Source: an optimization exercise on an open RTL-to-GDS flow (aim: small area, a short achievable clock period and few clock cycles per item). Production flows keep margins and buffers that such runs may drop. RTL that was checked went through simulation tests only; none was proved equivalent to the original. The series may have gaps, and a smaller design here may also do less where the tests do not look. No functional check of the RTL was part of runs 2, 3 and 6.

[run.sh]
#!/bin/bash
# synth_recipe.tcl (not shown) runs the flow's synth.tcl, then flattens the netlist and writes it again
# the make line also repeats each setting of config.mk as NAME=value (left out here)
make -C /OpenROAD-flow-scripts/flow DESIGN_CONFIG=/design/flow/config.mk WORK_HOME=/design/flow/orfs CLKGATE_MAP_FILE= SYNTH_SCRIPT=/design/flow/synth_recipe.tcl finish
[config.mk]
export PLATFORM = sky130hd
export DESIGN_NAME = booth
export DESIGN_NICKNAME = booth
export VERILOG_FILES = /design/flow/design.v
export SDC_FILE = /design/flow/constraint.sdc
export NUM_CORES = 4
export LEC_CHECK = 0
export CAP_MARGIN = 20
export CORE_MARGIN = 2
export CORE_UTILIZATION = 40
export SLEW_MARGIN = 20
[constraint.sdc]
create_clock -name core_clock -period 4.0 [get_ports {clk}]
set_input_delay 0.8000 -clock core_clock [delete_from_list [all_inputs] [get_ports {clk}]]
set_output_delay 0.8000 -clock core_clock [all_outputs]
set_load 0.01 [all_outputs]
[design.v]
module booth (
    input  wire        clk  ,
    input  wire        rst_n,
    input  wire [15:0] x    ,
    input  wire [15:0] y    ,
    input  wire        start,
    output reg  [31:0] z    ,
    output wire        busy
);
assign busy = 1'b0;
wire signed [15:0] xs = x;
wire signed [15:0] ys = y;
wire signed [31:0] p  = xs * ys;
always @(posedge clk)
    if (start)
        z <= p;
endmodule
**Run 1: routed metal per tile**

The die is cut into 34 by 34 equal tiles; dark purple is low, yellow is high, scaled to the fullest tile. Values are wire area over tile area, all layers added.
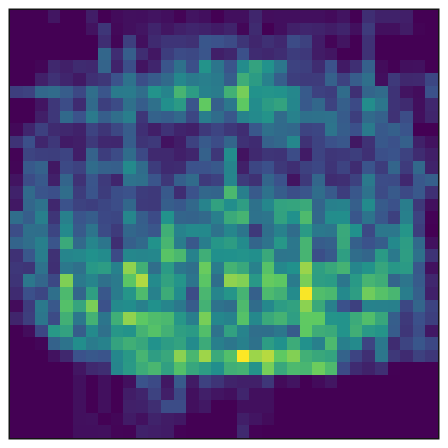
17% of the tiles are nearly empty. 17% of the tiles are over half the peak. The densest ninth of the die: center. The mean over all tiles is 0.16.
gr usage total: 22.0%
routed len/inst: 16.2 um
vias post-DR: 8609

**Run 1: close-up of the layout**

Window x 74 to 94, y 108 to 128 um. Cells in gray, sequential cells in the stronger gray; small squares are vias.
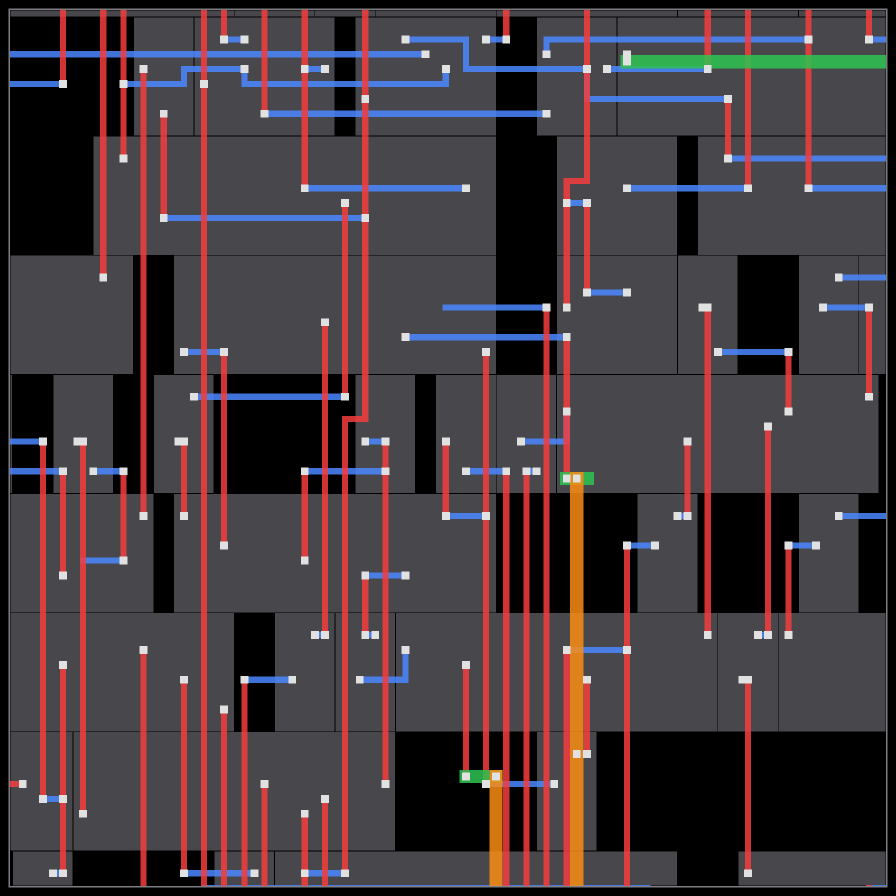
Key: green = metal 3; red = metal 2; blue = metal 1; orange = metal 4
27 logic cells have their middle in the window. Sequential cells in the window: 0. Most frequent: inv_1 (11), fa_1 (6), inv_2 (3).

**Run 1: clock network drawn from the DEF**

Scale bar: 50 um.
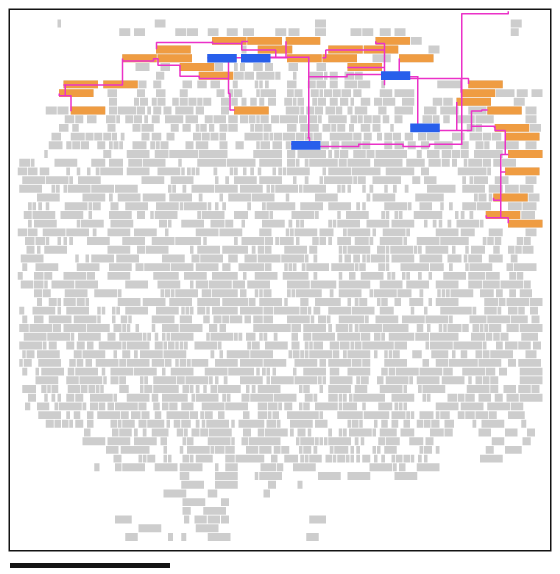
Key: magenta = clock wires [length 552 um]; orange = flip-flops [count 32]; blue = clock drivers [count 5]
There are 6 routed clock nets.

-- run 1: cell families after synthesis --
logic type / after synthesis / share of synthesized area [%]
AOI/OAI and AO/OA: 80 / 5.07
xor gates and xnor gates: 36 / 2.90
adders and majority gates: 344 / 57.7
other: 1 / 0.0345
buffers and inverters: 324 / 11.3
and+or+nand+nor: 307 / 14.1
DFF: 32 / 8.85
-- run 1: worst min path at each step --
stage,cells after the start,endpoint
after floorplan,0,z[0]
after global placement,1,z[0]
after detailed placement,1,z[7]
after CTS,5,z[1]
after global routing,5,z[1]
final,5,z[1]
-- run 1: metal layers --
metal / up-vias / global-route usage, %
li1: 3906 / -
met1: 4439 / 24.8
met2: 191 / 42.4
met3: 73 / 3.46
met4: 0 / 6.45
met5: - / 0
-- run 1: final cells by class --
type                    count  area [um2]
fillers                  2275       11300
multi-input cells         768        9550
repair buffers            333        3370
inverters                 287        1080
flip-flops and latches     32         961
well taps                 341         427
clock buffers               6         129
clock inverters             1        5.00
==> impl_metrics.csv, run 1 <==
group,metric,value,unit
floorplanning,coreArea,26800,um2
setup_path,startpoint,"x[7]",
finish,layout_commonest_cell,"inv_1",
setup_path,start_kind,"primary input",
logic_synthesis,yosysTopAreaCellShare,48.3,%
clocking,cts_tree,"done",
run,cap_violations,0,
setup_path,cp_top_family,"adder cells",
logic_synthesis,synthCells,1124,
setup_path,endpoint,"z[23]",
floorplanning,die_h,169,um
clocking,htreeDepth,2,
detailed_routing,drt_pass1_iterations,4,
placed_design,portBuffers,65,
finish,most-common-layout-cells,"inv_1 (252), fa_1 (239), buf_4 (183)",
setup_path,crit_type,"primary input to flip-flop",
clocking,cts_hold_buf,0,
logic_synthesis,ys_seq_area_share,8.85,%
sta,drv_slew,0,
detailed_routing,wl_met1,10500,um
placed_design,place_ws,-2.72,ns
logic_synthesis,synth_commonest_cells,"inv_1 (287), fa_1 (262), nand2_1 (131)",
global_routing,grt_pass1_wl,48600,um
logic_synthesis,yosysTopAreaCell,"fa_1",
setup_path,cp_max_fo,5,
detailed_routing,drtAntennaViolNets,0,
global_routing,grt_pass1_vias,10100,
finish,top_regs,"z x32",
min_path,worstHoldPathType,"primary input to flip-flop",
setup_path,cp.required,4.03,ns
logic_synthesis,syn_avg_cell_area,9.66,um2
placed_design,dp_hpwl,22100,um
logic_synthesis,synth_edf_count,32,
setup_path,cp_num_buf_inv,8,
sta,hold_slack,1.26,ns
logic_synthesis,synth-main-ff-cell,"edfxtp_1",
finish,max_flop_register,"z",
detailed_routing,drt-vias-per-instance,4.87,
detailed_routing,drtIter0Drc,302,
global_routing,grt_max_degree,33,
detailed_routing,finalWirelength,28700,um
logic_synthesis,syn_area,10900,um2
setup_path,worst_path_largest_cell_delay,0.54,ns
finish,largest_register_ffs,32,
detailed_routing,met3_length,1430,um
outcome,violations,"negative setup slack",
floorplanning,ioPinCount,68,
setup_path,slowest_stage,"fa_1",
detailed_routing,met2WireLength,15700,um
setup_path,end_kind,"flip-flop",
finish,syn_to_final_growth,42.9,%
finish,finish.utilization,57.9,%
floorplanning,die_w,169,um
floorplanning,dieArea,28500,um2
setup_path,crit_top_cell,"fa_1",
clocking,post_cts_buffers,83,
detailed_routing,remaining_drc_errors,0,
setup_path,path_cells,"buf_12, buf_12, buf_4, buf_6, buf_6, and2_4, fa_1, fa_1, ha_4, inv_2, fa_1, fa_1, fa_1, inv_2, ha_4, or4_4, o21ai_4, buf_4, a2111oi_4, o21ai_2, o21ai_4, a21o_1, a21o_1, xor2_1",
clocking,clk_pin_slew,0.05,ns
sta,timing.final.ws_setup,-1.97,ns
logic_synthesis,ys_warn_count,1,
clocking,post_cts_resized,268,
clocking,root_buffer,"clkbuf_16",
floorplanning,rows,60,
sta,period_share,149,%
min_path,hold_path_startpoint,"y[1]",
finish,diodes,0,
outcome,status,"complete, but fails checks",
sta,fmaxAchievable,167,MHz
placed_design,dpl-instance-area,13700,um2
sta,grt_setup_unrepaired,"true",
logic_synthesis,synth-async-reset-ratio,0,%
sta,setup_viol,26,
finish,layout.nets,1806,
finish,design_area,15500,um2
logic_synthesis,synth-seq-cells,32,
floorplanning,initial_core_util,40.5,%
finish,drive_above_1_share,36.0,%
logic_synthesis,synth_top_cells_by_area,"fa_1 (48%), inv_1 (9.9%), ha_1 (9.4%)",
sta,fin_setup_tns,-39.36,ns
finish,final_cell_count_no_fill,1768,
setup_path,path_depth,24,
clocking,cts_max_path_buffers,2,
logic_synthesis,synth_most_common_cell,"inv_1",
global_routing,antenna_found_initial,0,
global_routing,grt_remaining_overflow,0,
placed_design,place.gp.congestion,0.834,
logic_synthesis,synth_cell_types,42,
clocking,cts_sinks,32,
sta,final-hold-violation-count,0,
clocking,cts_made_buffers,5,
detailed_routing,top_layer,"met4",
setup_path,critical_path_arrival,6.00,ns
sta,final.min_clock_period,5.97,ns
placed_design,dp.cells,1660,
Testbench counts for the RTL of run 1, summed over its fixed seeds: cycles 3,200, items 3,200.
## Run 2: files that changed since run 1, shown whole
==> design.v <==
module booth (
    input  wire        clk  ,
    input  wire        rst_n,
    input  wire [15:0] x    ,
    input  wire [15:0] y    ,
    input  wire        start,
    output reg  [31:0] z    ,
    output wire        busy
);
assign busy = 1'b0;
wire neg0 = y[1];
wire one0 = y[0] ^ 1'b0;
wire two0 = (y[1] & ~y[0] & ~1'b0) | (~y[1] & y[0] & 1'b0);
wire neg1 = y[3];
wire one1 = y[2] ^ y[1];
wire two1 = (y[3] & ~y[2] & ~y[1]) | (~y[3] & y[2] & y[1]);
wire neg2 = y[5];
wire one2 = y[4] ^ y[3];
wire two2 = (y[5] & ~y[4] & ~y[3]) | (~y[5] & y[4] & y[3]);
wire neg3 = y[7];
wire one3 = y[6] ^ y[5];
wire two3 = (y[7] & ~y[6] & ~y[5]) | (~y[7] & y[6] & y[5]);
wire neg4 = y[9];
wire one4 = y[8] ^ y[7];
wire two4 = (y[9] & ~y[8] & ~y[7]) | (~y[9] & y[8] & y[7]);
wire neg5 = y[11];
wire one5 = y[10] ^ y[9];
wire two5 = (y[11] & ~y[10] & ~y[9]) | (~y[11] & y[10] & y[9]);
wire neg6 = y[13];
wire one6 = y[12] ^ y[11];
wire two6 = (y[13] & ~y[12] & ~y[11]) | (~y[13] & y[12] & y[11]);
wire neg7 = y[15];
wire one7 = y[14] ^ y[13];
wire two7 = (y[15] & ~y[14] & ~y[13]) | (~y[15] & y[14] & y[13]);
wire pp0_0 = ((one0 & x[0])) ^ neg0;
wire pp0_1 = ((one0 & x[1]) | (two0 & x[0])) ^ neg0;
wire pp0_2 = ((one0 & x[2]) | (two0 & x[1])) ^ neg0;
wire pp0_3 = ((one0 & x[3]) | (two0 & x[2])) ^ neg0;
wire pp0_4 = ((one0 & x[4]) | (two0 & x[3])) ^ neg0;
wire pp0_5 = ((one0 & x[5]) | (two0 & x[4])) ^ neg0;
wire pp0_6 = ((one0 & x[6]) | (two0 & x[5])) ^ neg0;
wire pp0_7 = ((one0 & x[7]) | (two0 & x[6])) ^ neg0;
wire pp0_8 = ((one0 & x[8]) | (two0 & x[7])) ^ neg0;
wire pp0_9 = ((one0 & x[9]) | (two0 & x[8])) ^ neg0;
wire pp0_10 = ((one0 & x[10]) | (two0 & x[9])) ^ neg0;
wire pp0_11 = ((one0 & x[11]) | (two0 & x[10])) ^ neg0;
wire pp0_12 = ((one0 & x[12]) | (two0 & x[11])) ^ neg0;
wire pp0_13 = ((one0 & x[13]) | (two0 & x[12])) ^ neg0;
wire pp0_14 = ((one0 & x[14]) | (two0 & x[13])) ^ neg0;
wire pp0_15 = ((one0 & x[15]) | (two0 & x[14])) ^ neg0;
wire pp0_16 = ~(((one0 & x[15]) | (two0 & x[15])) ^ neg0);
wire s0n = ~pp0_16;
wire pp1_0 = ((one1 & x[0])) ^ neg1;
wire pp1_1 = ((one1 & x[1]) | (two1 & x[0])) ^ neg1;
wire pp1_2 = ((one1 & x[2]) | (two1 & x[1])) ^ neg1;
wire pp1_3 = ((one1 & x[3]) | (two1 & x[2])) ^ neg1;
wire pp1_4 = ((one1 & x[4]) | (two1 & x[3])) ^ neg1;
wire pp1_5 = ((one1 & x[5]) | (two1 & x[4])) ^ neg1;
wire pp1_6 = ((one1 & x[6]) | (two1 & x[5])) ^ neg1;
wire pp1_7 = ((one1 & x[7]) | (two1 & x[6])) ^ neg1;
wire pp1_8 = ((one1 & x[8]) | (two1 & x[7])) ^ neg1;
wire pp1_9 = ((one1 & x[9]) | (two1 & x[8])) ^ neg1;
wire pp1_10 = ((one1 & x[10]) | (two1 & x[9])) ^ neg1;
wire pp1_11 = ((one1 & x[11]) | (two1 & x[10])) ^ neg1;
wire pp1_12 = ((one1 & x[12]) | (two1 & x[11])) ^ neg1;
wire pp1_13 = ((one1 & x[13]) | (two1 & x[12])) ^ neg1;
wire pp1_14 = ((one1 & x[14]) | (two1 & x[13])) ^ neg1;
wire pp1_15 = ((one1 & x[15]) | (two1 & x[14])) ^ neg1;
wire pp1_16 = ~(((one1 & x[15]) | (two1 & x[15])) ^ neg1);
wire pp2_0 = ((one2 & x[0])) ^ neg2;
wire pp2_1 = ((one2 & x[1]) | (two2 & x[0])) ^ neg2;
wire pp2_2 = ((one2 & x[2]) | (two2 & x[1])) ^ neg2;
wire pp2_3 = ((one2 & x[3]) | (two2 & x[2])) ^ neg2;
wire pp2_4 = ((one2 & x[4]) | (two2 & x[3])) ^ neg2;
wire pp2_5 = ((one2 & x[5]) | (two2 & x[4])) ^ neg2;
wire pp2_6 = ((one2 & x[6]) | (two2 & x[5])) ^ neg2;
wire pp2_7 = ((one2 & x[7]) | (two2 & x[6])) ^ neg2;
wire pp2_8 = ((one2 & x[8]) | (two2 & x[7])) ^ neg2;
wire pp2_9 = ((one2 & x[9]) | (two2 & x[8])) ^ neg2;
wire pp2_10 = ((one2 & x[10]) | (two2 & x[9])) ^ neg2;
wire pp2_11 = ((one2 & x[11]) | (two2 & x[10])) ^ neg2;
wire pp2_12 = ((one2 & x[12]) | (two2 & x[11])) ^ neg2;
wire pp2_13 = ((one2 & x[13]) | (two2 & x[12])) ^ neg2;
wire pp2_14 = ((one2 & x[14]) | (two2 & x[13])) ^ neg2;
wire pp2_15 = ((one2 & x[15]) | (two2 & x[14])) ^ neg2;
wire pp2_16 = ~(((one2 & x[15]) | (two2 & x[15])) ^ neg2);
wire pp3_0 = ((one3 & x[0])) ^ neg3;
wire pp3_1 = ((one3 & x[1]) | (two3 & x[0])) ^ neg3;
wire pp3_2 = ((one3 & x[2]) | (two3 & x[1])) ^ neg3;
wire pp3_3 = ((one3 & x[3]) | (two3 & x[2])) ^ neg3;
wire pp3_4 = ((one3 & x[4]) | (two3 & x[3])) ^ neg3;
wire pp3_5 = ((one3 & x[5]) | (two3 & x[4])) ^ neg3;
wire pp3_6 = ((one3 & x[6]) | (two3 & x[5])) ^ neg3;
wire pp3_7 = ((one3 & x[7]) | (two3 & x[6])) ^ neg3;
wire pp3_8 = ((one3 & x[8]) | (two3 & x[7])) ^ neg3;
wire pp3_9 = ((one3 & x[9]) | (two3 & x[8])) ^ neg3;
wire pp3_10 = ((one3 & x[10]) | (two3 & x[9])) ^ neg3;
wire pp3_11 = ((one3 & x[11]) | (two3 & x[10])) ^ neg3;
wire pp3_12 = ((one3 & x[12]) | (two3 & x[11])) ^ neg3;
wire pp3_13 = ((one3 & x[13]) | (two3 & x[12])) ^ neg3;
wire pp3_14 = ((one3 & x[14]) | (two3 & x[13])) ^ neg3;
wire pp3_15 = ((one3 & x[15]) | (two3 & x[14])) ^ neg3;
wire pp3_16 = ~(((one3 & x[15]) | (two3 & x[15])) ^ neg3);
wire pp4_0 = ((one4 & x[0])) ^ neg4;
wire pp4_1 = ((one4 & x[1]) | (two4 & x[0])) ^ neg4;
wire pp4_2 = ((one4 & x[2]) | (two4 & x[1])) ^ neg4;
wire pp4_3 = ((one4 & x[3]) | (two4 & x[2])) ^ neg4;
wire pp4_4 = ((one4 & x[4]) | (two4 & x[3])) ^ neg4;
wire pp4_5 = ((one4 & x[5]) | (two4 & x[4])) ^ neg4;
wire pp4_6 = ((one4 & x[6]) | (two4 & x[5])) ^ neg4;
wire pp4_7 = ((one4 & x[7]) | (two4 & x[6])) ^ neg4;
wire pp4_8 = ((one4 & x[8]) | (two4 & x[7])) ^ neg4;
wire pp4_9 = ((one4 & x[9]) | (two4 & x[8])) ^ neg4;
wire pp4_10 = ((one4 & x[10]) | (two4 & x[9])) ^ neg4;
wire pp4_11 = ((one4 & x[11]) | (two4 & x[10])) ^ neg4;
wire pp4_12 = ((one4 & x[12]) | (two4 & x[11])) ^ neg4;
wire pp4_13 = ((one4 & x[13]) | (two4 & x[12])) ^ neg4;
wire pp4_14 = ((one4 & x[14]) | (two4 & x[13])) ^ neg4;
wire pp4_15 = ((one4 & x[15]) | (two4 & x[14])) ^ neg4;
wire pp4_16 = ~(((one4 & x[15]) | (two4 & x[15])) ^ neg4);
wire pp5_0 = ((one5 & x[0])) ^ neg5;
wire pp5_1 = ((one5 & x[1]) | (two5 & x[0])) ^ neg5;
wire pp5_2 = ((one5 & x[2]) | (two5 & x[1])) ^ neg5;
wire pp5_3 = ((one5 & x[3]) | (two5 & x[2])) ^ neg5;
wire pp5_4 = ((one5 & x[4]) | (two5 & x[3])) ^ neg5;
wire pp5_5 = ((one5 & x[5]) | (two5 & x[4])) ^ neg5;
wire pp5_6 = ((one5 & x[6]) | (two5 & x[5])) ^ neg5;
wire pp5_7 = ((one5 & x[7]) | (two5 & x[6])) ^ neg5;
wire pp5_8 = ((one5 & x[8]) | (two5 & x[7])) ^ neg5;
wire pp5_9 = ((one5 & x[9]) | (two5 & x[8])) ^ neg5;
wire pp5_10 = ((one5 & x[10]) | (two5 & x[9])) ^ neg5;
wire pp5_11 = ((one5 & x[11]) | (two5 & x[10])) ^ neg5;
wire pp5_12 = ((one5 & x[12]) | (two5 & x[11])) ^ neg5;
wire pp5_13 = ((one5 & x[13]) | (two5 & x[12])) ^ neg5;
wire pp5_14 = ((one5 & x[14]) | (two5 & x[13])) ^ neg5;
wire pp5_15 = ((one5 & x[15]) | (two5 & x[14])) ^ neg5;
wire pp5_16 = ~(((one5 & x[15]) | (two5 & x[15])) ^ neg5);
wire pp6_0 = ((one6 & x[0])) ^ neg6;
wire pp6_1 = ((one6 & x[1]) | (two6 & x[0])) ^ neg6;
wire pp6_2 = ((one6 & x[2]) | (two6 & x[1])) ^ neg6;
wire pp6_3 = ((one6 & x[3]) | (two6 & x[2])) ^ neg6;
wire pp6_4 = ((one6 & x[4]) | (two6 & x[3])) ^ neg6;
wire pp6_5 = ((one6 & x[5]) | (two6 & x[4])) ^ neg6;
wire pp6_6 = ((one6 & x[6]) | (two6 & x[5])) ^ neg6;
wire pp6_7 = ((one6 & x[7]) | (two6 & x[6])) ^ neg6;
wire pp6_8 = ((one6 & x[8]) | (two6 & x[7])) ^ neg6;
wire pp6_9 = ((one6 & x[9]) | (two6 & x[8])) ^ neg6;
wire pp6_10 = ((one6 & x[10]) | (two6 & x[9])) ^ neg6;
wire pp6_11 = ((one6 & x[11]) | (two6 & x[10])) ^ neg6;
wire pp6_12 = ((one6 & x[12]) | (two6 & x[11])) ^ neg6;
wire pp6_13 = ((one6 & x[13]) | (two6 & x[12])) ^ neg6;
wire pp6_14 = ((one6 & x[14]) | (two6 & x[13])) ^ neg6;
wire pp6_15 = ((one6 & x[15]) | (two6 & x[14])) ^ neg6;
wire pp6_16 = ~(((one6 & x[15]) | (two6 & x[15])) ^ neg6);
wire pp7_0 = ((one7 & x[0])) ^ neg7;
wire pp7_1 = ((one7 & x[1]) | (two7 & x[0])) ^ neg7;
wire pp7_2 = ((one7 & x[2]) | (two7 & x[1])) ^ neg7;
wire pp7_3 = ((one7 & x[3]) | (two7 & x[2])) ^ neg7;
wire pp7_4 = ((one7 & x[4]) | (two7 & x[3])) ^ neg7;
wire pp7_5 = ((one7 & x[5]) | (two7 & x[4])) ^ neg7;
wire pp7_6 = ((one7 & x[6]) | (two7 & x[5])) ^ neg7;
wire pp7_7 = ((one7 & x[7]) | (two7 & x[6])) ^ neg7;
wire pp7_8 = ((one7 & x[8]) | (two7 & x[7])) ^ neg7;
wire pp7_9 = ((one7 & x[9]) | (two7 & x[8])) ^ neg7;
wire pp7_10 = ((one7 & x[10]) | (two7 & x[9])) ^ neg7;
wire pp7_11 = ((one7 & x[11]) | (two7 & x[10])) ^ neg7;
wire pp7_12 = ((one7 & x[12]) | (two7 & x[11])) ^ neg7;
wire pp7_13 = ((one7 & x[13]) | (two7 & x[12])) ^ neg7;
wire pp7_14 = ((one7 & x[14]) | (two7 & x[13])) ^ neg7;
wire pp7_15 = ((one7 & x[15]) | (two7 & x[14])) ^ neg7;
wire pp7_16 = ~(((one7 & x[15]) | (two7 & x[15])) ^ neg7);
wire s1 = neg1 ^ pp0_2;
wire c2 = neg1 & pp0_2;
wire s3 = pp0_3 ^ pp1_1;
wire c4 = pp0_3 & pp1_1;
wire s5 = neg2 ^ pp0_4 ^ pp1_2;
wire c6 = (neg2 & pp0_4) | (neg2 & pp1_2) | (pp0_4 & pp1_2);
wire s7 = pp2_0 ^ c4;
wire c8 = pp2_0 & c4;
wire s9 = pp0_5 ^ pp1_3 ^ pp2_1;
wire c10 = (pp0_5 & pp1_3) | (pp0_5 & pp2_1) | (pp1_3 & pp2_1);
wire s11 = c6 ^ c8;
wire c12 = c6 & c8;
wire s13 = neg3 ^ pp0_6 ^ pp1_4;
wire c14 = (neg3 & pp0_6) | (neg3 & pp1_4) | (pp0_6 & pp1_4);
wire s15 = pp2_2 ^ pp3_0 ^ c10;
wire c16 = (pp2_2 & pp3_0) | (pp2_2 & c10) | (pp3_0 & c10);
wire s17 = s13 ^ c12;
wire c18 = s13 & c12;
wire s19 = pp0_7 ^ pp1_5 ^ pp2_3;
wire c20 = (pp0_7 & pp1_5) | (pp0_7 & pp2_3) | (pp1_5 & pp2_3);
wire s21 = pp3_1 ^ c14 ^ s19;
wire c22 = (pp3_1 & c14) | (pp3_1 & s19) | (c14 & s19);
wire s23 = c16 ^ c18;
wire c24 = c16 & c18;
wire s25 = neg4 ^ pp0_8 ^ pp1_6;
wire c26 = (neg4 & pp0_8) | (neg4 & pp1_6) | (pp0_8 & pp1_6);
wire s27 = pp2_4 ^ pp3_2 ^ pp4_0;
wire c28 = (pp2_4 & pp3_2) | (pp2_4 & pp4_0) | (pp3_2 & pp4_0);
wire s29 = c20 ^ s25 ^ s27;
wire c30 = (c20 & s25) | (c20 & s27) | (s25 & s27);
wire s31 = c22 ^ s29;
wire c32 = c22 & s29;
wire s33 = pp0_9 ^ pp1_7 ^ pp2_5;
wire c34 = (pp0_9 & pp1_7) | (pp0_9 & pp2_5) | (pp1_7 & pp2_5);
wire s35 = pp3_3 ^ pp4_1 ^ c26;
wire c36 = (pp3_3 & pp4_1) | (pp3_3 & c26) | (pp4_1 & c26);
wire s37 = c28 ^ s33 ^ c30;
wire c38 = (c28 & s33) | (c28 & c30) | (s33 & c30);
wire s39 = s35 ^ c32;
wire c40 = s35 & c32;
wire s41 = neg5 ^ pp0_10 ^ pp1_8;
wire c42 = (neg5 & pp0_10) | (neg5 & pp1_8) | (pp0_10 & pp1_8);
wire s43 = pp2_6 ^ pp3_4 ^ pp4_2;
wire c44 = (pp2_6 & pp3_4) | (pp2_6 & pp4_2) | (pp3_4 & pp4_2);
wire s45 = pp5_0 ^ c34 ^ s41;
wire c46 = (pp5_0 & c34) | (pp5_0 & s41) | (c34 & s41);
wire s47 = s43 ^ c36 ^ s45;
wire c48 = (s43 & c36) | (s43 & s45) | (c36 & s45);
wire s49 = c38 ^ c40;
wire c50 = c38 & c40;
wire s51 = pp0_11 ^ pp1_9 ^ pp2_7;
wire c52 = (pp0_11 & pp1_9) | (pp0_11 & pp2_7) | (pp1_9 & pp2_7);
wire s53 = pp3_5 ^ pp4_3 ^ pp5_1;
wire c54 = (pp3_5 & pp4_3) | (pp3_5 & pp5_1) | (pp4_3 & pp5_1);
wire s55 = c42 ^ c44 ^ s51;
wire c56 = (c42 & c44) | (c42 & s51) | (c44 & s51);
wire s57 = s53 ^ c46 ^ s55;
wire c58 = (s53 & c46) | (s53 & s55) | (c46 & s55);
wire s59 = c48 ^ s57;
wire c60 = c48 & s57;
wire s61 = neg6 ^ pp0_12 ^ pp1_10;
wire c62 = (neg6 & pp0_12) | (neg6 & pp1_10) | (pp0_12 & pp1_10);
wire s63 = pp2_8 ^ pp3_6 ^ pp4_4;
wire c64 = (pp2_8 & pp3_6) | (pp2_8 & pp4_4) | (pp3_6 & pp4_4);
wire s65 = pp5_2 ^ pp6_0 ^ c52;
wire c66 = (pp5_2 & pp6_0) | (pp5_2 & c52) | (pp6_0 & c52);
wire s67 = c54 ^ s61 ^ s63;
wire c68 = (c54 & s61) | (c54 & s63) | (s61 & s63);
wire s69 = c56 ^ s65 ^ s67;
wire c70 = (c56 & s65) | (c56 & s67) | (s65 & s67);
wire s71 = c58 ^ s69;
wire c72 = c58 & s69;
wire s73 = pp0_13 ^ pp1_11 ^ pp2_9;
wire c74 = (pp0_13 & pp1_11) | (pp0_13 & pp2_9) | (pp1_11 & pp2_9);
wire s75 = pp3_7 ^ pp4_5 ^ pp5_3;
wire c76 = (pp3_7 & pp4_5) | (pp3_7 & pp5_3) | (pp4_5 & pp5_3);
wire s77 = pp6_1 ^ c62 ^ c64;
wire c78 = (pp6_1 & c62) | (pp6_1 & c64) | (c62 & c64);
wire s79 = s73 ^ s75 ^ c66;
wire c80 = (s73 & s75) | (s73 & c66) | (s75 & c66);
wire s81 = c68 ^ s77 ^ s79;
wire c82 = (c68 & s77) | (c68 & s79) | (s77 & s79);
wire s83 = c70 ^ c72;
wire c84 = c70 & c72;
wire s85 = neg7 ^ pp0_14 ^ pp1_12;
wire c86 = (neg7 & pp0_14) | (neg7 & pp1_12) | (pp0_14 & pp1_12);
wire s87 = pp2_10 ^ pp3_8 ^ pp4_6;
wire c88 = (pp2_10 & pp3_8) | (pp2_10 & pp4_6) | (pp3_8 & pp4_6);
wire s89 = pp5_4 ^ pp6_2 ^ pp7_0;
wire c90 = (pp5_4 & pp6_2) | (pp5_4 & pp7_0) | (pp6_2 & pp7_0);
wire s91 = c74 ^ c76 ^ s85;
wire c92 = (c74 & c76) | (c74 & s85) | (c76 & s85);
wire s93 = s87 ^ s89 ^ c78;
wire c94 = (s87 & s89) | (s87 & c78) | (s89 & c78);
wire s95 = s91 ^ c80 ^ s93;
wire c96 = (s91 & c80) | (s91 & s93) | (c80 & s93);
wire s97 = c82 ^ s95;
wire c98 = c82 & s95;
wire s99 = pp0_15 ^ pp1_13 ^ pp2_11;
wire c100 = (pp0_15 & pp1_13) | (pp0_15 & pp2_11) | (pp1_13 & pp2_11);
wire s101 = pp3_9 ^ pp4_7 ^ pp5_5;
wire c102 = (pp3_9 & pp4_7) | (pp3_9 & pp5_5) | (pp4_7 & pp5_5);
wire s103 = pp6_3 ^ pp7_1 ^ c86;
wire c104 = (pp6_3 & pp7_1) | (pp6_3 & c86) | (pp7_1 & c86);
wire s105 = c88 ^ c90 ^ s99;
wire c106 = (c88 & c90) | (c88 & s99) | (c90 & s99);
wire s107 = s101 ^ c92 ^ s103;
wire c108 = (s101 & c92) | (s101 & s103) | (c92 & s103);
wire s109 = s105 ^ c94 ^ s107;
wire c110 = (s105 & c94) | (s105 & s107) | (c94 & s107);
wire s111 = c96 ^ s109;
wire c112 = c96 & s109;
wire s113 = s0n ^ pp1_14 ^ pp2_12;
wire c114 = (s0n & pp1_14) | (s0n & pp2_12) | (pp1_14 & pp2_12);
wire s115 = pp3_10 ^ pp4_8 ^ pp5_6;
wire c116 = (pp3_10 & pp4_8) | (pp3_10 & pp5_6) | (pp4_8 & pp5_6);
wire s117 = pp6_4 ^ pp7_2 ^ c100;
wire c118 = (pp6_4 & pp7_2) | (pp6_4 & c100) | (pp7_2 & c100);
wire s119 = c102 ^ s113 ^ s115;
wire c120 = (c102 & s113) | (c102 & s115) | (s113 & s115);
wire s121 = c104 ^ c106 ^ s117;
wire c122 = (c104 & c106) | (c104 & s117) | (c106 & s117);
wire s123 = s119 ^ c108 ^ s121;
wire c124 = (s119 & c108) | (s119 & s121) | (c108 & s121);
wire s125 = c110 ^ s123;
wire c126 = c110 & s123;
wire s127 = s0n ^ pp1_15 ^ pp2_13;
wire c128 = (s0n & pp1_15) | (s0n & pp2_13) | (pp1_15 & pp2_13);
wire s129 = pp3_11 ^ pp4_9 ^ pp5_7;
wire c130 = (pp3_11 & pp4_9) | (pp3_11 & pp5_7) | (pp4_9 & pp5_7);
wire s131 = pp6_5 ^ pp7_3 ^ c114;
wire c132 = (pp6_5 & pp7_3) | (pp6_5 & c114) | (pp7_3 & c114);
wire s133 = c116 ^ s127 ^ s129;
wire c134 = (c116 & s127) | (c116 & s129) | (s127 & s129);
wire s135 = c118 ^ c120 ^ s131;
wire c136 = (c118 & c120) | (c118 & s131) | (c120 & s131);
wire s137 = s133 ^ c122 ^ s135;
wire c138 = (s133 & c122) | (s133 & s135) | (c122 & s135);
wire s139 = c124 ^ s137;
wire c140 = c124 & s137;
wire s141 = pp0_16 ^ pp1_16 ^ pp2_14;
wire c142 = (pp0_16 & pp1_16) | (pp0_16 & pp2_14) | (pp1_16 & pp2_14);
wire s143 = pp3_12 ^ pp4_10 ^ pp5_8;
wire c144 = (pp3_12 & pp4_10) | (pp3_12 & pp5_8) | (pp4_10 & pp5_8);
wire s145 = pp6_6 ^ pp7_4 ^ c128;
wire c146 = (pp6_6 & pp7_4) | (pp6_6 & c128) | (pp7_4 & c128);
wire s147 = c130 ^ s141 ^ s143;
wire c148 = (c130 & s141) | (c130 & s143) | (s141 & s143);
wire s149 = c132 ^ c134 ^ s145;
wire c150 = (c132 & c134) | (c132 & s145) | (c134 & s145);
wire s151 = s147 ^ c136 ^ s149;
wire c152 = (s147 & c136) | (s147 & s149) | (c136 & s149);
wire s153 = c138 ^ s151;
wire c154 = c138 & s151;
wire s155 = 1'b1 ^ pp2_15 ^ pp3_13;
wire c156 = (1'b1 & pp2_15) | (1'b1 & pp3_13) | (pp2_15 & pp3_13);
wire s157 = pp4_11 ^ pp5_9 ^ pp6_7;
wire c158 = (pp4_11 & pp5_9) | (pp4_11 & pp6_7) | (pp5_9 & pp6_7);
wire s159 = pp7_5 ^ c142 ^ c144;
wire c160 = (pp7_5 & c142) | (pp7_5 & c144) | (c142 & c144);
wire s161 = s155 ^ s157 ^ c146;
wire c162 = (s155 & s157) | (s155 & c146) | (s157 & c146);
wire s163 = c148 ^ s159 ^ c150;
wire c164 = (c148 & s159) | (c148 & c150) | (s159 & c150);
wire s165 = s161 ^ c152 ^ s163;
wire c166 = (s161 & c152) | (s161 & s163) | (c152 & s163);
wire s167 = pp2_16 ^ pp3_14 ^ pp4_12;
wire c168 = (pp2_16 & pp3_14) | (pp2_16 & pp4_12) | (pp3_14 & pp4_12);
wire s169 = pp5_10 ^ pp6_8 ^ pp7_6;
wire c170 = (pp5_10 & pp6_8) | (pp5_10 & pp7_6) | (pp6_8 & pp7_6);
wire s171 = c156 ^ c158 ^ s167;
wire c172 = (c156 & c158) | (c156 & s167) | (c158 & s167);
wire s173 = s169 ^ c160 ^ s171;
wire c174 = (s169 & c160) | (s169 & s171) | (c160 & s171);
wire s175 = c162 ^ s173 ^ c164;
wire c176 = (c162 & s173) | (c162 & c164) | (s173 & c164);
wire s177 = 1'b1 ^ pp3_15 ^ pp4_13;
wire c178 = (1'b1 & pp3_15) | (1'b1 & pp4_13) | (pp3_15 & pp4_13);
wire s179 = pp5_11 ^ pp6_9 ^ pp7_7;
wire c180 = (pp5_11 & pp6_9) | (pp5_11 & pp7_7) | (pp6_9 & pp7_7);
wire s181 = c168 ^ c170 ^ s177;
wire c182 = (c168 & c170) | (c168 & s177) | (c170 & s177);
wire s183 = s179 ^ c172 ^ s181;
wire c184 = (s179 & c172) | (s179 & s181) | (c172 & s181);
wire s185 = c174 ^ s183;
wire c186 = c174 & s183;
wire s187 = pp3_16 ^ pp4_14 ^ pp5_12;
wire c188 = (pp3_16 & pp4_14) | (pp3_16 & pp5_12) | (pp4_14 & pp5_12);
wire s189 = pp6_10 ^ pp7_8 ^ c178;
wire c190 = (pp6_10 & pp7_8) | (pp6_10 & c178) | (pp7_8 & c178);
wire s191 = c180 ^ s187 ^ c182;
wire c192 = (c180 & s187) | (c180 & c182) | (s187 & c182);
wire s193 = s189 ^ c184 ^ s191;
wire c194 = (s189 & c184) | (s189 & s191) | (c184 & s191);
wire s195 = 1'b1 ^ pp4_15 ^ pp5_13;
wire c196 = (1'b1 & pp4_15) | (1'b1 & pp5_13) | (pp4_15 & pp5_13);
wire s197 = pp6_11 ^ pp7_9 ^ c188;
wire c198 = (pp6_11 & pp7_9) | (pp6_11 & c188) | (pp7_9 & c188);
wire s199 = s195 ^ c190 ^ s197;
wire c200 = (s195 & c190) | (s195 & s197) | (c190 & s197);
wire s201 = c192 ^ s199;
wire c202 = c192 & s199;
wire s203 = pp4_16 ^ pp5_14 ^ pp6_12;
wire c204 = (pp4_16 & pp5_14) | (pp4_16 & pp6_12) | (pp5_14 & pp6_12);
wire s205 = pp7_10 ^ c196 ^ s203;
wire c206 = (pp7_10 & c196) | (pp7_10 & s203) | (c196 & s203);
wire s207 = c198 ^ s205 ^ c200;
wire c208 = (c198 & s205) | (c198 & c200) | (s205 & c200);
wire s209 = 1'b1 ^ pp5_15 ^ pp6_13;
wire c210 = (1'b1 & pp5_15) | (1'b1 & pp6_13) | (pp5_15 & pp6_13);
wire s211 = pp7_11 ^ c204 ^ s209;
wire c212 = (pp7_11 & c204) | (pp7_11 & s209) | (c204 & s209);
wire s213 = c206 ^ s211;
wire c214 = c206 & s211;
wire s215 = pp5_16 ^ pp6_14 ^ pp7_12;
wire c216 = (pp5_16 & pp6_14) | (pp5_16 & pp7_12) | (pp6_14 & pp7_12);
wire s217 = c210 ^ s215 ^ c212;
wire c218 = (c210 & s215) | (c210 & c212) | (s215 & c212);
wire s219 = 1'b1 ^ pp6_15 ^ pp7_13;
wire c220 = (1'b1 & pp6_15) | (1'b1 & pp7_13) | (pp6_15 & pp7_13);
wire s221 = c216 ^ s219;
wire c222 = c216 & s219;
wire s223 = pp6_16 ^ pp7_14 ^ c220;
wire c224 = (pp6_16 & pp7_14) | (pp6_16 & c220) | (pp7_14 & c220);
wire s225 = 1'b1 ^ pp7_15;
wire c226 = 1'b1 & pp7_15;
wire [31:0] ra = {1'b1, pp7_16, c224, c222, c218, c214, c208, c202, c194, c186, c176, c166, c154, c140, c126, c112, c98, c84, s81, c60, c50, s47, s37, c24, s21, s15, s9, s5, c2, pp1_0, pp0_1, pp0_0};
wire [31:0] rb = {1'b0, c226, s225, s223, s221, s217, s213, s207, s201, s193, s185, s175, s165, s153, s139, s125, s111, s97, s83, s71, s59, s49, s39, s31, s23, s17, s11, s7, s3, s1, 1'b0, neg0};
wire [31:0] p = ra + rb;
always @(posedge clk)
    if (start)
        z <= p;
endmodule
**Run 2: close-up of the layout**

Window x 71 to 91, y 103 to 123 um. Cells in gray, sequential cells in the stronger gray; small squares are vias.
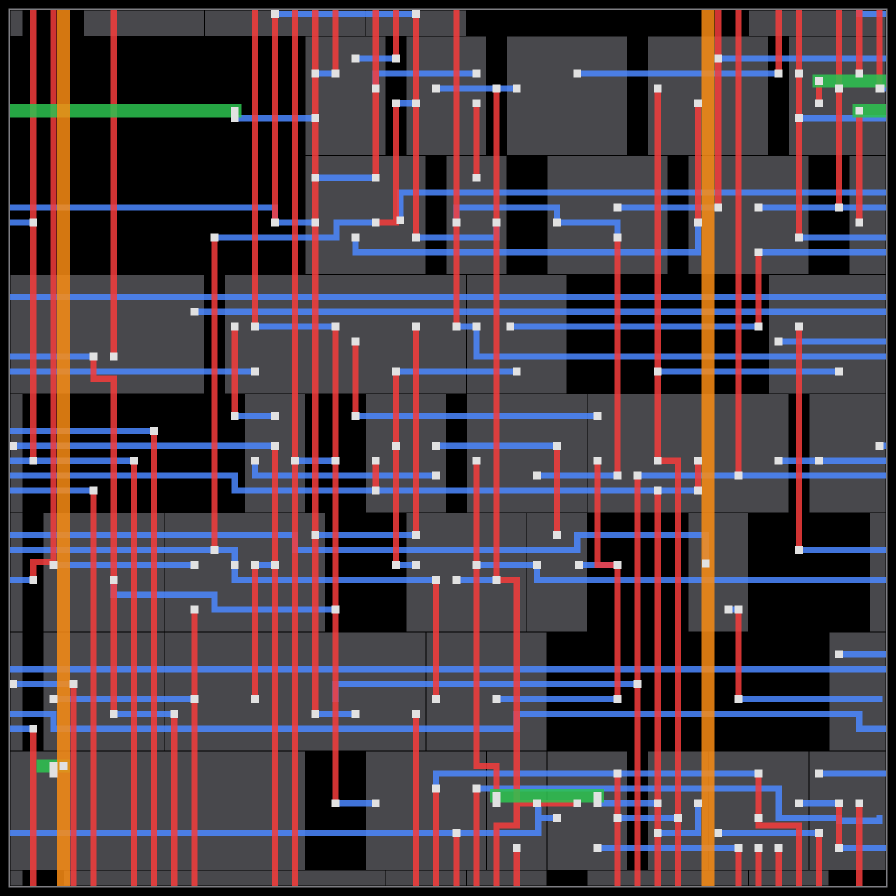
Key: red = metal 2; orange = metal 4; green = metal 3; blue = metal 1
Sequential cells in the window: 0. 32 logic cells have their middle in the window. Most frequent: buf_4 (11), nand2_1 (5), o21ai_0 (3).

**Run 2: routed metal per tile**

The die is cut into 32 by 32 equal tiles; dark purple is low, yellow is high, scaled to the fullest tile. Values are wire area over tile area, all layers added.
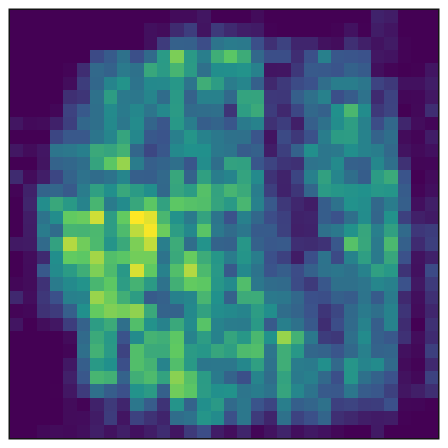
15% of the tiles are nearly empty. The fullest tile reaches 0.82. 22% of the tiles are over half the peak. The mean over all tiles is 0.25. The emptiest ninth of the die: north-west.
routed len/inst: 19.3 um
gr usage total: 29.3%

==> run 2 against run 1 <==
Against the previous run: the layout still fails its checks (negative setup slack); cell area grew 3.8%; first-iteration DRC count rose to 3.8 times the previous value; die area down 7.7%.
==> impl_metrics.csv, run 2 <==
group,metric,value,unit
outcome,status,"complete, but fails checks",
outcome,violations,"negative setup slack",
clocking,cts_made_buffers,5,
setup_path,startpoint,"y[6]",
clocking,clk_pin_slew,0.05,ns
sta,hold_slack,1.12,ns
placed_design,dp_hpwl,28100,um
setup_path,cp_num_buf_inv,7,
global_routing,grt_pass1_vias,11700,
logic_synthesis,synth_commonest_cells,"nand2_1 (172), a21oi_1 (161), clkbuf_1 (121)",
setup_path,worst_path_largest_cell_delay,0.57,ns
sta,setup_viol,24,
logic_synthesis,synth-async-reset-ratio,0,%
setup_path,crit_type,"primary input to flip-flop",
finish,syn_to_final_growth,61.1,%
global_routing,grt_remaining_overflow,0,
finish,largest_register_ffs,32,
setup_path,slowest_stage,"fa_2",
min_path,min_path_cells,3,
clocking,cts_max_path_buffers,2,
global_routing,grt_max_degree,33,
clocking,htreeDepth,2,
detailed_routing,finalWirelength,40100,um
floorplanning,dieArea,26300,um2
detailed_routing,drtIter0Drc,1161,
detailed_routing,drt_pass1_iterations,5,
detailed_routing,drtAntennaViolNets,0,
min_path,hold_path_end,"z[0]",
run,cap_violations,0,
min_path,hold_path_startpoint,"y[1]",
logic_synthesis,yosysTopAreaCellShare,16.6,%
clocking,cts_sinks,32,
sta,fin_setup_tns,-24.79,ns
floorplanning,rows,57,
finish,top_regs,"z x32",
clocking,cts_tree,"done",
logic_synthesis,synthCells,1384,
finish,layout.nets,1926,
finish,design_area,16100,um2
clocking,post_cts_buffers,67,
clocking,cts_hold_buf,0,
logic_synthesis,synth-seq-cells,32,
placed_design,place.gp.congestion,0.970,
logic_synthesis,synth_edf_count,32,
logic_synthesis,ys_warn_count,1,
global_routing,grt_pass1_wl,61700,um
placed_design,portBuffers,65,
logic_synthesis,ys_seq_area_share,9.61,%
sta,period_share,137,%
floorplanning,die_h,162,um
sta,final.min_clock_period,5.50,ns
setup_path,end_kind,"flip-flop",
finish,finish.utilization,65.8,%
clocking,root_buffer,"clkbuf_16",
logic_synthesis,yosysTopAreaCell,"fa_1",
finish,final_cell_count_no_fill,2076,
floorplanning,coreArea,24500,um2
global_routing,antenna_found_initial,1,
setup_path,critical_path_arrival,5.53,ns
detailed_routing,vias,12100,
finish,drive_above_1_share,44.9,%
finish,max_flop_register,"z",
sta,final-hold-violation-count,0,
setup_path,start_kind,"primary input",
sta,fmaxAchievable,182,MHz
sta,tightestPinTransition,0.724,ns
finish,layout_commonest_cell,"buf_4",
logic_synthesis,synth-main-ff-cell,"edfxtp_1",
logic_synthesis,synth_most_common_cell,"nand2_1",
sta,timing.final.ws_setup,-1.50,ns
setup_path,endpoint,"z[31]",
detailed_routing,remaining_drc_errors,0,
sta,slew_headroom,51.2,%
finish,most-common-layout-cells,"buf_4 (374), nand2_1 (160), a21oi_1 (124)",
floorplanning,initial_core_util,40.9,%
detailed_routing,drt-vias-per-instance,5.83,
setup_path,cp_max_fo,6,
setup_path,path_depth,22,
placed_design,dpl-instance-area,13500,um2
logic_synthesis,syn_avg_cell_area,7.23,um2
sta,grt_setup_unrepaired,"true",
logic_synthesis,synth_top_cells_by_area,"fa_1 (17%), edfxtp_1 (9.6%), a21oi_1 (8.1%)",
logic_synthesis,synth_cell_types,67,
setup_path,cp_top_family,"adder cells",
setup_path,cp.required,4.03,ns
placed_design,place_ws,-2.29,ns
min_path,worstHoldPathType,"primary input to flip-flop",
logic_synthesis,syn_area,10000,um2
placed_design,dp.cells,1981,
sta,drv_slew,0,
==> run 2: changes by cell type after synthesis, moves of 69 or more <==
cell and change:
fa_1 -179, and2_1 -112, inv_1 -182, nor2_1 +69
clkbuf_1 +90, o21ai_0 +85, a21oi_1 +138
==> run 2: metal layers <==
layer	part of all wire [%]	GRT usage [%]	routed length, um	vias to the layer above
met5	0	0	0	-
met4	4.5	11.3	1810	0
met3	6.9	1.81	2770	124
met2	47	49.1	18800	590
met1	42	39.7	16700	5774
li1	-	-	-	5617
==> run 2: layout make-up <==
type	count	area (um2)
Antenna cell	1	2.50
Clock buffer	6	129
Clock inverter	2	16.3
Fill cell	1915	8360
Inverter	108	414
Multi-Input combinational cell	1088	9640
Sequential cell	32	961
Tap cell	324	405
Timing Repair Buffer	515	4540
==> run 2: kinds of logic (layout without fill, tap and decap cells) <==
logic type	Yosys count	in the layout	share of synthesized area (%)
AO/OA/AOI/OAI	497	497	31.7
AND/OR/NAND/NOR	348	348	14.8
buffers and inverters	264	631	10.5
adder cells (fa/ha/maj)	181	181	27.9
XOR/XNOR	58	58	5.08
flip-flops	32	32	9.61
multiplexers	3	3	0.300
other	1	2	0.0375
==> run 3: changes to the inputs <==
--- a/design.v
+++ b/design.v
@@ -4,7 +4,7 @@
     input  wire [15:0] x    ,
     input  wire [15:0] y    ,
     input  wire        start,
-    output reg  [31:0] z    ,
+    output wire [31:0] z    ,
     output wire        busy
 );
 assign busy = 1'b0;
@@ -205,10 +205,10 @@
 wire c34 = (pp0_9 & pp1_7) | (pp0_9 & pp2_5) | (pp1_7 & pp2_5);
 wire s35 = pp3_3 ^ pp4_1 ^ c26;
 wire c36 = (pp3_3 & pp4_1) | (pp3_3 & c26) | (pp4_1 & c26);
-wire s37 = c28 ^ s33 ^ c30;
-wire c38 = (c28 & s33) | (c28 & c30) | (s33 & c30);
-wire s39 = s35 ^ c32;
-wire c40 = s35 & c32;
+wire s37 = c28 ^ s33 ^ s35;
+wire c38 = (c28 & s33) | (c28 & s35) | (s33 & s35);
+wire s39 = c30 ^ c32;
+wire c40 = c30 & c32;
 wire s41 = neg5 ^ pp0_10 ^ pp1_8;
 wire c42 = (neg5 & pp0_10) | (neg5 & pp1_8) | (pp0_10 & pp1_8);
 wire s43 = pp2_6 ^ pp3_4 ^ pp4_2;
@@ -237,8 +237,8 @@
 wire c66 = (pp5_2 & pp6_0) | (pp5_2 & c52) | (pp6_0 & c52);
 wire s67 = c54 ^ s61 ^ s63;
 wire c68 = (c54 & s61) | (c54 & s63) | (s61 & s63);
-wire s69 = c56 ^ s65 ^ s67;
-wire c70 = (c56 & s65) | (c56 & s67) | (s65 & s67);
+wire s69 = s65 ^ c56 ^ s67;
+wire c70 = (s65 & c56) | (s65 & s67) | (c56 & s67);
 wire s71 = c58 ^ s69;
 wire c72 = c58 & s69;
 wire s73 = pp0_13 ^ pp1_11 ^ pp2_9;
@@ -249,8 +249,8 @@
 wire c78 = (pp6_1 & c62) | (pp6_1 & c64) | (c62 & c64);
 wire s79 = s73 ^ s75 ^ c66;
 wire c80 = (s73 & s75) | (s73 & c66) | (s75 & c66);
-wire s81 = c68 ^ s77 ^ s79;
-wire c82 = (c68 & s77) | (c68 & s79) | (s77 & s79);
+wire s81 = s77 ^ c68 ^ s79;
+wire c82 = (s77 & c68) | (s77 & s79) | (c68 & s79);
 wire s83 = c70 ^ c72;
 wire c84 = c70 & c72;
 wire s85 = neg7 ^ pp0_14 ^ pp1_12;
@@ -275,8 +275,8 @@
 wire c104 = (pp6_3 & pp7_1) | (pp6_3 & c86) | (pp7_1 & c86);
 wire s105 = c88 ^ c90 ^ s99;
 wire c106 = (c88 & c90) | (c88 & s99) | (c90 & s99);
-wire s107 = s101 ^ c92 ^ s103;
-wire c108 = (s101 & c92) | (s101 & s103) | (c92 & s103);
+wire s107 = s101 ^ s103 ^ c92;
+wire c108 = (s101 & s103) | (s101 & c92) | (s103 & c92);
 wire s109 = s105 ^ c94 ^ s107;
 wire c110 = (s105 & c94) | (s105 & s107) | (c94 & s107);
 wire s111 = c96 ^ s109;
@@ -289,8 +289,8 @@
 wire c118 = (pp6_4 & pp7_2) | (pp6_4 & c100) | (pp7_2 & c100);
 wire s119 = c102 ^ s113 ^ s115;
 wire c120 = (c102 & s113) | (c102 & s115) | (s113 & s115);
-wire s121 = c104 ^ c106 ^ s117;
-wire c122 = (c104 & c106) | (c104 & s117) | (c106 & s117);
+wire s121 = c104 ^ s117 ^ c106;
+wire c122 = (c104 & s117) | (c104 & c106) | (s117 & c106);
 wire s123 = s119 ^ c108 ^ s121;
 wire c124 = (s119 & c108) | (s119 & s121) | (c108 & s121);
 wire s125 = c110 ^ s123;
@@ -303,8 +303,8 @@
 wire c132 = (pp6_5 & pp7_3) | (pp6_5 & c114) | (pp7_3 & c114);
 wire s133 = c116 ^ s127 ^ s129;
 wire c134 = (c116 & s127) | (c116 & s129) | (s127 & s129);
-wire s135 = c118 ^ c120 ^ s131;
-wire c136 = (c118 & c120) | (c118 & s131) | (c120 & s131);
+wire s135 = c118 ^ s131 ^ c120;
+wire c136 = (c118 & s131) | (c118 & c120) | (s131 & c120);
 wire s137 = s133 ^ c122 ^ s135;
 wire c138 = (s133 & c122) | (s133 & s135) | (c122 & s135);
 wire s139 = c124 ^ s137;
@@ -317,88 +317,110 @@
 wire c146 = (pp6_6 & pp7_4) | (pp6_6 & c128) | (pp7_4 & c128);
 wire s147 = c130 ^ s141 ^ s143;
 wire c148 = (c130 & s141) | (c130 & s143) | (s141 & s143);
-wire s149 = c132 ^ c134 ^ s145;
-wire c150 = (c132 & c134) | (c132 & s145) | (c134 & s145);
+wire s149 = c132 ^ s145 ^ c134;
+wire c150 = (c132 & s145) | (c132 & c134) | (s145 & c134);
 wire s151 = s147 ^ c136 ^ s149;
 wire c152 = (s147 & c136) | (s147 & s149) | (c136 & s149);
 wire s153 = c138 ^ s151;
 wire c154 = c138 & s151;
-wire s155 = 1'b1 ^ pp2_15 ^ pp3_13;
-wire c156 = (1'b1 & pp2_15) | (1'b1 & pp3_13) | (pp2_15 & pp3_13);
-wire s157 = pp4_11 ^ pp5_9 ^ pp6_7;
-wire c158 = (pp4_11 & pp5_9) | (pp4_11 & pp6_7) | (pp5_9 & pp6_7);
-wire s159 = pp7_5 ^ c142 ^ c144;
-wire c160 = (pp7_5 & c142) | (pp7_5 & c144) | (c142 & c144);
-wire s161 = s155 ^ s157 ^ c146;
-wire c162 = (s155 & s157) | (s155 & c146) | (s157 & c146);
-wire s163 = c148 ^ s159 ^ c150;
-wire c164 = (c148 & s159) | (c148 & c150) | (s159 & c150);
-wire s165 = s161 ^ c152 ^ s163;
-wire c166 = (s161 & c152) | (s161 & s163) | (c152 & s163);
-wire s167 = pp2_16 ^ pp3_14 ^ pp4_12;
-wire c168 = (pp2_16 & pp3_14) | (pp2_16 & pp4_12) | (pp3_14 & pp4_12);
-wire s169 = pp5_10 ^ pp6_8 ^ pp7_6;
-wire c170 = (pp5_10 & pp6_8) | (pp5_10 & pp7_6) | (pp6_8 & pp7_6);
-wire s171 = c156 ^ c158 ^ s167;
-wire c172 = (c156 & c158) | (c156 & s167) | (c158 & s167);
-wire s173 = s169 ^ c160 ^ s171;
-wire c174 = (s169 & c160) | (s169 & s171) | (c160 & s171);
-wire s175 = c162 ^ s173 ^ c164;
-wire c176 = (c162 & s173) | (c162 & c164) | (s173 & c164);
-wire s177 = 1'b1 ^ pp3_15 ^ pp4_13;
-wire c178 = (1'b1 & pp3_15) | (1'b1 & pp4_13) | (pp3_15 & pp4_13);
-wire s179 = pp5_11 ^ pp6_9 ^ pp7_7;
-wire c180 = (pp5_11 & pp6_9) | (pp5_11 & pp7_7) | (pp6_9 & pp7_7);
-wire s181 = c168 ^ c170 ^ s177;
-wire c182 = (c168 & c170) | (c168 & s177) | (c170 & s177);
-wire s183 = s179 ^ c172 ^ s181;
-wire c184 = (s179 & c172) | (s179 & s181) | (c172 & s181);
-wire s185 = c174 ^ s183;
-wire c186 = c174 & s183;
-wire s187 = pp3_16 ^ pp4_14 ^ pp5_12;
-wire c188 = (pp3_16 & pp4_14) | (pp3_16 & pp5_12) | (pp4_14 & pp5_12);
-wire s189 = pp6_10 ^ pp7_8 ^ c178;
-wire c190 = (pp6_10 & pp7_8) | (pp6_10 & c178) | (pp7_8 & c178);
-wire s191 = c180 ^ s187 ^ c182;
-wire c192 = (c180 & s187) | (c180 & c182) | (s187 & c182);
-wire s193 = s189 ^ c184 ^ s191;
-wire c194 = (s189 & c184) | (s189 & s191) | (c184 & s191);
-wire s195 = 1'b1 ^ pp4_15 ^ pp5_13;
-wire c196 = (1'b1 & pp4_15) | (1'b1 & pp5_13) | (pp4_15 & pp5_13);
-wire s197 = pp6_11 ^ pp7_9 ^ c188;
-wire c198 = (pp6_11 & pp7_9) | (pp6_11 & c188) | (pp7_9 & c188);
-wire s199 = s195 ^ c190 ^ s197;
-wire c200 = (s195 & c190) | (s195 & s197) | (c190 & s197);
-wire s201 = c192 ^ s199;
-wire c202 = c192 & s199;
-wire s203 = pp4_16 ^ pp5_14 ^ pp6_12;
-wire c204 = (pp4_16 & pp5_14) | (pp4_16 & pp6_12) | (pp5_14 & pp6_12);
-wire s205 = pp7_10 ^ c196 ^ s203;
-wire c206 = (pp7_10 & c196) | (pp7_10 & s203) | (c196 & s203);
-wire s207 = c198 ^ s205 ^ c200;
-wire c208 = (c198 & s205) | (c198 & c200) | (s205 & c200);
-wire s209 = 1'b1 ^ pp5_15 ^ pp6_13;
-wire c210 = (1'b1 & pp5_15) | (1'b1 & pp6_13) | (pp5_15 & pp6_13);
-wire s211 = pp7_11 ^ c204 ^ s209;
-wire c212 = (pp7_11 & c204) | (pp7_11 & s209) | (c204 & s209);
-wire s213 = c206 ^ s211;
-wire c214 = c206 & s211;
-wire s215 = pp5_16 ^ pp6_14 ^ pp7_12;
-wire c216 = (pp5_16 & pp6_14) | (pp5_16 & pp7_12) | (pp6_14 & pp7_12);
-wire s217 = c210 ^ s215 ^ c212;
-wire c218 = (c210 & s215) | (c210 & c212) | (s215 & c212);
-wire s219 = 1'b1 ^ pp6_15 ^ pp7_13;
-wire c220 = (1'b1 & pp6_15) | (1'b1 & pp7_13) | (pp6_15 & pp7_13);
-wire s221 = c216 ^ s219;
-wire c222 = c216 & s219;
-wire s223 = pp6_16 ^ pp7_14 ^ c220;
-wire c224 = (pp6_16 & pp7_14) | (pp6_16 & c220) | (pp7_14 & c220);
-wire s225 = 1'b1 ^ pp7_15;
-wire c226 = 1'b1 & pp7_15;
-wire [31:0] ra = {1'b1, pp7_16, c224, c222, c218, c214, c208, c202, c194, c186, c176, c166, c154, c140, c126, c112, c98, c84, s81, c60, c50, s47, s37, c24, s21, s15, s9, s5, c2, pp1_0, pp0_1, pp0_0};
-wire [31:0] rb = {1'b0, c226, s225, s223, s221, s217, s213, s207, s201, s193, s185, s175, s165, s153, s139, s125, s111, s97, s83, s71, s59, s49, s39, s31, s23, s17, s11, s7, s3, s1, 1'b0, neg0};
-wire [31:0] p = ra + rb;
+wire s155 = ~pp2_15;
+wire s156 = pp3_13 ^ pp4_11 ^ pp5_9;
+wire c157 = (pp3_13 & pp4_11) | (pp3_13 & pp5_9) | (pp4_11 & pp5_9);
+wire s158 = pp6_7 ^ pp7_5 ^ s155;
+wire c159 = (pp6_7 & pp7_5) | (pp6_7 & s155) | (pp7_5 & s155);
+wire s160 = c142 ^ c144 ^ s156;
+wire c161 = (c142 & c144) | (c142 & s156) | (c144 & s156);
+wire s162 = s158 ^ c146 ^ c148;
+wire c163 = (s158 & c146) | (s158 & c148) | (c146 & c148);
+wire s164 = s160 ^ c150 ^ s162;
+wire c165 = (s160 & c150) | (s160 & s162) | (c150 & s162);
+wire s166 = c152 ^ s164;
+wire c167 = c152 & s164;
+wire s168 = pp2_16 ^ pp3_14 ^ pp4_12;
+wire c169 = (pp2_16 & pp3_14) | (pp2_16 & pp4_12) | (pp3_14 & pp4_12);
+wire s170 = pp5_10 ^ pp6_8 ^ pp7_6;
+wire c171 = (pp5_10 & pp6_8) | (pp5_10 & pp7_6) | (pp6_8 & pp7_6);
+wire s172 = pp2_15 ^ c157 ^ s168;
+wire c173 = (pp2_15 & c157) | (pp2_15 & s168) | (c157 & s168);
+wire s174 = s170 ^ c159 ^ c161;
+wire c175 = (s170 & c159) | (s170 & c161) | (c159 & c161);
+wire s176 = s172 ^ c163 ^ s174;
+wire c177 = (s172 & c163) | (s172 & s174) | (c163 & s174);
+wire s178 = c165 ^ s176;
+wire c179 = c165 & s176;
+wire s180 = ~pp3_15;
+wire s181 = pp4_13 ^ pp5_11 ^ pp6_9;
+wire c182 = (pp4_13 & pp5_11) | (pp4_13 & pp6_9) | (pp5_11 & pp6_9);
+wire s183 = pp7_7 ^ s180 ^ c169;
+wire c184 = (pp7_7 & s180) | (pp7_7 & c169) | (s180 & c169);
+wire s185 = c171 ^ s181 ^ s183;
+wire c186 = (c171 & s181) | (c171 & s183) | (s181 & s183);
+wire s187 = c173 ^ c175 ^ s185;
+wire c188 = (c173 & c175) | (c173 & s185) | (c175 & s185);
+wire s189 = c177 ^ s187;
+wire c190 = c177 & s187;
+wire s191 = pp3_16 ^ pp4_14 ^ pp5_12;
+wire c192 = (pp3_16 & pp4_14) | (pp3_16 & pp5_12) | (pp4_14 & pp5_12);
+wire s193 = pp6_10 ^ pp7_8 ^ pp3_15;
+wire c194 = (pp6_10 & pp7_8) | (pp6_10 & pp3_15) | (pp7_8 & pp3_15);
+wire s195 = c182 ^ s191 ^ s193;
+wire c196 = (c182 & s191) | (c182 & s193) | (s191 & s193);
+wire s197 = c184 ^ s195 ^ c186;
+wire c198 = (c184 & s195) | (c184 & c186) | (s195 & c186);
+wire s199 = c188 ^ s197;
+wire c200 = c188 & s197;
+wire s201 = ~pp4_15;
+wire s202 = pp5_13 ^ pp6_11 ^ pp7_9;
+wire c203 = (pp5_13 & pp6_11) | (pp5_13 & pp7_9) | (pp6_11 & pp7_9);
+wire s204 = s201 ^ c192 ^ c194;
+wire c205 = (s201 & c192) | (s201 & c194) | (c192 & c194);
+wire s206 = s202 ^ s204 ^ c196;
+wire c207 = (s202 & s204) | (s202 & c196) | (s204 & c196);
+wire s208 = s206 ^ c198;
+wire c209 = s206 & c198;
+wire s210 = pp4_16 ^ pp5_14 ^ pp6_12;
+wire c211 = (pp4_16 & pp5_14) | (pp4_16 & pp6_12) | (pp5_14 & pp6_12);
+wire s212 = pp7_10 ^ pp4_15 ^ c203;
+wire c213 = (pp7_10 & pp4_15) | (pp7_10 & c203) | (pp4_15 & c203);
+wire s214 = s210 ^ c205 ^ s212;
+wire c215 = (s210 & c205) | (s210 & s212) | (c205 & s212);
+wire s216 = c207 ^ s214;
+wire c217 = c207 & s214;
+wire s218 = ~pp5_15;
+wire s219 = pp6_13 ^ pp7_11 ^ s218;
+wire c220 = (pp6_13 & pp7_11) | (pp6_13 & s218) | (pp7_11 & s218);
+wire s221 = c211 ^ s219 ^ c213;
+wire c222 = (c211 & s219) | (c211 & c213) | (s219 & c213);
+wire s223 = c215 ^ s221;
+wire c224 = c215 & s221;
+wire s225 = pp5_16 ^ pp6_14 ^ pp7_12;
+wire c226 = (pp5_16 & pp6_14) | (pp5_16 & pp7_12) | (pp6_14 & pp7_12);
+wire s227 = pp5_15 ^ s225 ^ c220;
+wire c228 = (pp5_15 & s225) | (pp5_15 & c220) | (s225 & c220);
+wire s229 = s227 ^ c222;
+wire c230 = s227 & c222;
+wire s231 = ~pp6_15;
+wire s232 = pp7_13 ^ s231 ^ c226;
+wire c233 = (pp7_13 & s231) | (pp7_13 & c226) | (s231 & c226);
+wire s234 = s232 ^ c228;
+wire c235 = s232 & c228;
+wire s236 = pp6_16 ^ pp7_14 ^ pp6_15;
+wire c237 = (pp6_16 & pp7_14) | (pp6_16 & pp6_15) | (pp7_14 & pp6_15);
+wire s238 = s236 ^ c233;
+wire c239 = s236 & c233;
+wire s240 = ~pp7_15;
+wire s241 = s240 ^ c237;
+wire c242 = s240 & c237;
+wire s243 = pp7_16 ^ pp7_15;
+wire c244 = pp7_16 & pp7_15;
+wire s245 = ~c244;
+reg [31:0] qa;
+reg [29:0] qb;
+wire [31:0] qbw = {1'b0, qb[29], qb[28], qb[27], qb[26], qb[25], qb[24], qb[23], qb[22], qb[21], qb[20], qb[19], qb[18], qb[17], qb[16], qb[15], qb[14], qb[13], qb[12], qb[11], qb[10], qb[9], qb[8], qb[7], qb[6], qb[5], qb[4], qb[3], qb[2], qb[1], 1'b0, qb[0]};
+assign z = qa + qbw;
 always @(posedge clk)
-    if (start)
-        z <= p;
+    if (start) begin
+        qa <= {s245, c242, c239, c235, c230, c224, c217, c209, c200, c190, c179, c167, c154, c140, c126, c112, c98, c84, s81, c60, c50, s47, s37, c24, s21, s15, s9, s5, c2, pp1_0, pp0_1, pp0_0};
+        qb <= {s243, s241, s238, s234, s229, s223, s216, s208, s199, s189, s178, s166, s153, s139, s125, s111, s97, s83, s71, s59, s49, s39, s31, s23, s17, s11, s7, s3, s1, neg0};
+    end
 endmodule
==> run 3 against run 2 <==
Against the previous run: the run now finishes clean; setup slack improved by 1.6 ns; cell area fell by 8.4%; via count fell by 4.4%; synthesized cell count rose by 5.6%; global-route usage fell by 6.4 points; non-clock buffer count fell by 186; maximum frequency rose by 40%; critical endpoint is now qb[18].
==> impl_metrics.csv, run 3 <==
group,metric,value,unit
outcome,status,"timing/DRC/antenna clean",
detailed_routing,met3_length,2120,um
finish,top_regs,"qa x32, qb x30",
finish,num-multi-input-gates,1132,
logic_synthesis,synth-async-reset-ratio,0,%
detailed_routing,vias,11600,
sta,tightestPinTransition,0.770,ns
setup_path,startpoint,"x[14]",
sta,final-hold-violation-count,0,
global_routing,antenna_found_initial,0,
sta,grt_setup_unrepaired,"true",
clocking,cts_sinks,62,
finish,seq_cells,62,
sta,slew_headroom,48.6,%
logic_synthesis,synth-seq-cells,62,
sta,hold_slack,0.955,ns
floorplanning,dieArea,29800,um2
finish,seqAreaFraction,12.6,%
setup_path,critical_path_arrival,3.99,ns
detailed_routing,remaining_drc_errors,0,
sta,period_share,98.0,%
setup_path,cp.required,4.07,ns
global_routing,grt_max_degree,58,
logic_synthesis,synth_top_cells_by_area,"edfxtp_1 (16%), fa_1 (16%), a21oi_1 (7.9%)",
logic_synthesis,synth_most_common_cell,"a21oi_1",
finish,multi_input_area,8860,um2
clocking,clk_pin_slew,0.06,ns
global_routing,grt_pass1_vias,10600,
finish,final_cell_count_no_fill,2017,
global_routing,grt_pass1_wl,56300,um
finish,layout_commonest_cell,"buf_4",
sta,final.min_clock_period,3.92,ns
setup_path,endpoint,"qb[18]",
global_routing,grtUsageTotal,22.9,%
detailed_routing,drt-vias-per-instance,5.74,
placed_design,place_ws,-0.606,ns
min_path,worstHoldPathType,"primary input to flip-flop",
sta,fin_setup_tns,0,ns
logic_synthesis,synth_commonest_cells,"a21oi_1 (179), clkbuf_1 (128), nor2_1 (126)",
min_path,hold_path_startpoint,"y[1]",
finish,finish.utilization,53.0,%
setup_path,cp_max_fo,8,
detailed_routing,wl_per_cell,17.6,um
logic_synthesis,syn_area,11400,um2
clocking,htreeDepth,3,
clocking,cts_hold_buf,0,
logic_synthesis,synth_edf_count,62,
logic_synthesis,synth_cell_types,70,
sta,fmaxAchievable,255,MHz
placed_design,portBuffers,65,
finish,diodes,0,
setup_path,crit_type,"primary input to flip-flop",
placed_design,dp.cells,1982,
finish,clock_area_share,2.25,%
clocking,root_buffer,"clkbuf_16",
logic_synthesis,yosysTopAreaCell,"edfxtp_1",
logic_synthesis,syn_avg_cell_area,7.77,um2
finish,layout.nets,1819,
detailed_routing,finalWirelength,35600,um
detailed_routing,drtIter0Drc,1302,
finish,drive_above_1_share,24.8,%
sta,drv_slew,0,
finish,buf_share,19.3,%
detailed_routing,met2WireLength,16500,um
finish,most-common-layout-cells,"buf_4 (236), a21oi_1 (172), nand2_1 (124)",
finish,inverters,100,
floorplanning,coreArea,27900,um2
finish,largest_register_ffs,32,
floorplanning,nWellTaps,378,
run 3: cell count changes in the layout (fill, tap and decap cells not counted), moves of 30 or more:
cell / delta
nand2_1: -36
ha_1: +32
buf_6: -44
a21oi_1: +48
a211oi_1: +47
nor2_1: +42
buf_4: -138
edfxtp_1: +30
run 3: critical path, stage by stage:
cell	delay (ns)
dlygate4sd2_1	0.28
buf_4	0.19
maj3_1	0.37
o21ai_2	0.15
fa_1	0.47
fa_2	0.42
fa_1	0.46
fa_1	0.52
inv_1	0.06
ha_1	0.26
run 3: routing by layer:
metal	track usage [%]	vias to the layer above
met5	0	-
met3	2.32	59
met2	37.8	393
met1	32.0	5525
met4	6.45	0
li1	-	5601
run 3: kinds of logic after synthesis:
family                   Yosys count  share of synthesized area, %
AO/OA/AOI/OAI                    541                          31.2
AND/OR/NAND/NOR                  348                          13.6
XOR/XNOR                          61                          4.70
buffers and inverters            267                          8.99
adder cells (fa/ha/maj)          181                          25.1
flip-flops                        62                          16.4
other                              1                        0.0330
run 3: repair_timing:
item                                    in CTS  in global routing
gates resized for setup                    107                 70
endpoints found under the setup margin      27                 27
pin swaps                                   19                 28
gates cloned                                 3                  1
setup buffers                               13                  2
**Run 3: clock network drawn from the DEF**

Scale bar: 50 um.
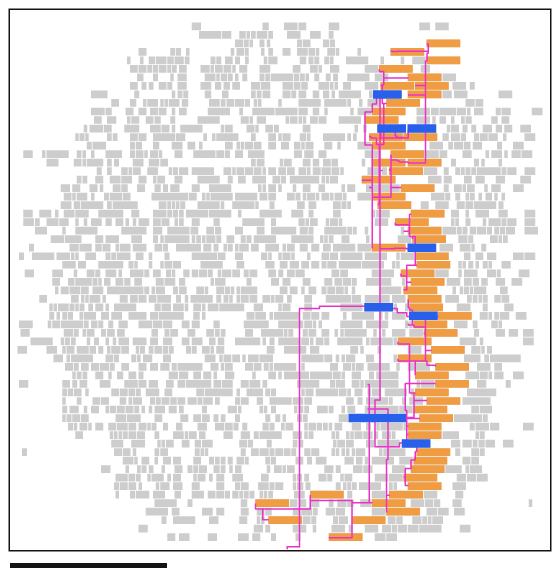
Key: magenta = clock wires [length 856 um]; blue = clock drivers [count 9]; orange = flip-flops [count 62]
There are 10 routed clock nets.

**Run 3: close-up of the layout**

Window x 76 to 96, y 111 to 131 um. Cells in gray, sequential cells in the stronger gray; small squares are vias.
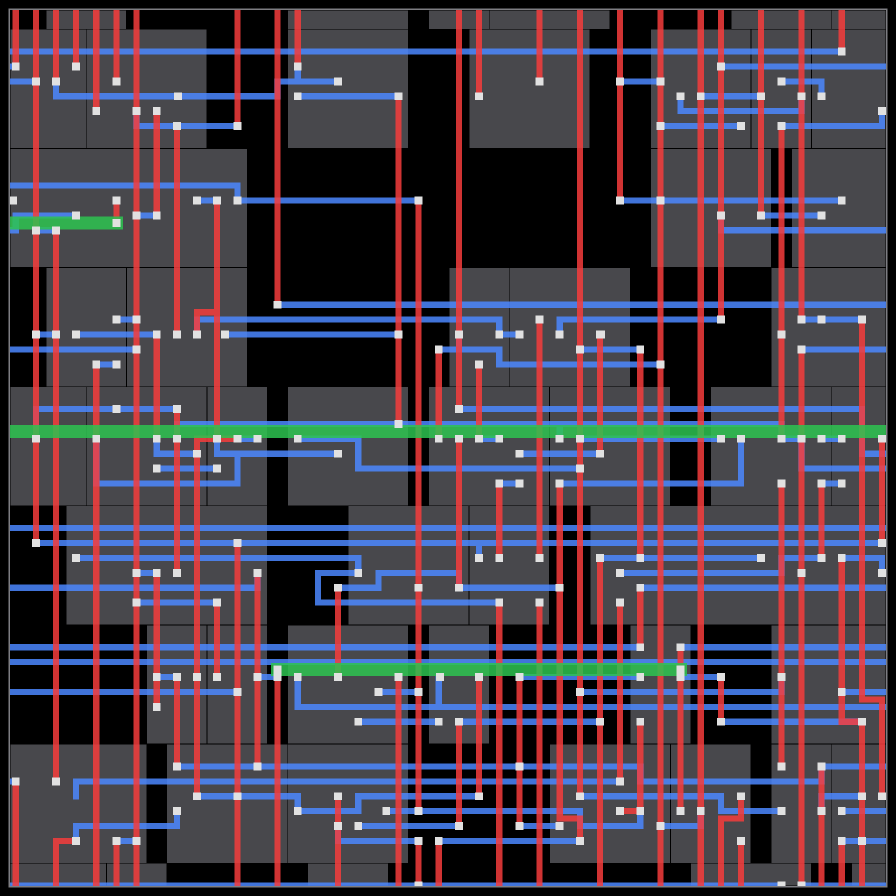
Key: red = metal 2; blue = metal 1; green = metal 3
Sequential cells in the window: 0. Most frequent: buf_4 (11), nor2_1 (9), a211oi_1 (6). 38 logic cells have their middle in the window.

--- run 4 (changed files replaced; the others as in run 3) ---
==> design.v <==
module booth (
    input  wire        clk  ,
    input  wire        rst_n,
    input  wire [15:0] x    ,
    input  wire [15:0] y    ,
    input  wire        start,
    output wire [31:0] z    ,
    output wire        busy
);
assign busy = 1'b0;
wire neg0 = y[1];
wire one0 = y[0] ^ 1'b0;
wire two0 = (y[1] & ~y[0] & ~1'b0) | (~y[1] & y[0] & 1'b0);
wire neg1 = y[3];
wire one1 = y[2] ^ y[1];
wire two1 = (y[3] & ~y[2] & ~y[1]) | (~y[3] & y[2] & y[1]);
wire neg2 = y[5];
wire one2 = y[4] ^ y[3];
wire two2 = (y[5] & ~y[4] & ~y[3]) | (~y[5] & y[4] & y[3]);
wire neg3 = y[7];
wire one3 = y[6] ^ y[5];
wire two3 = (y[7] & ~y[6] & ~y[5]) | (~y[7] & y[6] & y[5]);
wire neg4 = y[9];
wire one4 = y[8] ^ y[7];
wire two4 = (y[9] & ~y[8] & ~y[7]) | (~y[9] & y[8] & y[7]);
wire neg5 = y[11];
wire one5 = y[10] ^ y[9];
wire two5 = (y[11] & ~y[10] & ~y[9]) | (~y[11] & y[10] & y[9]);
wire neg6 = y[13];
wire one6 = y[12] ^ y[11];
wire two6 = (y[13] & ~y[12] & ~y[11]) | (~y[13] & y[12] & y[11]);
wire neg7 = y[15];
wire one7 = y[14] ^ y[13];
wire two7 = (y[15] & ~y[14] & ~y[13]) | (~y[15] & y[14] & y[13]);
wire pp0_0 = ((one0 & x[0])) ^ neg0;
wire pp0_1 = ((one0 & x[1]) | (two0 & x[0])) ^ neg0;
wire pp0_2 = ((one0 & x[2]) | (two0 & x[1])) ^ neg0;
wire pp0_3 = ((one0 & x[3]) | (two0 & x[2])) ^ neg0;
wire pp0_4 = ((one0 & x[4]) | (two0 & x[3])) ^ neg0;
wire pp0_5 = ((one0 & x[5]) | (two0 & x[4])) ^ neg0;
wire pp0_6 = ((one0 & x[6]) | (two0 & x[5])) ^ neg0;
wire pp0_7 = ((one0 & x[7]) | (two0 & x[6])) ^ neg0;
wire pp0_8 = ((one0 & x[8]) | (two0 & x[7])) ^ neg0;
wire pp0_9 = ((one0 & x[9]) | (two0 & x[8])) ^ neg0;
wire pp0_10 = ((one0 & x[10]) | (two0 & x[9])) ^ neg0;
wire pp0_11 = ((one0 & x[11]) | (two0 & x[10])) ^ neg0;
wire pp0_12 = ((one0 & x[12]) | (two0 & x[11])) ^ neg0;
wire pp0_13 = ((one0 & x[13]) | (two0 & x[12])) ^ neg0;
wire pp0_14 = ((one0 & x[14]) | (two0 & x[13])) ^ neg0;
wire pp0_15 = ((one0 & x[15]) | (two0 & x[14])) ^ neg0;
wire pp0_16 = ~(((one0 & x[15]) | (two0 & x[15])) ^ neg0);
wire s0n = ~pp0_16;
wire pp1_0 = ((one1 & x[0])) ^ neg1;
wire pp1_1 = ((one1 & x[1]) | (two1 & x[0])) ^ neg1;
wire pp1_2 = ((one1 & x[2]) | (two1 & x[1])) ^ neg1;
wire pp1_3 = ((one1 & x[3]) | (two1 & x[2])) ^ neg1;
wire pp1_4 = ((one1 & x[4]) | (two1 & x[3])) ^ neg1;
wire pp1_5 = ((one1 & x[5]) | (two1 & x[4])) ^ neg1;
wire pp1_6 = ((one1 & x[6]) | (two1 & x[5])) ^ neg1;
wire pp1_7 = ((one1 & x[7]) | (two1 & x[6])) ^ neg1;
wire pp1_8 = ((one1 & x[8]) | (two1 & x[7])) ^ neg1;
wire pp1_9 = ((one1 & x[9]) | (two1 & x[8])) ^ neg1;
wire pp1_10 = ((one1 & x[10]) | (two1 & x[9])) ^ neg1;
wire pp1_11 = ((one1 & x[11]) | (two1 & x[10])) ^ neg1;
wire pp1_12 = ((one1 & x[12]) | (two1 & x[11])) ^ neg1;
wire pp1_13 = ((one1 & x[13]) | (two1 & x[12])) ^ neg1;
wire pp1_14 = ((one1 & x[14]) | (two1 & x[13])) ^ neg1;
wire pp1_15 = ((one1 & x[15]) | (two1 & x[14])) ^ neg1;
wire pp1_16 = ~(((one1 & x[15]) | (two1 & x[15])) ^ neg1);
wire pp2_0 = ((one2 & x[0])) ^ neg2;
wire pp2_1 = ((one2 & x[1]) | (two2 & x[0])) ^ neg2;
wire pp2_2 = ((one2 & x[2]) | (two2 & x[1])) ^ neg2;
wire pp2_3 = ((one2 & x[3]) | (two2 & x[2])) ^ neg2;
wire pp2_4 = ((one2 & x[4]) | (two2 & x[3])) ^ neg2;
wire pp2_5 = ((one2 & x[5]) | (two2 & x[4])) ^ neg2;
wire pp2_6 = ((one2 & x[6]) | (two2 & x[5])) ^ neg2;
wire pp2_7 = ((one2 & x[7]) | (two2 & x[6])) ^ neg2;
wire pp2_8 = ((one2 & x[8]) | (two2 & x[7])) ^ neg2;
wire pp2_9 = ((one2 & x[9]) | (two2 & x[8])) ^ neg2;
wire pp2_10 = ((one2 & x[10]) | (two2 & x[9])) ^ neg2;
wire pp2_11 = ((one2 & x[11]) | (two2 & x[10])) ^ neg2;
wire pp2_12 = ((one2 & x[12]) | (two2 & x[11])) ^ neg2;
wire pp2_13 = ((one2 & x[13]) | (two2 & x[12])) ^ neg2;
wire pp2_14 = ((one2 & x[14]) | (two2 & x[13])) ^ neg2;
wire pp2_15 = ((one2 & x[15]) | (two2 & x[14])) ^ neg2;
wire pp2_16 = ~(((one2 & x[15]) | (two2 & x[15])) ^ neg2);
wire pp3_0 = ((one3 & x[0])) ^ neg3;
wire pp3_1 = ((one3 & x[1]) | (two3 & x[0])) ^ neg3;
wire pp3_2 = ((one3 & x[2]) | (two3 & x[1])) ^ neg3;
wire pp3_3 = ((one3 & x[3]) | (two3 & x[2])) ^ neg3;
wire pp3_4 = ((one3 & x[4]) | (two3 & x[3])) ^ neg3;
wire pp3_5 = ((one3 & x[5]) | (two3 & x[4])) ^ neg3;
wire pp3_6 = ((one3 & x[6]) | (two3 & x[5])) ^ neg3;
wire pp3_7 = ((one3 & x[7]) | (two3 & x[6])) ^ neg3;
wire pp3_8 = ((one3 & x[8]) | (two3 & x[7])) ^ neg3;
wire pp3_9 = ((one3 & x[9]) | (two3 & x[8])) ^ neg3;
wire pp3_10 = ((one3 & x[10]) | (two3 & x[9])) ^ neg3;
wire pp3_11 = ((one3 & x[11]) | (two3 & x[10])) ^ neg3;
wire pp3_12 = ((one3 & x[12]) | (two3 & x[11])) ^ neg3;
wire pp3_13 = ((one3 & x[13]) | (two3 & x[12])) ^ neg3;
wire pp3_14 = ((one3 & x[14]) | (two3 & x[13])) ^ neg3;
wire pp3_15 = ((one3 & x[15]) | (two3 & x[14])) ^ neg3;
wire pp3_16 = ~(((one3 & x[15]) | (two3 & x[15])) ^ neg3);
wire pp4_0 = ((one4 & x[0])) ^ neg4;
wire pp4_1 = ((one4 & x[1]) | (two4 & x[0])) ^ neg4;
wire pp4_2 = ((one4 & x[2]) | (two4 & x[1])) ^ neg4;
wire pp4_3 = ((one4 & x[3]) | (two4 & x[2])) ^ neg4;
wire pp4_4 = ((one4 & x[4]) | (two4 & x[3])) ^ neg4;
wire pp4_5 = ((one4 & x[5]) | (two4 & x[4])) ^ neg4;
wire pp4_6 = ((one4 & x[6]) | (two4 & x[5])) ^ neg4;
wire pp4_7 = ((one4 & x[7]) | (two4 & x[6])) ^ neg4;
wire pp4_8 = ((one4 & x[8]) | (two4 & x[7])) ^ neg4;
wire pp4_9 = ((one4 & x[9]) | (two4 & x[8])) ^ neg4;
wire pp4_10 = ((one4 & x[10]) | (two4 & x[9])) ^ neg4;
wire pp4_11 = ((one4 & x[11]) | (two4 & x[10])) ^ neg4;
wire pp4_12 = ((one4 & x[12]) | (two4 & x[11])) ^ neg4;
wire pp4_13 = ((one4 & x[13]) | (two4 & x[12])) ^ neg4;
wire pp4_14 = ((one4 & x[14]) | (two4 & x[13])) ^ neg4;
wire pp4_15 = ((one4 & x[15]) | (two4 & x[14])) ^ neg4;
wire pp4_16 = ~(((one4 & x[15]) | (two4 & x[15])) ^ neg4);
wire pp5_0 = ((one5 & x[0])) ^ neg5;
wire pp5_1 = ((one5 & x[1]) | (two5 & x[0])) ^ neg5;
wire pp5_2 = ((one5 & x[2]) | (two5 & x[1])) ^ neg5;
wire pp5_3 = ((one5 & x[3]) | (two5 & x[2])) ^ neg5;
wire pp5_4 = ((one5 & x[4]) | (two5 & x[3])) ^ neg5;
wire pp5_5 = ((one5 & x[5]) | (two5 & x[4])) ^ neg5;
wire pp5_6 = ((one5 & x[6]) | (two5 & x[5])) ^ neg5;
wire pp5_7 = ((one5 & x[7]) | (two5 & x[6])) ^ neg5;
wire pp5_8 = ((one5 & x[8]) | (two5 & x[7])) ^ neg5;
wire pp5_9 = ((one5 & x[9]) | (two5 & x[8])) ^ neg5;
wire pp5_10 = ((one5 & x[10]) | (two5 & x[9])) ^ neg5;
wire pp5_11 = ((one5 & x[11]) | (two5 & x[10])) ^ neg5;
wire pp5_12 = ((one5 & x[12]) | (two5 & x[11])) ^ neg5;
wire pp5_13 = ((one5 & x[13]) | (two5 & x[12])) ^ neg5;
wire pp5_14 = ((one5 & x[14]) | (two5 & x[13])) ^ neg5;
wire pp5_15 = ((one5 & x[15]) | (two5 & x[14])) ^ neg5;
wire pp5_16 = ~(((one5 & x[15]) | (two5 & x[15])) ^ neg5);
wire pp6_0 = ((one6 & x[0])) ^ neg6;
wire pp6_1 = ((one6 & x[1]) | (two6 & x[0])) ^ neg6;
wire pp6_2 = ((one6 & x[2]) | (two6 & x[1])) ^ neg6;
wire pp6_3 = ((one6 & x[3]) | (two6 & x[2])) ^ neg6;
wire pp6_4 = ((one6 & x[4]) | (two6 & x[3])) ^ neg6;
wire pp6_5 = ((one6 & x[5]) | (two6 & x[4])) ^ neg6;
wire pp6_6 = ((one6 & x[6]) | (two6 & x[5])) ^ neg6;
wire pp6_7 = ((one6 & x[7]) | (two6 & x[6])) ^ neg6;
wire pp6_8 = ((one6 & x[8]) | (two6 & x[7])) ^ neg6;
wire pp6_9 = ((one6 & x[9]) | (two6 & x[8])) ^ neg6;
wire pp6_10 = ((one6 & x[10]) | (two6 & x[9])) ^ neg6;
wire pp6_11 = ((one6 & x[11]) | (two6 & x[10])) ^ neg6;
wire pp6_12 = ((one6 & x[12]) | (two6 & x[11])) ^ neg6;
wire pp6_13 = ((one6 & x[13]) | (two6 & x[12])) ^ neg6;
wire pp6_14 = ((one6 & x[14]) | (two6 & x[13])) ^ neg6;
wire pp6_15 = ((one6 & x[15]) | (two6 & x[14])) ^ neg6;
wire pp6_16 = ~(((one6 & x[15]) | (two6 & x[15])) ^ neg6);
wire pp7_0 = ((one7 & x[0])) ^ neg7;
wire pp7_1 = ((one7 & x[1]) | (two7 & x[0])) ^ neg7;
wire pp7_2 = ((one7 & x[2]) | (two7 & x[1])) ^ neg7;
wire pp7_3 = ((one7 & x[3]) | (two7 & x[2])) ^ neg7;
wire pp7_4 = ((one7 & x[4]) | (two7 & x[3])) ^ neg7;
wire pp7_5 = ((one7 & x[5]) | (two7 & x[4])) ^ neg7;
wire pp7_6 = ((one7 & x[6]) | (two7 & x[5])) ^ neg7;
wire pp7_7 = ((one7 & x[7]) | (two7 & x[6])) ^ neg7;
wire pp7_8 = ((one7 & x[8]) | (two7 & x[7])) ^ neg7;
wire pp7_9 = ((one7 & x[9]) | (two7 & x[8])) ^ neg7;
wire pp7_10 = ((one7 & x[10]) | (two7 & x[9])) ^ neg7;
wire pp7_11 = ((one7 & x[11]) | (two7 & x[10])) ^ neg7;
wire pp7_12 = ((one7 & x[12]) | (two7 & x[11])) ^ neg7;
wire pp7_13 = ((one7 & x[13]) | (two7 & x[12])) ^ neg7;
wire pp7_14 = ((one7 & x[14]) | (two7 & x[13])) ^ neg7;
wire pp7_15 = ((one7 & x[15]) | (two7 & x[14])) ^ neg7;
wire pp7_16 = ~(((one7 & x[15]) | (two7 & x[15])) ^ neg7);
wire s1, c2;
mha us1 (.a(neg1), .b(pp0_2), .s(s1), .co(c2));
wire s3, c4;
mha us3 (.a(pp0_3), .b(pp1_1), .s(s3), .co(c4));
wire s5, c6;
mfa us5 (.a(neg2), .b(pp0_4), .c(pp1_2), .s(s5), .co(c6));
wire s7, c8;
mha us7 (.a(pp2_0), .b(c4), .s(s7), .co(c8));
wire s9, c10;
mfa us9 (.a(pp0_5), .b(pp1_3), .c(pp2_1), .s(s9), .co(c10));
wire s11, c12;
mha us11 (.a(c6), .b(c8), .s(s11), .co(c12));
wire s13, c14;
mfa us13 (.a(neg3), .b(pp0_6), .c(pp1_4), .s(s13), .co(c14));
wire s15, c16;
mfa us15 (.a(pp2_2), .b(pp3_0), .c(c10), .s(s15), .co(c16));
wire s17, c18;
mha us17 (.a(s13), .b(c12), .s(s17), .co(c18));
wire s19, c20;
mfa us19 (.a(pp0_7), .b(pp1_5), .c(pp2_3), .s(s19), .co(c20));
wire s21, c22;
mfa us21 (.a(pp3_1), .b(c14), .c(s19), .s(s21), .co(c22));
wire s23, c24;
mha us23 (.a(c16), .b(c18), .s(s23), .co(c24));
wire s25, c26;
mfa us25 (.a(neg4), .b(pp0_8), .c(pp1_6), .s(s25), .co(c26));
wire s27, c28;
mfa us27 (.a(pp2_4), .b(pp3_2), .c(pp4_0), .s(s27), .co(c28));
wire s29, c30;
mfa us29 (.a(c20), .b(s25), .c(s27), .s(s29), .co(c30));
wire s31, c32;
mha us31 (.a(c22), .b(s29), .s(s31), .co(c32));
wire s33, c34;
mfa us33 (.a(pp0_9), .b(pp1_7), .c(pp2_5), .s(s33), .co(c34));
wire s35, c36;
mfa us35 (.a(pp3_3), .b(pp4_1), .c(c26), .s(s35), .co(c36));
wire s37, c38;
mfa us37 (.a(c28), .b(s33), .c(s35), .s(s37), .co(c38));
wire s39, c40;
mha us39 (.a(c30), .b(c32), .s(s39), .co(c40));
wire s41, c42;
mfa us41 (.a(neg5), .b(pp0_10), .c(pp1_8), .s(s41), .co(c42));
wire s43, c44;
mfa us43 (.a(pp2_6), .b(pp3_4), .c(pp4_2), .s(s43), .co(c44));
wire s45, c46;
mfa us45 (.a(pp5_0), .b(c34), .c(s41), .s(s45), .co(c46));
wire s47, c48;
mfa us47 (.a(s43), .b(c36), .c(s45), .s(s47), .co(c48));
wire s49, c50;
mha us49 (.a(c38), .b(c40), .s(s49), .co(c50));
wire s51, c52;
mfa us51 (.a(pp0_11), .b(pp1_9), .c(pp2_7), .s(s51), .co(c52));
wire s53, c54;
mfa us53 (.a(pp3_5), .b(pp4_3), .c(pp5_1), .s(s53), .co(c54));
wire s55, c56;
mfa us55 (.a(c42), .b(c44), .c(s51), .s(s55), .co(c56));
wire s57, c58;
mfa us57 (.a(s53), .b(c46), .c(s55), .s(s57), .co(c58));
wire s59, c60;
mha us59 (.a(c48), .b(s57), .s(s59), .co(c60));
wire s61, c62;
mfa us61 (.a(neg6), .b(pp0_12), .c(pp1_10), .s(s61), .co(c62));
wire s63, c64;
mfa us63 (.a(pp2_8), .b(pp3_6), .c(pp4_4), .s(s63), .co(c64));
wire s65, c66;
mfa us65 (.a(pp5_2), .b(pp6_0), .c(c52), .s(s65), .co(c66));
wire s67, c68;
mfa us67 (.a(c54), .b(s61), .c(s63), .s(s67), .co(c68));
wire s69, c70;
mfa us69 (.a(s65), .b(c56), .c(s67), .s(s69), .co(c70));
wire s71, c72;
mha us71 (.a(c58), .b(s69), .s(s71), .co(c72));
wire s73, c74;
mfa us73 (.a(pp0_13), .b(pp1_11), .c(pp2_9), .s(s73), .co(c74));
wire s75, c76;
mfa us75 (.a(pp3_7), .b(pp4_5), .c(pp5_3), .s(s75), .co(c76));
wire s77, c78;
mfa us77 (.a(pp6_1), .b(c62), .c(c64), .s(s77), .co(c78));
wire s79, c80;
mfa us79 (.a(s73), .b(s75), .c(c66), .s(s79), .co(c80));
wire s81, c82;
mfa us81 (.a(s77), .b(c68), .c(s79), .s(s81), .co(c82));
wire s83, c84;
mha us83 (.a(c70), .b(c72), .s(s83), .co(c84));
wire s85, c86;
mfa us85 (.a(neg7), .b(pp0_14), .c(pp1_12), .s(s85), .co(c86));
wire s87, c88;
mfa us87 (.a(pp2_10), .b(pp3_8), .c(pp4_6), .s(s87), .co(c88));
wire s89, c90;
mfa us89 (.a(pp5_4), .b(pp6_2), .c(pp7_0), .s(s89), .co(c90));
wire s91, c92;
mfa us91 (.a(c74), .b(c76), .c(s85), .s(s91), .co(c92));
wire s93, c94;
mfa us93 (.a(s87), .b(s89), .c(c78), .s(s93), .co(c94));
wire s95, c96;
mfa us95 (.a(s91), .b(c80), .c(s93), .s(s95), .co(c96));
wire s97, c98;
mha us97 (.a(c82), .b(s95), .s(s97), .co(c98));
wire s99, c100;
mfa us99 (.a(pp0_15), .b(pp1_13), .c(pp2_11), .s(s99), .co(c100));
wire s101, c102;
mfa us101 (.a(pp3_9), .b(pp4_7), .c(pp5_5), .s(s101), .co(c102));
wire s103, c104;
mfa us103 (.a(pp6_3), .b(pp7_1), .c(c86), .s(s103), .co(c104));
wire s105, c106;
mfa us105 (.a(c88), .b(c90), .c(s99), .s(s105), .co(c106));
wire s107, c108;
mfa us107 (.a(s101), .b(s103), .c(c92), .s(s107), .co(c108));
wire s109, c110;
mfa us109 (.a(s105), .b(c94), .c(s107), .s(s109), .co(c110));
wire s111, c112;
mha us111 (.a(c96), .b(s109), .s(s111), .co(c112));
wire s113, c114;
mfa us113 (.a(s0n), .b(pp1_14), .c(pp2_12), .s(s113), .co(c114));
wire s115, c116;
mfa us115 (.a(pp3_10), .b(pp4_8), .c(pp5_6), .s(s115), .co(c116));
wire s117, c118;
mfa us117 (.a(pp6_4), .b(pp7_2), .c(c100), .s(s117), .co(c118));
wire s119, c120;
mfa us119 (.a(c102), .b(s113), .c(s115), .s(s119), .co(c120));
wire s121, c122;
mfa us121 (.a(c104), .b(s117), .c(c106), .s(s121), .co(c122));
wire s123, c124;
mfa us123 (.a(s119), .b(c108), .c(s121), .s(s123), .co(c124));
wire s125, c126;
mha us125 (.a(c110), .b(s123), .s(s125), .co(c126));
wire s127, c128;
mfa us127 (.a(s0n), .b(pp1_15), .c(pp2_13), .s(s127), .co(c128));
wire s129, c130;
mfa us129 (.a(pp3_11), .b(pp4_9), .c(pp5_7), .s(s129), .co(c130));
wire s131, c132;
mfa us131 (.a(pp6_5), .b(pp7_3), .c(c114), .s(s131), .co(c132));
wire s133, c134;
mfa us133 (.a(c116), .b(s127), .c(s129), .s(s133), .co(c134));
wire s135, c136;
mfa us135 (.a(c118), .b(s131), .c(c120), .s(s135), .co(c136));
wire s137, c138;
mfa us137 (.a(s133), .b(c122), .c(s135), .s(s137), .co(c138));
wire s139, c140;
mha us139 (.a(c124), .b(s137), .s(s139), .co(c140));
wire s141, c142;
mfa us141 (.a(pp0_16), .b(pp1_16), .c(pp2_14), .s(s141), .co(c142));
wire s143, c144;
mfa us143 (.a(pp3_12), .b(pp4_10), .c(pp5_8), .s(s143), .co(c144));
wire s145, c146;
mfa us145 (.a(pp6_6), .b(pp7_4), .c(c128), .s(s145), .co(c146));
wire s147, c148;
mfa us147 (.a(c130), .b(s141), .c(s143), .s(s147), .co(c148));
wire s149, c150;
mfa us149 (.a(c132), .b(s145), .c(c134), .s(s149), .co(c150));
wire s151, c152;
mfa us151 (.a(s147), .b(c136), .c(s149), .s(s151), .co(c152));
wire s153, c154;
mha us153 (.a(c138), .b(s151), .s(s153), .co(c154));
wire s155 = ~pp2_15;
wire s156, c157;
mfa us156 (.a(pp3_13), .b(pp4_11), .c(pp5_9), .s(s156), .co(c157));
wire s158, c159;
mfa us158 (.a(pp6_7), .b(pp7_5), .c(s155), .s(s158), .co(c159));
wire s160, c161;
mfa us160 (.a(c142), .b(c144), .c(s156), .s(s160), .co(c161));
wire s162, c163;
mfa us162 (.a(s158), .b(c146), .c(c148), .s(s162), .co(c163));
wire s164, c165;
mfa us164 (.a(s160), .b(c150), .c(s162), .s(s164), .co(c165));
wire s166, c167;
mha us166 (.a(c152), .b(s164), .s(s166), .co(c167));
wire s168, c169;
mfa us168 (.a(pp2_16), .b(pp3_14), .c(pp4_12), .s(s168), .co(c169));
wire s170, c171;
mfa us170 (.a(pp5_10), .b(pp6_8), .c(pp7_6), .s(s170), .co(c171));
wire s172, c173;
mfa us172 (.a(pp2_15), .b(c157), .c(s168), .s(s172), .co(c173));
wire s174, c175;
mfa us174 (.a(s170), .b(c159), .c(c161), .s(s174), .co(c175));
wire s176, c177;
mfa us176 (.a(s172), .b(c163), .c(s174), .s(s176), .co(c177));
wire s178, c179;
mha us178 (.a(c165), .b(s176), .s(s178), .co(c179));
wire s180 = ~pp3_15;
wire s181, c182;
mfa us181 (.a(pp4_13), .b(pp5_11), .c(pp6_9), .s(s181), .co(c182));
wire s183, c184;
mfa us183 (.a(pp7_7), .b(s180), .c(c169), .s(s183), .co(c184));
wire s185, c186;
mfa us185 (.a(c171), .b(s181), .c(s183), .s(s185), .co(c186));
wire s187, c188;
mfa us187 (.a(c173), .b(c175), .c(s185), .s(s187), .co(c188));
wire s189, c190;
mha us189 (.a(c177), .b(s187), .s(s189), .co(c190));
wire s191, c192;
mfa us191 (.a(pp3_16), .b(pp4_14), .c(pp5_12), .s(s191), .co(c192));
wire s193, c194;
mfa us193 (.a(pp6_10), .b(pp7_8), .c(pp3_15), .s(s193), .co(c194));
wire s195, c196;
mfa us195 (.a(c182), .b(s191), .c(s193), .s(s195), .co(c196));
wire s197, c198;
mfa us197 (.a(c184), .b(s195), .c(c186), .s(s197), .co(c198));
wire s199, c200;
mha us199 (.a(c188), .b(s197), .s(s199), .co(c200));
wire s201 = ~pp4_15;
wire s202, c203;
mfa us202 (.a(pp5_13), .b(pp6_11), .c(pp7_9), .s(s202), .co(c203));
wire s204, c205;
mfa us204 (.a(s201), .b(c192), .c(c194), .s(s204), .co(c205));
wire s206, c207;
mfa us206 (.a(s202), .b(s204), .c(c196), .s(s206), .co(c207));
wire s208, c209;
mha us208 (.a(s206), .b(c198), .s(s208), .co(c209));
wire s210, c211;
mfa us210 (.a(pp4_16), .b(pp5_14), .c(pp6_12), .s(s210), .co(c211));
wire s212, c213;
mfa us212 (.a(pp7_10), .b(pp4_15), .c(c203), .s(s212), .co(c213));
wire s214, c215;
mfa us214 (.a(s210), .b(c205), .c(s212), .s(s214), .co(c215));
wire s216, c217;
mha us216 (.a(c207), .b(s214), .s(s216), .co(c217));
wire s218 = ~pp5_15;
wire s219, c220;
mfa us219 (.a(pp6_13), .b(pp7_11), .c(s218), .s(s219), .co(c220));
wire s221, c222;
mfa us221 (.a(c211), .b(s219), .c(c213), .s(s221), .co(c222));
wire s223, c224;
mha us223 (.a(c215), .b(s221), .s(s223), .co(c224));
wire s225, c226;
mfa us225 (.a(pp5_16), .b(pp6_14), .c(pp7_12), .s(s225), .co(c226));
wire s227, c228;
mfa us227 (.a(pp5_15), .b(s225), .c(c220), .s(s227), .co(c228));
wire s229, c230;
mha us229 (.a(s227), .b(c222), .s(s229), .co(c230));
wire s231 = ~pp6_15;
wire s232, c233;
mfa us232 (.a(pp7_13), .b(s231), .c(c226), .s(s232), .co(c233));
wire s234, c235;
mha us234 (.a(s232), .b(c228), .s(s234), .co(c235));
wire s236, c237;
mfa us236 (.a(pp6_16), .b(pp7_14), .c(pp6_15), .s(s236), .co(c237));
wire s238, c239;
mha us238 (.a(s236), .b(c233), .s(s238), .co(c239));
wire s240 = ~pp7_15;
wire s241, c242;
mha us241 (.a(s240), .b(c237), .s(s241), .co(c242));
wire s243, c244;
mha us243 (.a(pp7_16), .b(pp7_15), .s(s243), .co(c244));
wire s245 = ~c244;
reg [31:0] qa;
reg [29:0] qb;
wire [31:0] qbw = {1'b0, qb[29], qb[28], qb[27], qb[26], qb[25], qb[24], qb[23], qb[22], qb[21], qb[20], qb[19], qb[18], qb[17], qb[16], qb[15], qb[14], qb[13], qb[12], qb[11], qb[10], qb[9], qb[8], qb[7], qb[6], qb[5], qb[4], qb[3], qb[2], qb[1], 1'b0, qb[0]};
assign z = qa + qbw;
always @(posedge clk)
    if (start) begin
        qa <= {s245, c242, c239, c235, c230, c224, c217, c209, c200, c190, c179, c167, c154, c140, c126, c112, c98, c84, s81, c60, c50, s47, s37, c24, s21, s15, s9, s5, c2, pp1_0, pp0_1, pp0_0};
        qb <= {s243, s241, s238, s234, s229, s223, s216, s208, s199, s189, s178, s166, s153, s139, s125, s111, s97, s83, s71, s59, s49, s39, s31, s23, s17, s11, s7, s3, s1, neg0};
    end
endmodule
module mfa (input wire a, input wire b, input wire c, output wire s, output wire co);
assign s  = a ^ b ^ c;
assign co = (a & b) | (a & c) | (b & c);
endmodule
module mha (input wire a, input wire b, output wire s, output wire co);
assign s  = a ^ b;
assign co = a & b;
endmodule
==> config.mk <==
export PLATFORM = sky130hd
export DESIGN_NAME = booth
export DESIGN_NICKNAME = booth
export VERILOG_FILES = /design/flow/design.v
export SDC_FILE = /design/flow/constraint.sdc
export NUM_CORES = 4
export LEC_CHECK = 0
export CAP_MARGIN = 20
export CORE_MARGIN = 2
export CORE_UTILIZATION = 40
export SLEW_MARGIN = 20
export SYNTH_HIERARCHICAL = 1
export SYNTH_MINIMUM_KEEP_SIZE = 0
**Run 4: clock network drawn from the DEF**

Scale bar: 50 um.
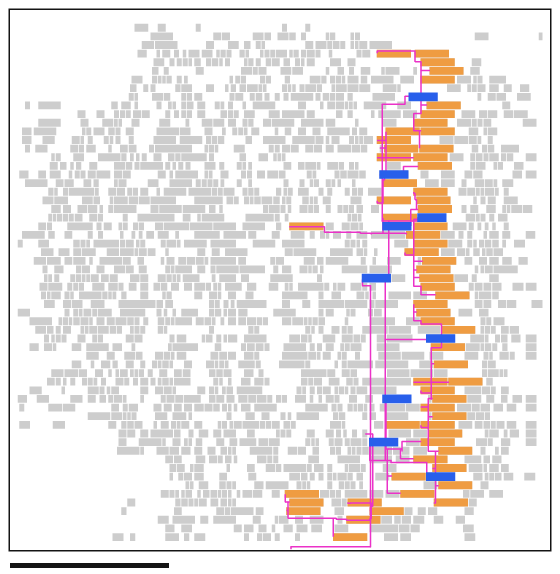
Key: orange = flip-flops [count 62]; magenta = clock wires [length 780 um]; blue = clock drivers [count 9]
There are 10 routed clock nets.

**Run 4: close-up of the layout**

Window x 75 to 95, y 109 to 129 um. Cells in gray, sequential cells in the stronger gray; small squares are vias.
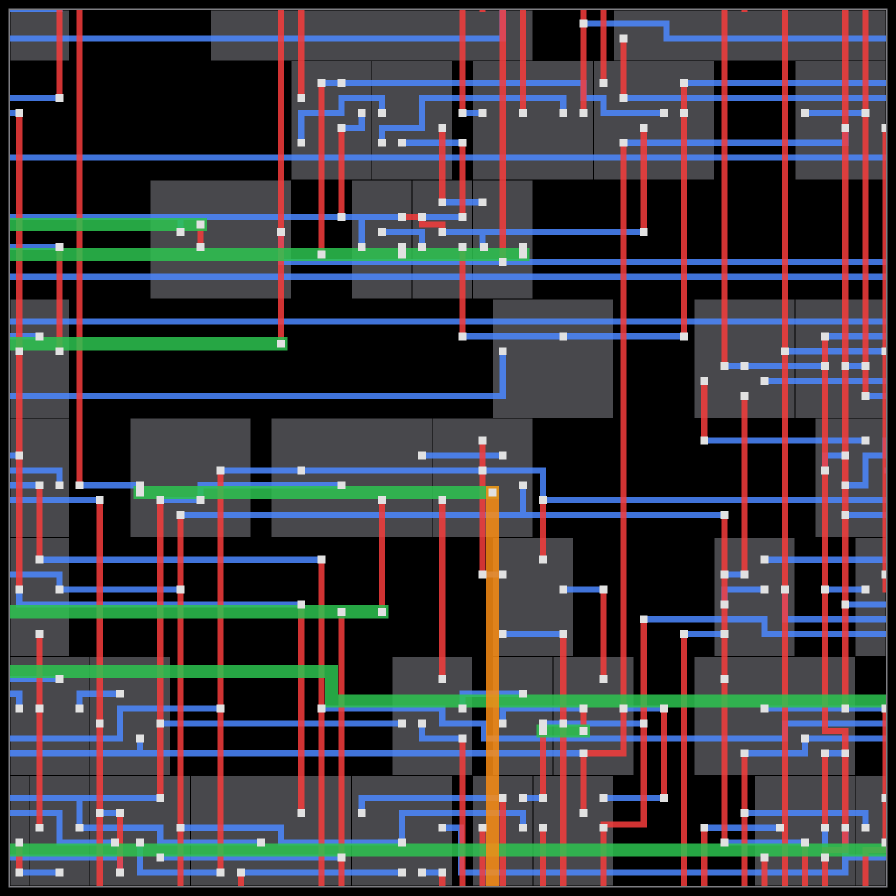
Key: blue = metal 1; red = metal 2; orange = metal 4; green = metal 3
Most frequent: nand2_1 (8), o22ai_1 (5). 36 logic cells have their middle in the window. Sequential cells in the window: 0.

==> run 4 against run 3 <==
Against the previous run: still clean on timing, DRC and antenna; critical path depth did not move; flip-flop and latch count stayed put; cell area decreased by 1.6%; count of clock-buffer cells in the layout is 1 lower; maximum frequency down 0.90%; worst hold slack improved by 0.11 ns; synthesized cell count fell by 1.6%; highest routed layer unchanged.
==> impl_metrics.csv, run 4 <==
group,metric,value,unit
setup_path,slowest_stage,"fa_2",
placed_design,dp.cells,1898,
global_routing,antenna_found_initial,0,
setup_path,path_cells,"dlygate4sd2_1, bufbuf_16, maj3_1, o22ai_2, a21oi_1, fa_1, fa_2, fa_1, fa_2, ha_4",
sta,slew_headroom,51.9,%
clocking,post_cts_resized,102,
logic_synthesis,synth_cell_types,46,
sta,final-hold-violation-count,0,
setup_path,endpoint,"qb[20]",
sta,period_share,98.8,%
clocking,cts_sinks,62,
sta,final.min_clock_period,3.95,ns
logic_synthesis,synth-async-reset-ratio,0,%
detailed_routing,finalWirelength,35300,um
detailed_routing,drt-vias-per-instance,5.78,
finish,finish.utilization,53.7,%
detailed_routing,remaining_drc_errors,0,
sta,fmaxAchievable,253,MHz
sta,tightestPinTransition,0.721,ns
floorplanning,nWellTaps,341,
clocking,clk_pin_slew,0.05,ns
floorplanning,coreArea,27000,um2
setup_path,cp_max_fo,5,
finish,inverters,29,
finish,multi_input_area,8860,um2
global_routing,grtUsageTotal,24.5,%
logic_synthesis,synth_top_cells_by_area,"edfxtp_1 (17%), fa_1 (16%), a21oi_1 (7.3%)",
logic_synthesis,syn_avg_cell_area,7.68,um2
setup_path,crit_type,"primary input to flip-flop",
finish,top_regs,"qa x32, qb x30",
setup_path,worst_path_largest_cell_delay,0.59,ns
min_path,worstHoldPathType,"primary input to flip-flop",
min_path,hold_path_startpoint,"start",
sta,fin_setup_tns,0,ns
logic_synthesis,synth_most_common_cell,"nand2_1",
clocking,cts_hold_buf,0,
clocking,htreeDepth,3,
finish,layout.nets,1793,
finish,most-common-layout-cells,"buf_4 (233), nand2_1 (175), a21oi_1 (143)",
outcome,status,"timing/DRC/antenna clean",
finish,drive_above_1_share,24.8,%
setup_path,critical_path_arrival,4.03,ns
floorplanning,dieArea,29000,um2
setup_path,cp.required,4.07,ns
sta,grt_setup_unrepaired,"false",
finish,largest_register_ffs,32,
clocking,root_buffer,"clkbuf_16",
placed_design,portBuffers,65,
Testbench counts for the RTL of run 4, summed over its fixed seeds: cycles 3,200, items 3,200.
==> run 4: cell count changes in the layout (fill, tap and decap cells not counted), moves of 38 or more <==
cell	previous run	this run
maj3_1	31	69
nand3_1	19	78
nor2_1	123	85
a211oi_1	55	1
inv_1	86	25
o22ai_1	35	86
o21ai_0	78	142
nand2_1	124	175
==> run 4: metal layers <==
layer | wire length (um) | GRT usage [%] | vias up | part of all wire [%]
li1 | - | - | 5514 | -
met1 | 16200 | 35.0 | 5357 | 46
met2 | 16500 | 40.6 | 384 | 47
met3 | 1980 | 1.47 | 37 | 5.6
met4 | 616 | 6.39 | 0 | 1.7
met5 | 0 | 0 | - | 0
==> run 4: critical path: cells and delay by family <==
family / cells / cell delay, ns
adders and majority gates: 6 / 2.42
buffers and inverters: 2 / 0.57
AOI/OAI and AO/OA: 2 / 0.22
==> run 4: cell families (layout without fill, tap and decap cells) <==
kind of cell	count (synthesis)	after routing	synth area share, %
other	1	1	0.0340
muxes	8	8	0.725
adders and majority gates	225	225	29.9
AOI/OAI and AO/OA	502	502	26.3
buffers and inverters	203	378	6.93
DFF	62	62	16.9
and+or+nand+nor	379	379	14.7
xor gates and xnor gates	58	58	4.60
**Run 4: where the registers sit**

Scale bar: 50 um.
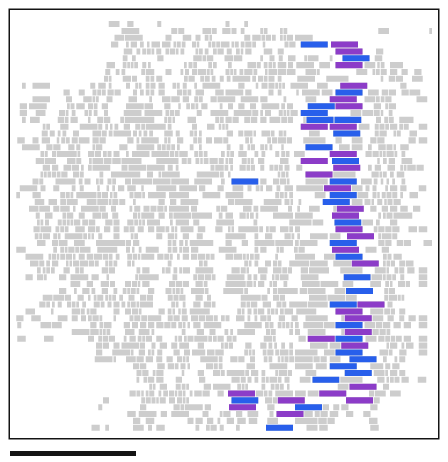

==> run 5: changes to the inputs <==
--- a/config.mk
+++ b/config.mk
@@ -5,6 +5,7 @@
 export SDC_FILE = /design/flow/constraint.sdc
 export NUM_CORES = 4
 export LEC_CHECK = 0
+export ABC_AREA = 1
 export CAP_MARGIN = 20
 export CORE_MARGIN = 2
 export CORE_UTILIZATION = 40
**Run 5: where the registers sit**

Scale bar: 50 um.
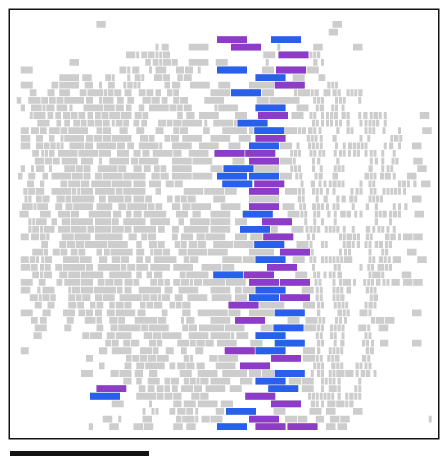
Key: purple = `qa` [flops 32, where a column down the middle]; blue = `qb` [flops 30, where a column down the middle]
Seq area share: 15.9%
post-layout util: 53.4%

**Run 5: routed metal per tile**

The die is cut into 31 by 31 equal tiles; dark purple is low, yellow is high, scaled to the fullest tile. Values are wire area over tile area, all layers added.
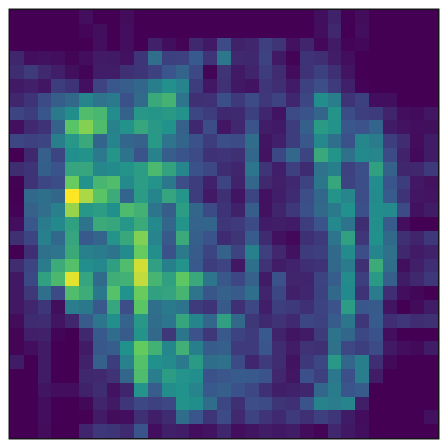
The fullest tile reaches 0.71. 12% of the tiles are over half the peak. The emptiest ninth of the die: north-east.

==> run 5 against run 4 <==
Against the previous run: sequential share of layout area increased by 3.1 points; still clean on timing, DRC and antenna; first-iteration DRC count decreased by 54%; global-route usage decreased by 4.6 points; via count decreased by 32%; non-clock buffer count decreased by 132; maximum frequency increased by 0.36%; worst hold slack got worse by 0.062 ns.
==> impl_metrics.csv, run 5 <==
group,metric,value,unit
outcome,status,"timing/DRC/antenna clean",
detailed_routing,met3_length,1120,um
setup_path,crit_type,"primary input to flip-flop",
clocking,cts_hold_buf,0,
clocking,htreeDepth,3,
logic_synthesis,yosys-mux-area-fraction,0,%
sta,fmaxAchievable,254,MHz
global_routing,grt_util_met1,28.0,%
placed_design,portBuffers,65,
finish,most-common-layout-cells,"nand2_1 (249), xor2_1 (131), inv_1 (129)",
detailed_routing,remaining_drc_errors,0,
logic_synthesis,synth-seq-cells,62,
clocking,root_buffer,"clkbuf_16",
clocking,cts_sinks,62,
logic_synthesis,synth_fa_ha_area_share,28.6,%
logic_synthesis,synth-simple-area-share,16.7,%
finish,largest_register_ffs,32,
detailed_routing,wl_met1,11000,um
finish,layout.nets,1416,
global_routing,use_met3,2.18,%
global_routing,antenna_found_initial,0,
logic_synthesis,synth_cell_types,30,
sta,tightestPinTransition,0.591,ns
logic_synthesis,synth_most_common_cell,"nand2_1",
logic_synthesis,ys_seq_area_share,20.8,%
setup_path,critical_path_arrival,4.01,ns
setup_path,worst_path_largest_cell_delay,0.55,ns
setup_path,path_cells,"clkdlybuf4s15_1, or2_4, nand2_4, nand2_8, buf_16, o22ai_4, xor2_2, fa_2, fa_1, fa_1, fa_1, ha_1",
global_routing,use_met2,33.0,%
min_path,worstHoldPathType,"primary input to flip-flop",
logic_synthesis,synth-async-reset-ratio,0,%
logic_synthesis,syn_avg_cell_area,8.37,um2
min_path,hold_path_startpoint,"start",
finish,multi_input_area,6770,um2
logic_synthesis,synth_top_cells_by_area,"edfxtp_1 (21%), fa_1 (20%), xor2_1 (14%)",
detailed_routing,finalWirelength,24000,um
logic_synthesis,synth_commonest_cells,"nand2_1 (264), xor2_1 (142), inv_1 (137)",
sta,final.min_clock_period,3.94,ns
setup_path,cp_top_family,"adder cells",
setup_path,cp_max_fo,6,
finish,seq_area,1860,um2
logic_synthesis,yosys.area_share.xor_xnor,13.9,%
floorplanning,dieArea,23500,um2
detailed_routing,top_layer,"met4",
setup_path,start_kind,"primary input",
finish,top_regs,"qa x32, qb x30",
detailed_routing,drt-vias-per-instance,5.10,
logic_synthesis,synth-compound-area-share,11.2,%
floorplanning,ioPinCount,68,
clocking,clk_pin_slew,0.06,ns
setup_path,slowest_stage,"fa_1",
detailed_routing,met2WireLength,11400,um
global_routing,grtUsageTotal,20.0,%
setup_path,path_depth,12,
sta,period_share,98.5,%
sta,grt_setup_unrepaired,"true",
setup_path,endpoint,"qb[20]",
sta,final-hold-violation-count,0,
sta,slew_headroom,60.6,%
logic_synthesis,synth_top_family_by_area,"adder cells",
[run 5: changes by cell type in the layout (fill, tap and decap cells not counted), moves of 18 or more]
cell / previous run / this run
nor2_1: 85 / 55
buf_4: 233 / 115
o21ai_0: 142 / 0
nand3_1: 78 / 28
a21oi_2: 19 / 0
o22ai_2: 11 / 32
inv_1: 25 / 129
xor2_1: 20 / 131
a221oi_1: 19 / 0
a21o_1: 19 / 1
nand2_1: 175 / 249
xnor2_1: 38 / 0
a21oi_1: 143 / 22
maj3_1: 69 / 0
[run 5: stage by stage]
step | util [%] | setup TNS [ns]
after floorplan | - | 0
after global placement | 47.8 | -12.59
after detailed placement | 47.8 | -14.25
after CTS | 50.7 | -0.00337
after global routing | 53.4 | -0.122
final | 53.4 | 0
[run 5: layout make-up]
type	count	share of cell area [%]
timing repair buffer	201	15.5
timing repair inverter	1	0.0643
inverter	140	4.76
multi-input combinational	816	58.0
sequential	62	15.9
clock buffer	10	1.96
clock inverter	5	0.846
tap	280	3.00
[run 5: repair_timing]
item | 4_1_cts | 5_1_grt
gates cloned | 1 | 1
endpoints found under the setup margin | 23 | 20
buffers inserted | 12 | 28
resized for setup | 68 | 94
pin swaps | 28 | 44
hold endpoints to repair | 0 | 0
==> run 6: too many edits to list; what changed since run 5 <==
design.v: 434 -> 579 lines; modules unchanged: 2
  booth: edited, 426 -> 565 lines
  mbs: new, 3 lines
  mbsn: new, 3 lines
==> module mbs as of run 6 <==
module mbs (input wire xj, input wire xm, input wire one, input wire two, input wire neg, output wire pp);
assign pp = ((one & xj) | (two & xm)) ^ neg;
endmodule
==> module mbsn as of run 6 <==
module mbsn (input wire xj, input wire xm, input wire one, input wire two, input wire neg, output wire pp);
assign pp = ~(((one & xj) | (two & xm)) ^ neg);
endmodule
==> run 6 against run 5 <==
Against the previous run: maximum frequency increased by 0.85%; setup slack improved by 0.033 ns; die area increased by 8.4%; first-iteration DRC count increased by 88%; final cell count increased by 36%; still clean; utilization decreased by 2.0 points.
==> impl_metrics.csv, run 6 <==
group,metric,value,unit
outcome,status,"timing/DRC/antenna clean",
finish,layout.nets,1927,
sta,fin_setup_tns,0,ns
logic_synthesis,synth_top_cells_by_area,"nand2_1 (32%), fa_1 (19%), edfxtp_1 (17%)",
placed_design,portBuffers,65,
clocking,root_buffer,"clkbuf_16",
clocking,htreeDepth,2,
sta,slew_headroom,48.5,%
logic_synthesis,synth_most_common_cell,"nand2_1",
floorplanning,ioPinCount,68,
logic_synthesis,synth_fa_ha_area_share,26.6,%
logic_synthesis,synth-seq-cells,54,
setup_path,critical_path_arrival,3.96,ns
detailed_routing,finalWirelength,28900,um
sta,period_share,97.7,%
logic_synthesis,synth_cell_types,27,
detailed_routing,remaining_drc_errors,0,
clocking,post_cts_buffers,7,
logic_synthesis,synth-async-reset-ratio,0,%
global_routing,antenna_found_initial,0,
detailed_routing,met3_length,1710,um
global_routing,grt_util_met1,32.9,%
sta,fmaxAchievable,256,MHz
sta,final.min_clock_period,3.91,ns
global_routing,use_met3,1.74,%
logic_synthesis,yosys.area_share.xor_xnor,1.35,%
logic_synthesis,synth_top_family_by_area,"simple AND/OR/NAND/NOR gates",
global_routing,use_met2,36.9,%
detailed_routing,wl_met1,13600,um
finish,largest_register_ffs,22,
setup_path,cp_max_fo,5,
sta,final-hold-violation-count,0,
setup_path,worst_path_largest_cell_delay,0.51,ns
logic_synthesis,syn_avg_cell_area,6.28,um2
setup_path,start_kind,"primary input",
floorplanning,dieArea,25500,um2
logic_synthesis,synth-simple-area-share,43.5,%
setup_path,path_cells,"dlygate4sd2_1, nand2_1, inv_2, mux2_4, nand2_2, nand2_1, nand2_1, nand2_1, fa_1, fa_2, fa_1, fa_1, ha_1",
min_path,worstHoldPathType,"primary input to flip-flop",
clocking,post_cts_resized,71,
detailed_routing,drt_pass1_iterations,5,
clocking,cts_hold_buf,0,
sta,tightestPinTransition,0.773,ns
logic_synthesis,ys_seq_area_share,16.7,%
detailed_routing,met2WireLength,13100,um
logic_synthesis,synth_commonest_cells,"nand2_1 (830), inv_1 (225), nand3_1 (167)",
clocking,clk_pin_slew,0.07,ns
global_routing,grtUsageTotal,22.6,%
detailed_routing,drt-vias-per-instance,4.90,
finish,top_regs,"qa x22, qb x21, qlo x11",
run 6: cell count changes after synthesis, sizes merged, moves of 4 or more:
cell	delta
xor2	-130
nand3	+140
inv	+87
edfxtp	-8
mux2	+7
nand2	+564
a31oi	-6
a21oi	-4
clkbuf	-15
buf	-23
nor2	-12
or2	-7
o22ai	-119
run 6: final cells by class:
| cell class | count | area [um2] | share of cell area (%) |
|---|---|---|---|
| Clock buffer | 5 | 125 | 1.01 |
| Timing Repair Buffer | 188 | 1820 | 14.8 |
| Inverter | 226 | 851 | 6.90 |
| Clock inverter | 3 | 28.8 | 0.233 |
| Tap cell | 324 | 405 | 3.29 |
| Multi-Input combinational cell | 1266 | 7480 | 60.7 |
| Sequential cell | 54 | 1620 | 13.1 |
run 6: modules after synthesis, one instance, submodules excluded:
module  cell area (um2)  flip-flops and latches
booth              3800                      54
mbs                27.5                       0
mbsn               27.5                       0
mfa                20.0                       0
mha                12.5                       0
run 6: worst paths after layout:
| kind | start | end | slack, ns | cells past startpoint |
|---|---|---|---|---|
| setup / recovery | y[10] | qb[10] | 0.09 | 13 |
| hold / removal | start | qlo[1] | 1.12 | 1 |
**Run 6: close-up of the layout**

Window x 70 to 90, y 102 to 122 um. Cells in gray, sequential cells in the stronger gray; small squares are vias.
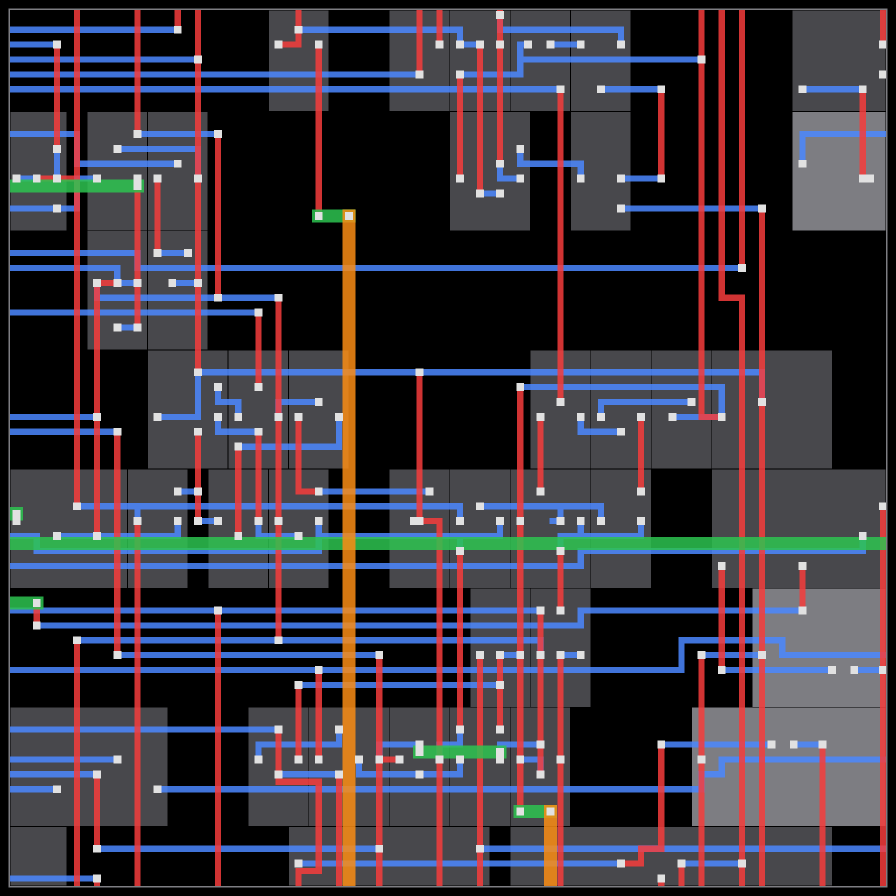
Key: blue = metal 1; green = metal 3; orange = metal 4; red = metal 2
38 logic cells have their middle in the window. Most frequent: nand2_1 (23), nand3_1 (4), inv_1 (4). Sequential cells in the window: 0.

**Run 6: where the registers sit**

Scale bar: 50 um.
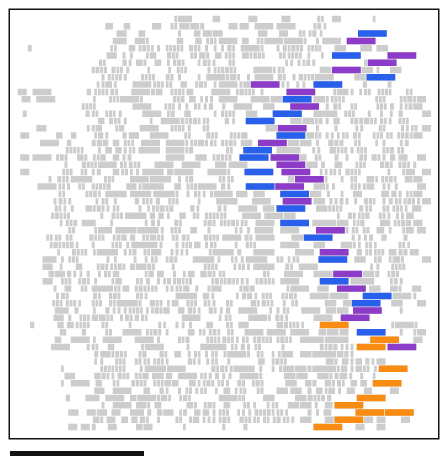
Key: blue = `qb` [flops 21]; orange = `qlo` [flops 11, where south-east]; purple = `qa` [flops 22]
post-layout util: 51.3%
Reg area: 1620 um2
Seq area share: 13.1%


## Gallery

Clock network drawn from the DEF.
Scale bar: 50 um.
Plate I
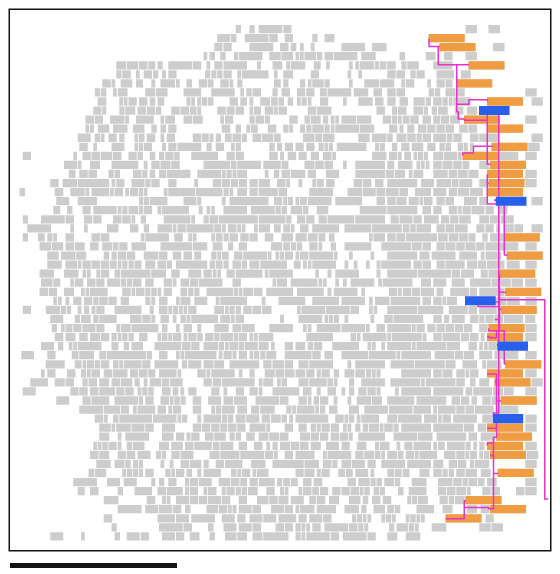
Plate II
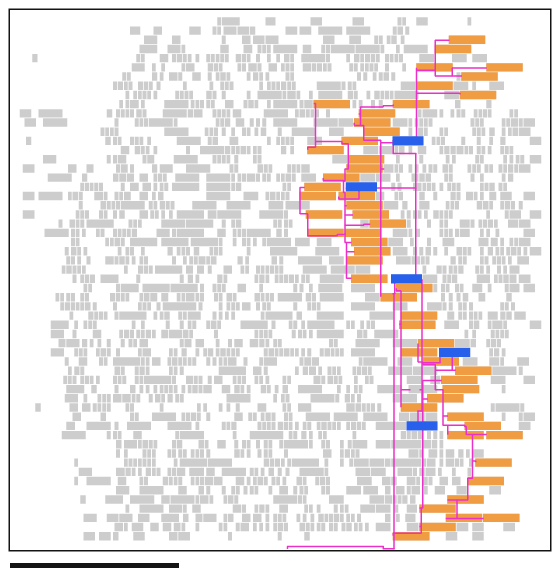
Plate III
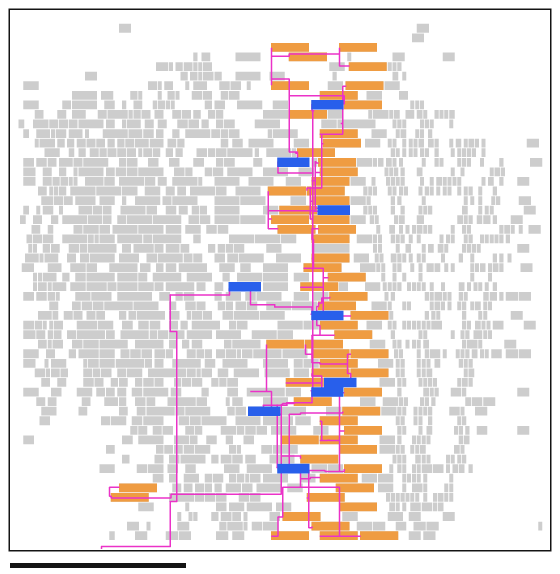
Of these, fewest sequential cells: Plate I
run 5 -> Plate III
run 2 -> Plate I
run 6 -> Plate II

Key to Plate I:
Key: magenta = clock wires [length 448 um]; blue = clock drivers [count 5]; orange = flip-flops [count 32]
There are 6 routed clock nets. Position of the flops: a column on the right.

-- what the ideal ports hide --
In the flow no input, the clock included, has a driving cell. The finished layouts below were timed again as built, in two steps.
Step 1, drivers: a clkbuf_16 drives clk and a buf_2 each remaining input, both assumed.
Step 2, shift: input delay + t, output delay - t, t = (earliest + latest rising clock arrival at the registers) / 2. This alone moves slack from input paths to output paths.
Three values: ideal, step 1, step 2; two values: the first two.
| run | shift t [ns] | setup slack, ns | clock arrival spread, ns | slew at the worst register clock pin (ns) | pins driven straight from the clock port |
|---|---|---|---|---|---|
| run 1 | 0.317 | -1.970 / -1.975 / -2.292 | 0.007 / 0.007 | 0.05 / 0.05 | 1 |
| run 2 | 0.314 | -1.496 / -1.514 / -1.827 | 0.007 / 0.007 | 0.05 / 0.05 | 1 |
| run 3 | 0.362 | 0.082 / 0.082 / -0.257 | 0.010 / 0.009 | 0.06 / 0.06 | 1 |
| run 4 | 0.362 | 0.046 / 0.066 / -0.296 | 0.006 / 0.006 | 0.05 / 0.05 | 1 |
| run 5 | 0.368 | 0.061 / 0.084 / -0.284 | 0.012 / 0.012 | 0.06 / 0.06 | 1 |
| run 6 | 0.338 | 0.094 / 0.100 / -0.238 | 0.007 / 0.007 | 0.08 / 0.08 | 1 |
Met with ideal ports but missed after step 2: setup timing in run 3, run 4, run 5 and run 6. The setup slack of run 5, which loses most, moves by +0.023 ns with the drivers and by -0.345 ns with both steps.
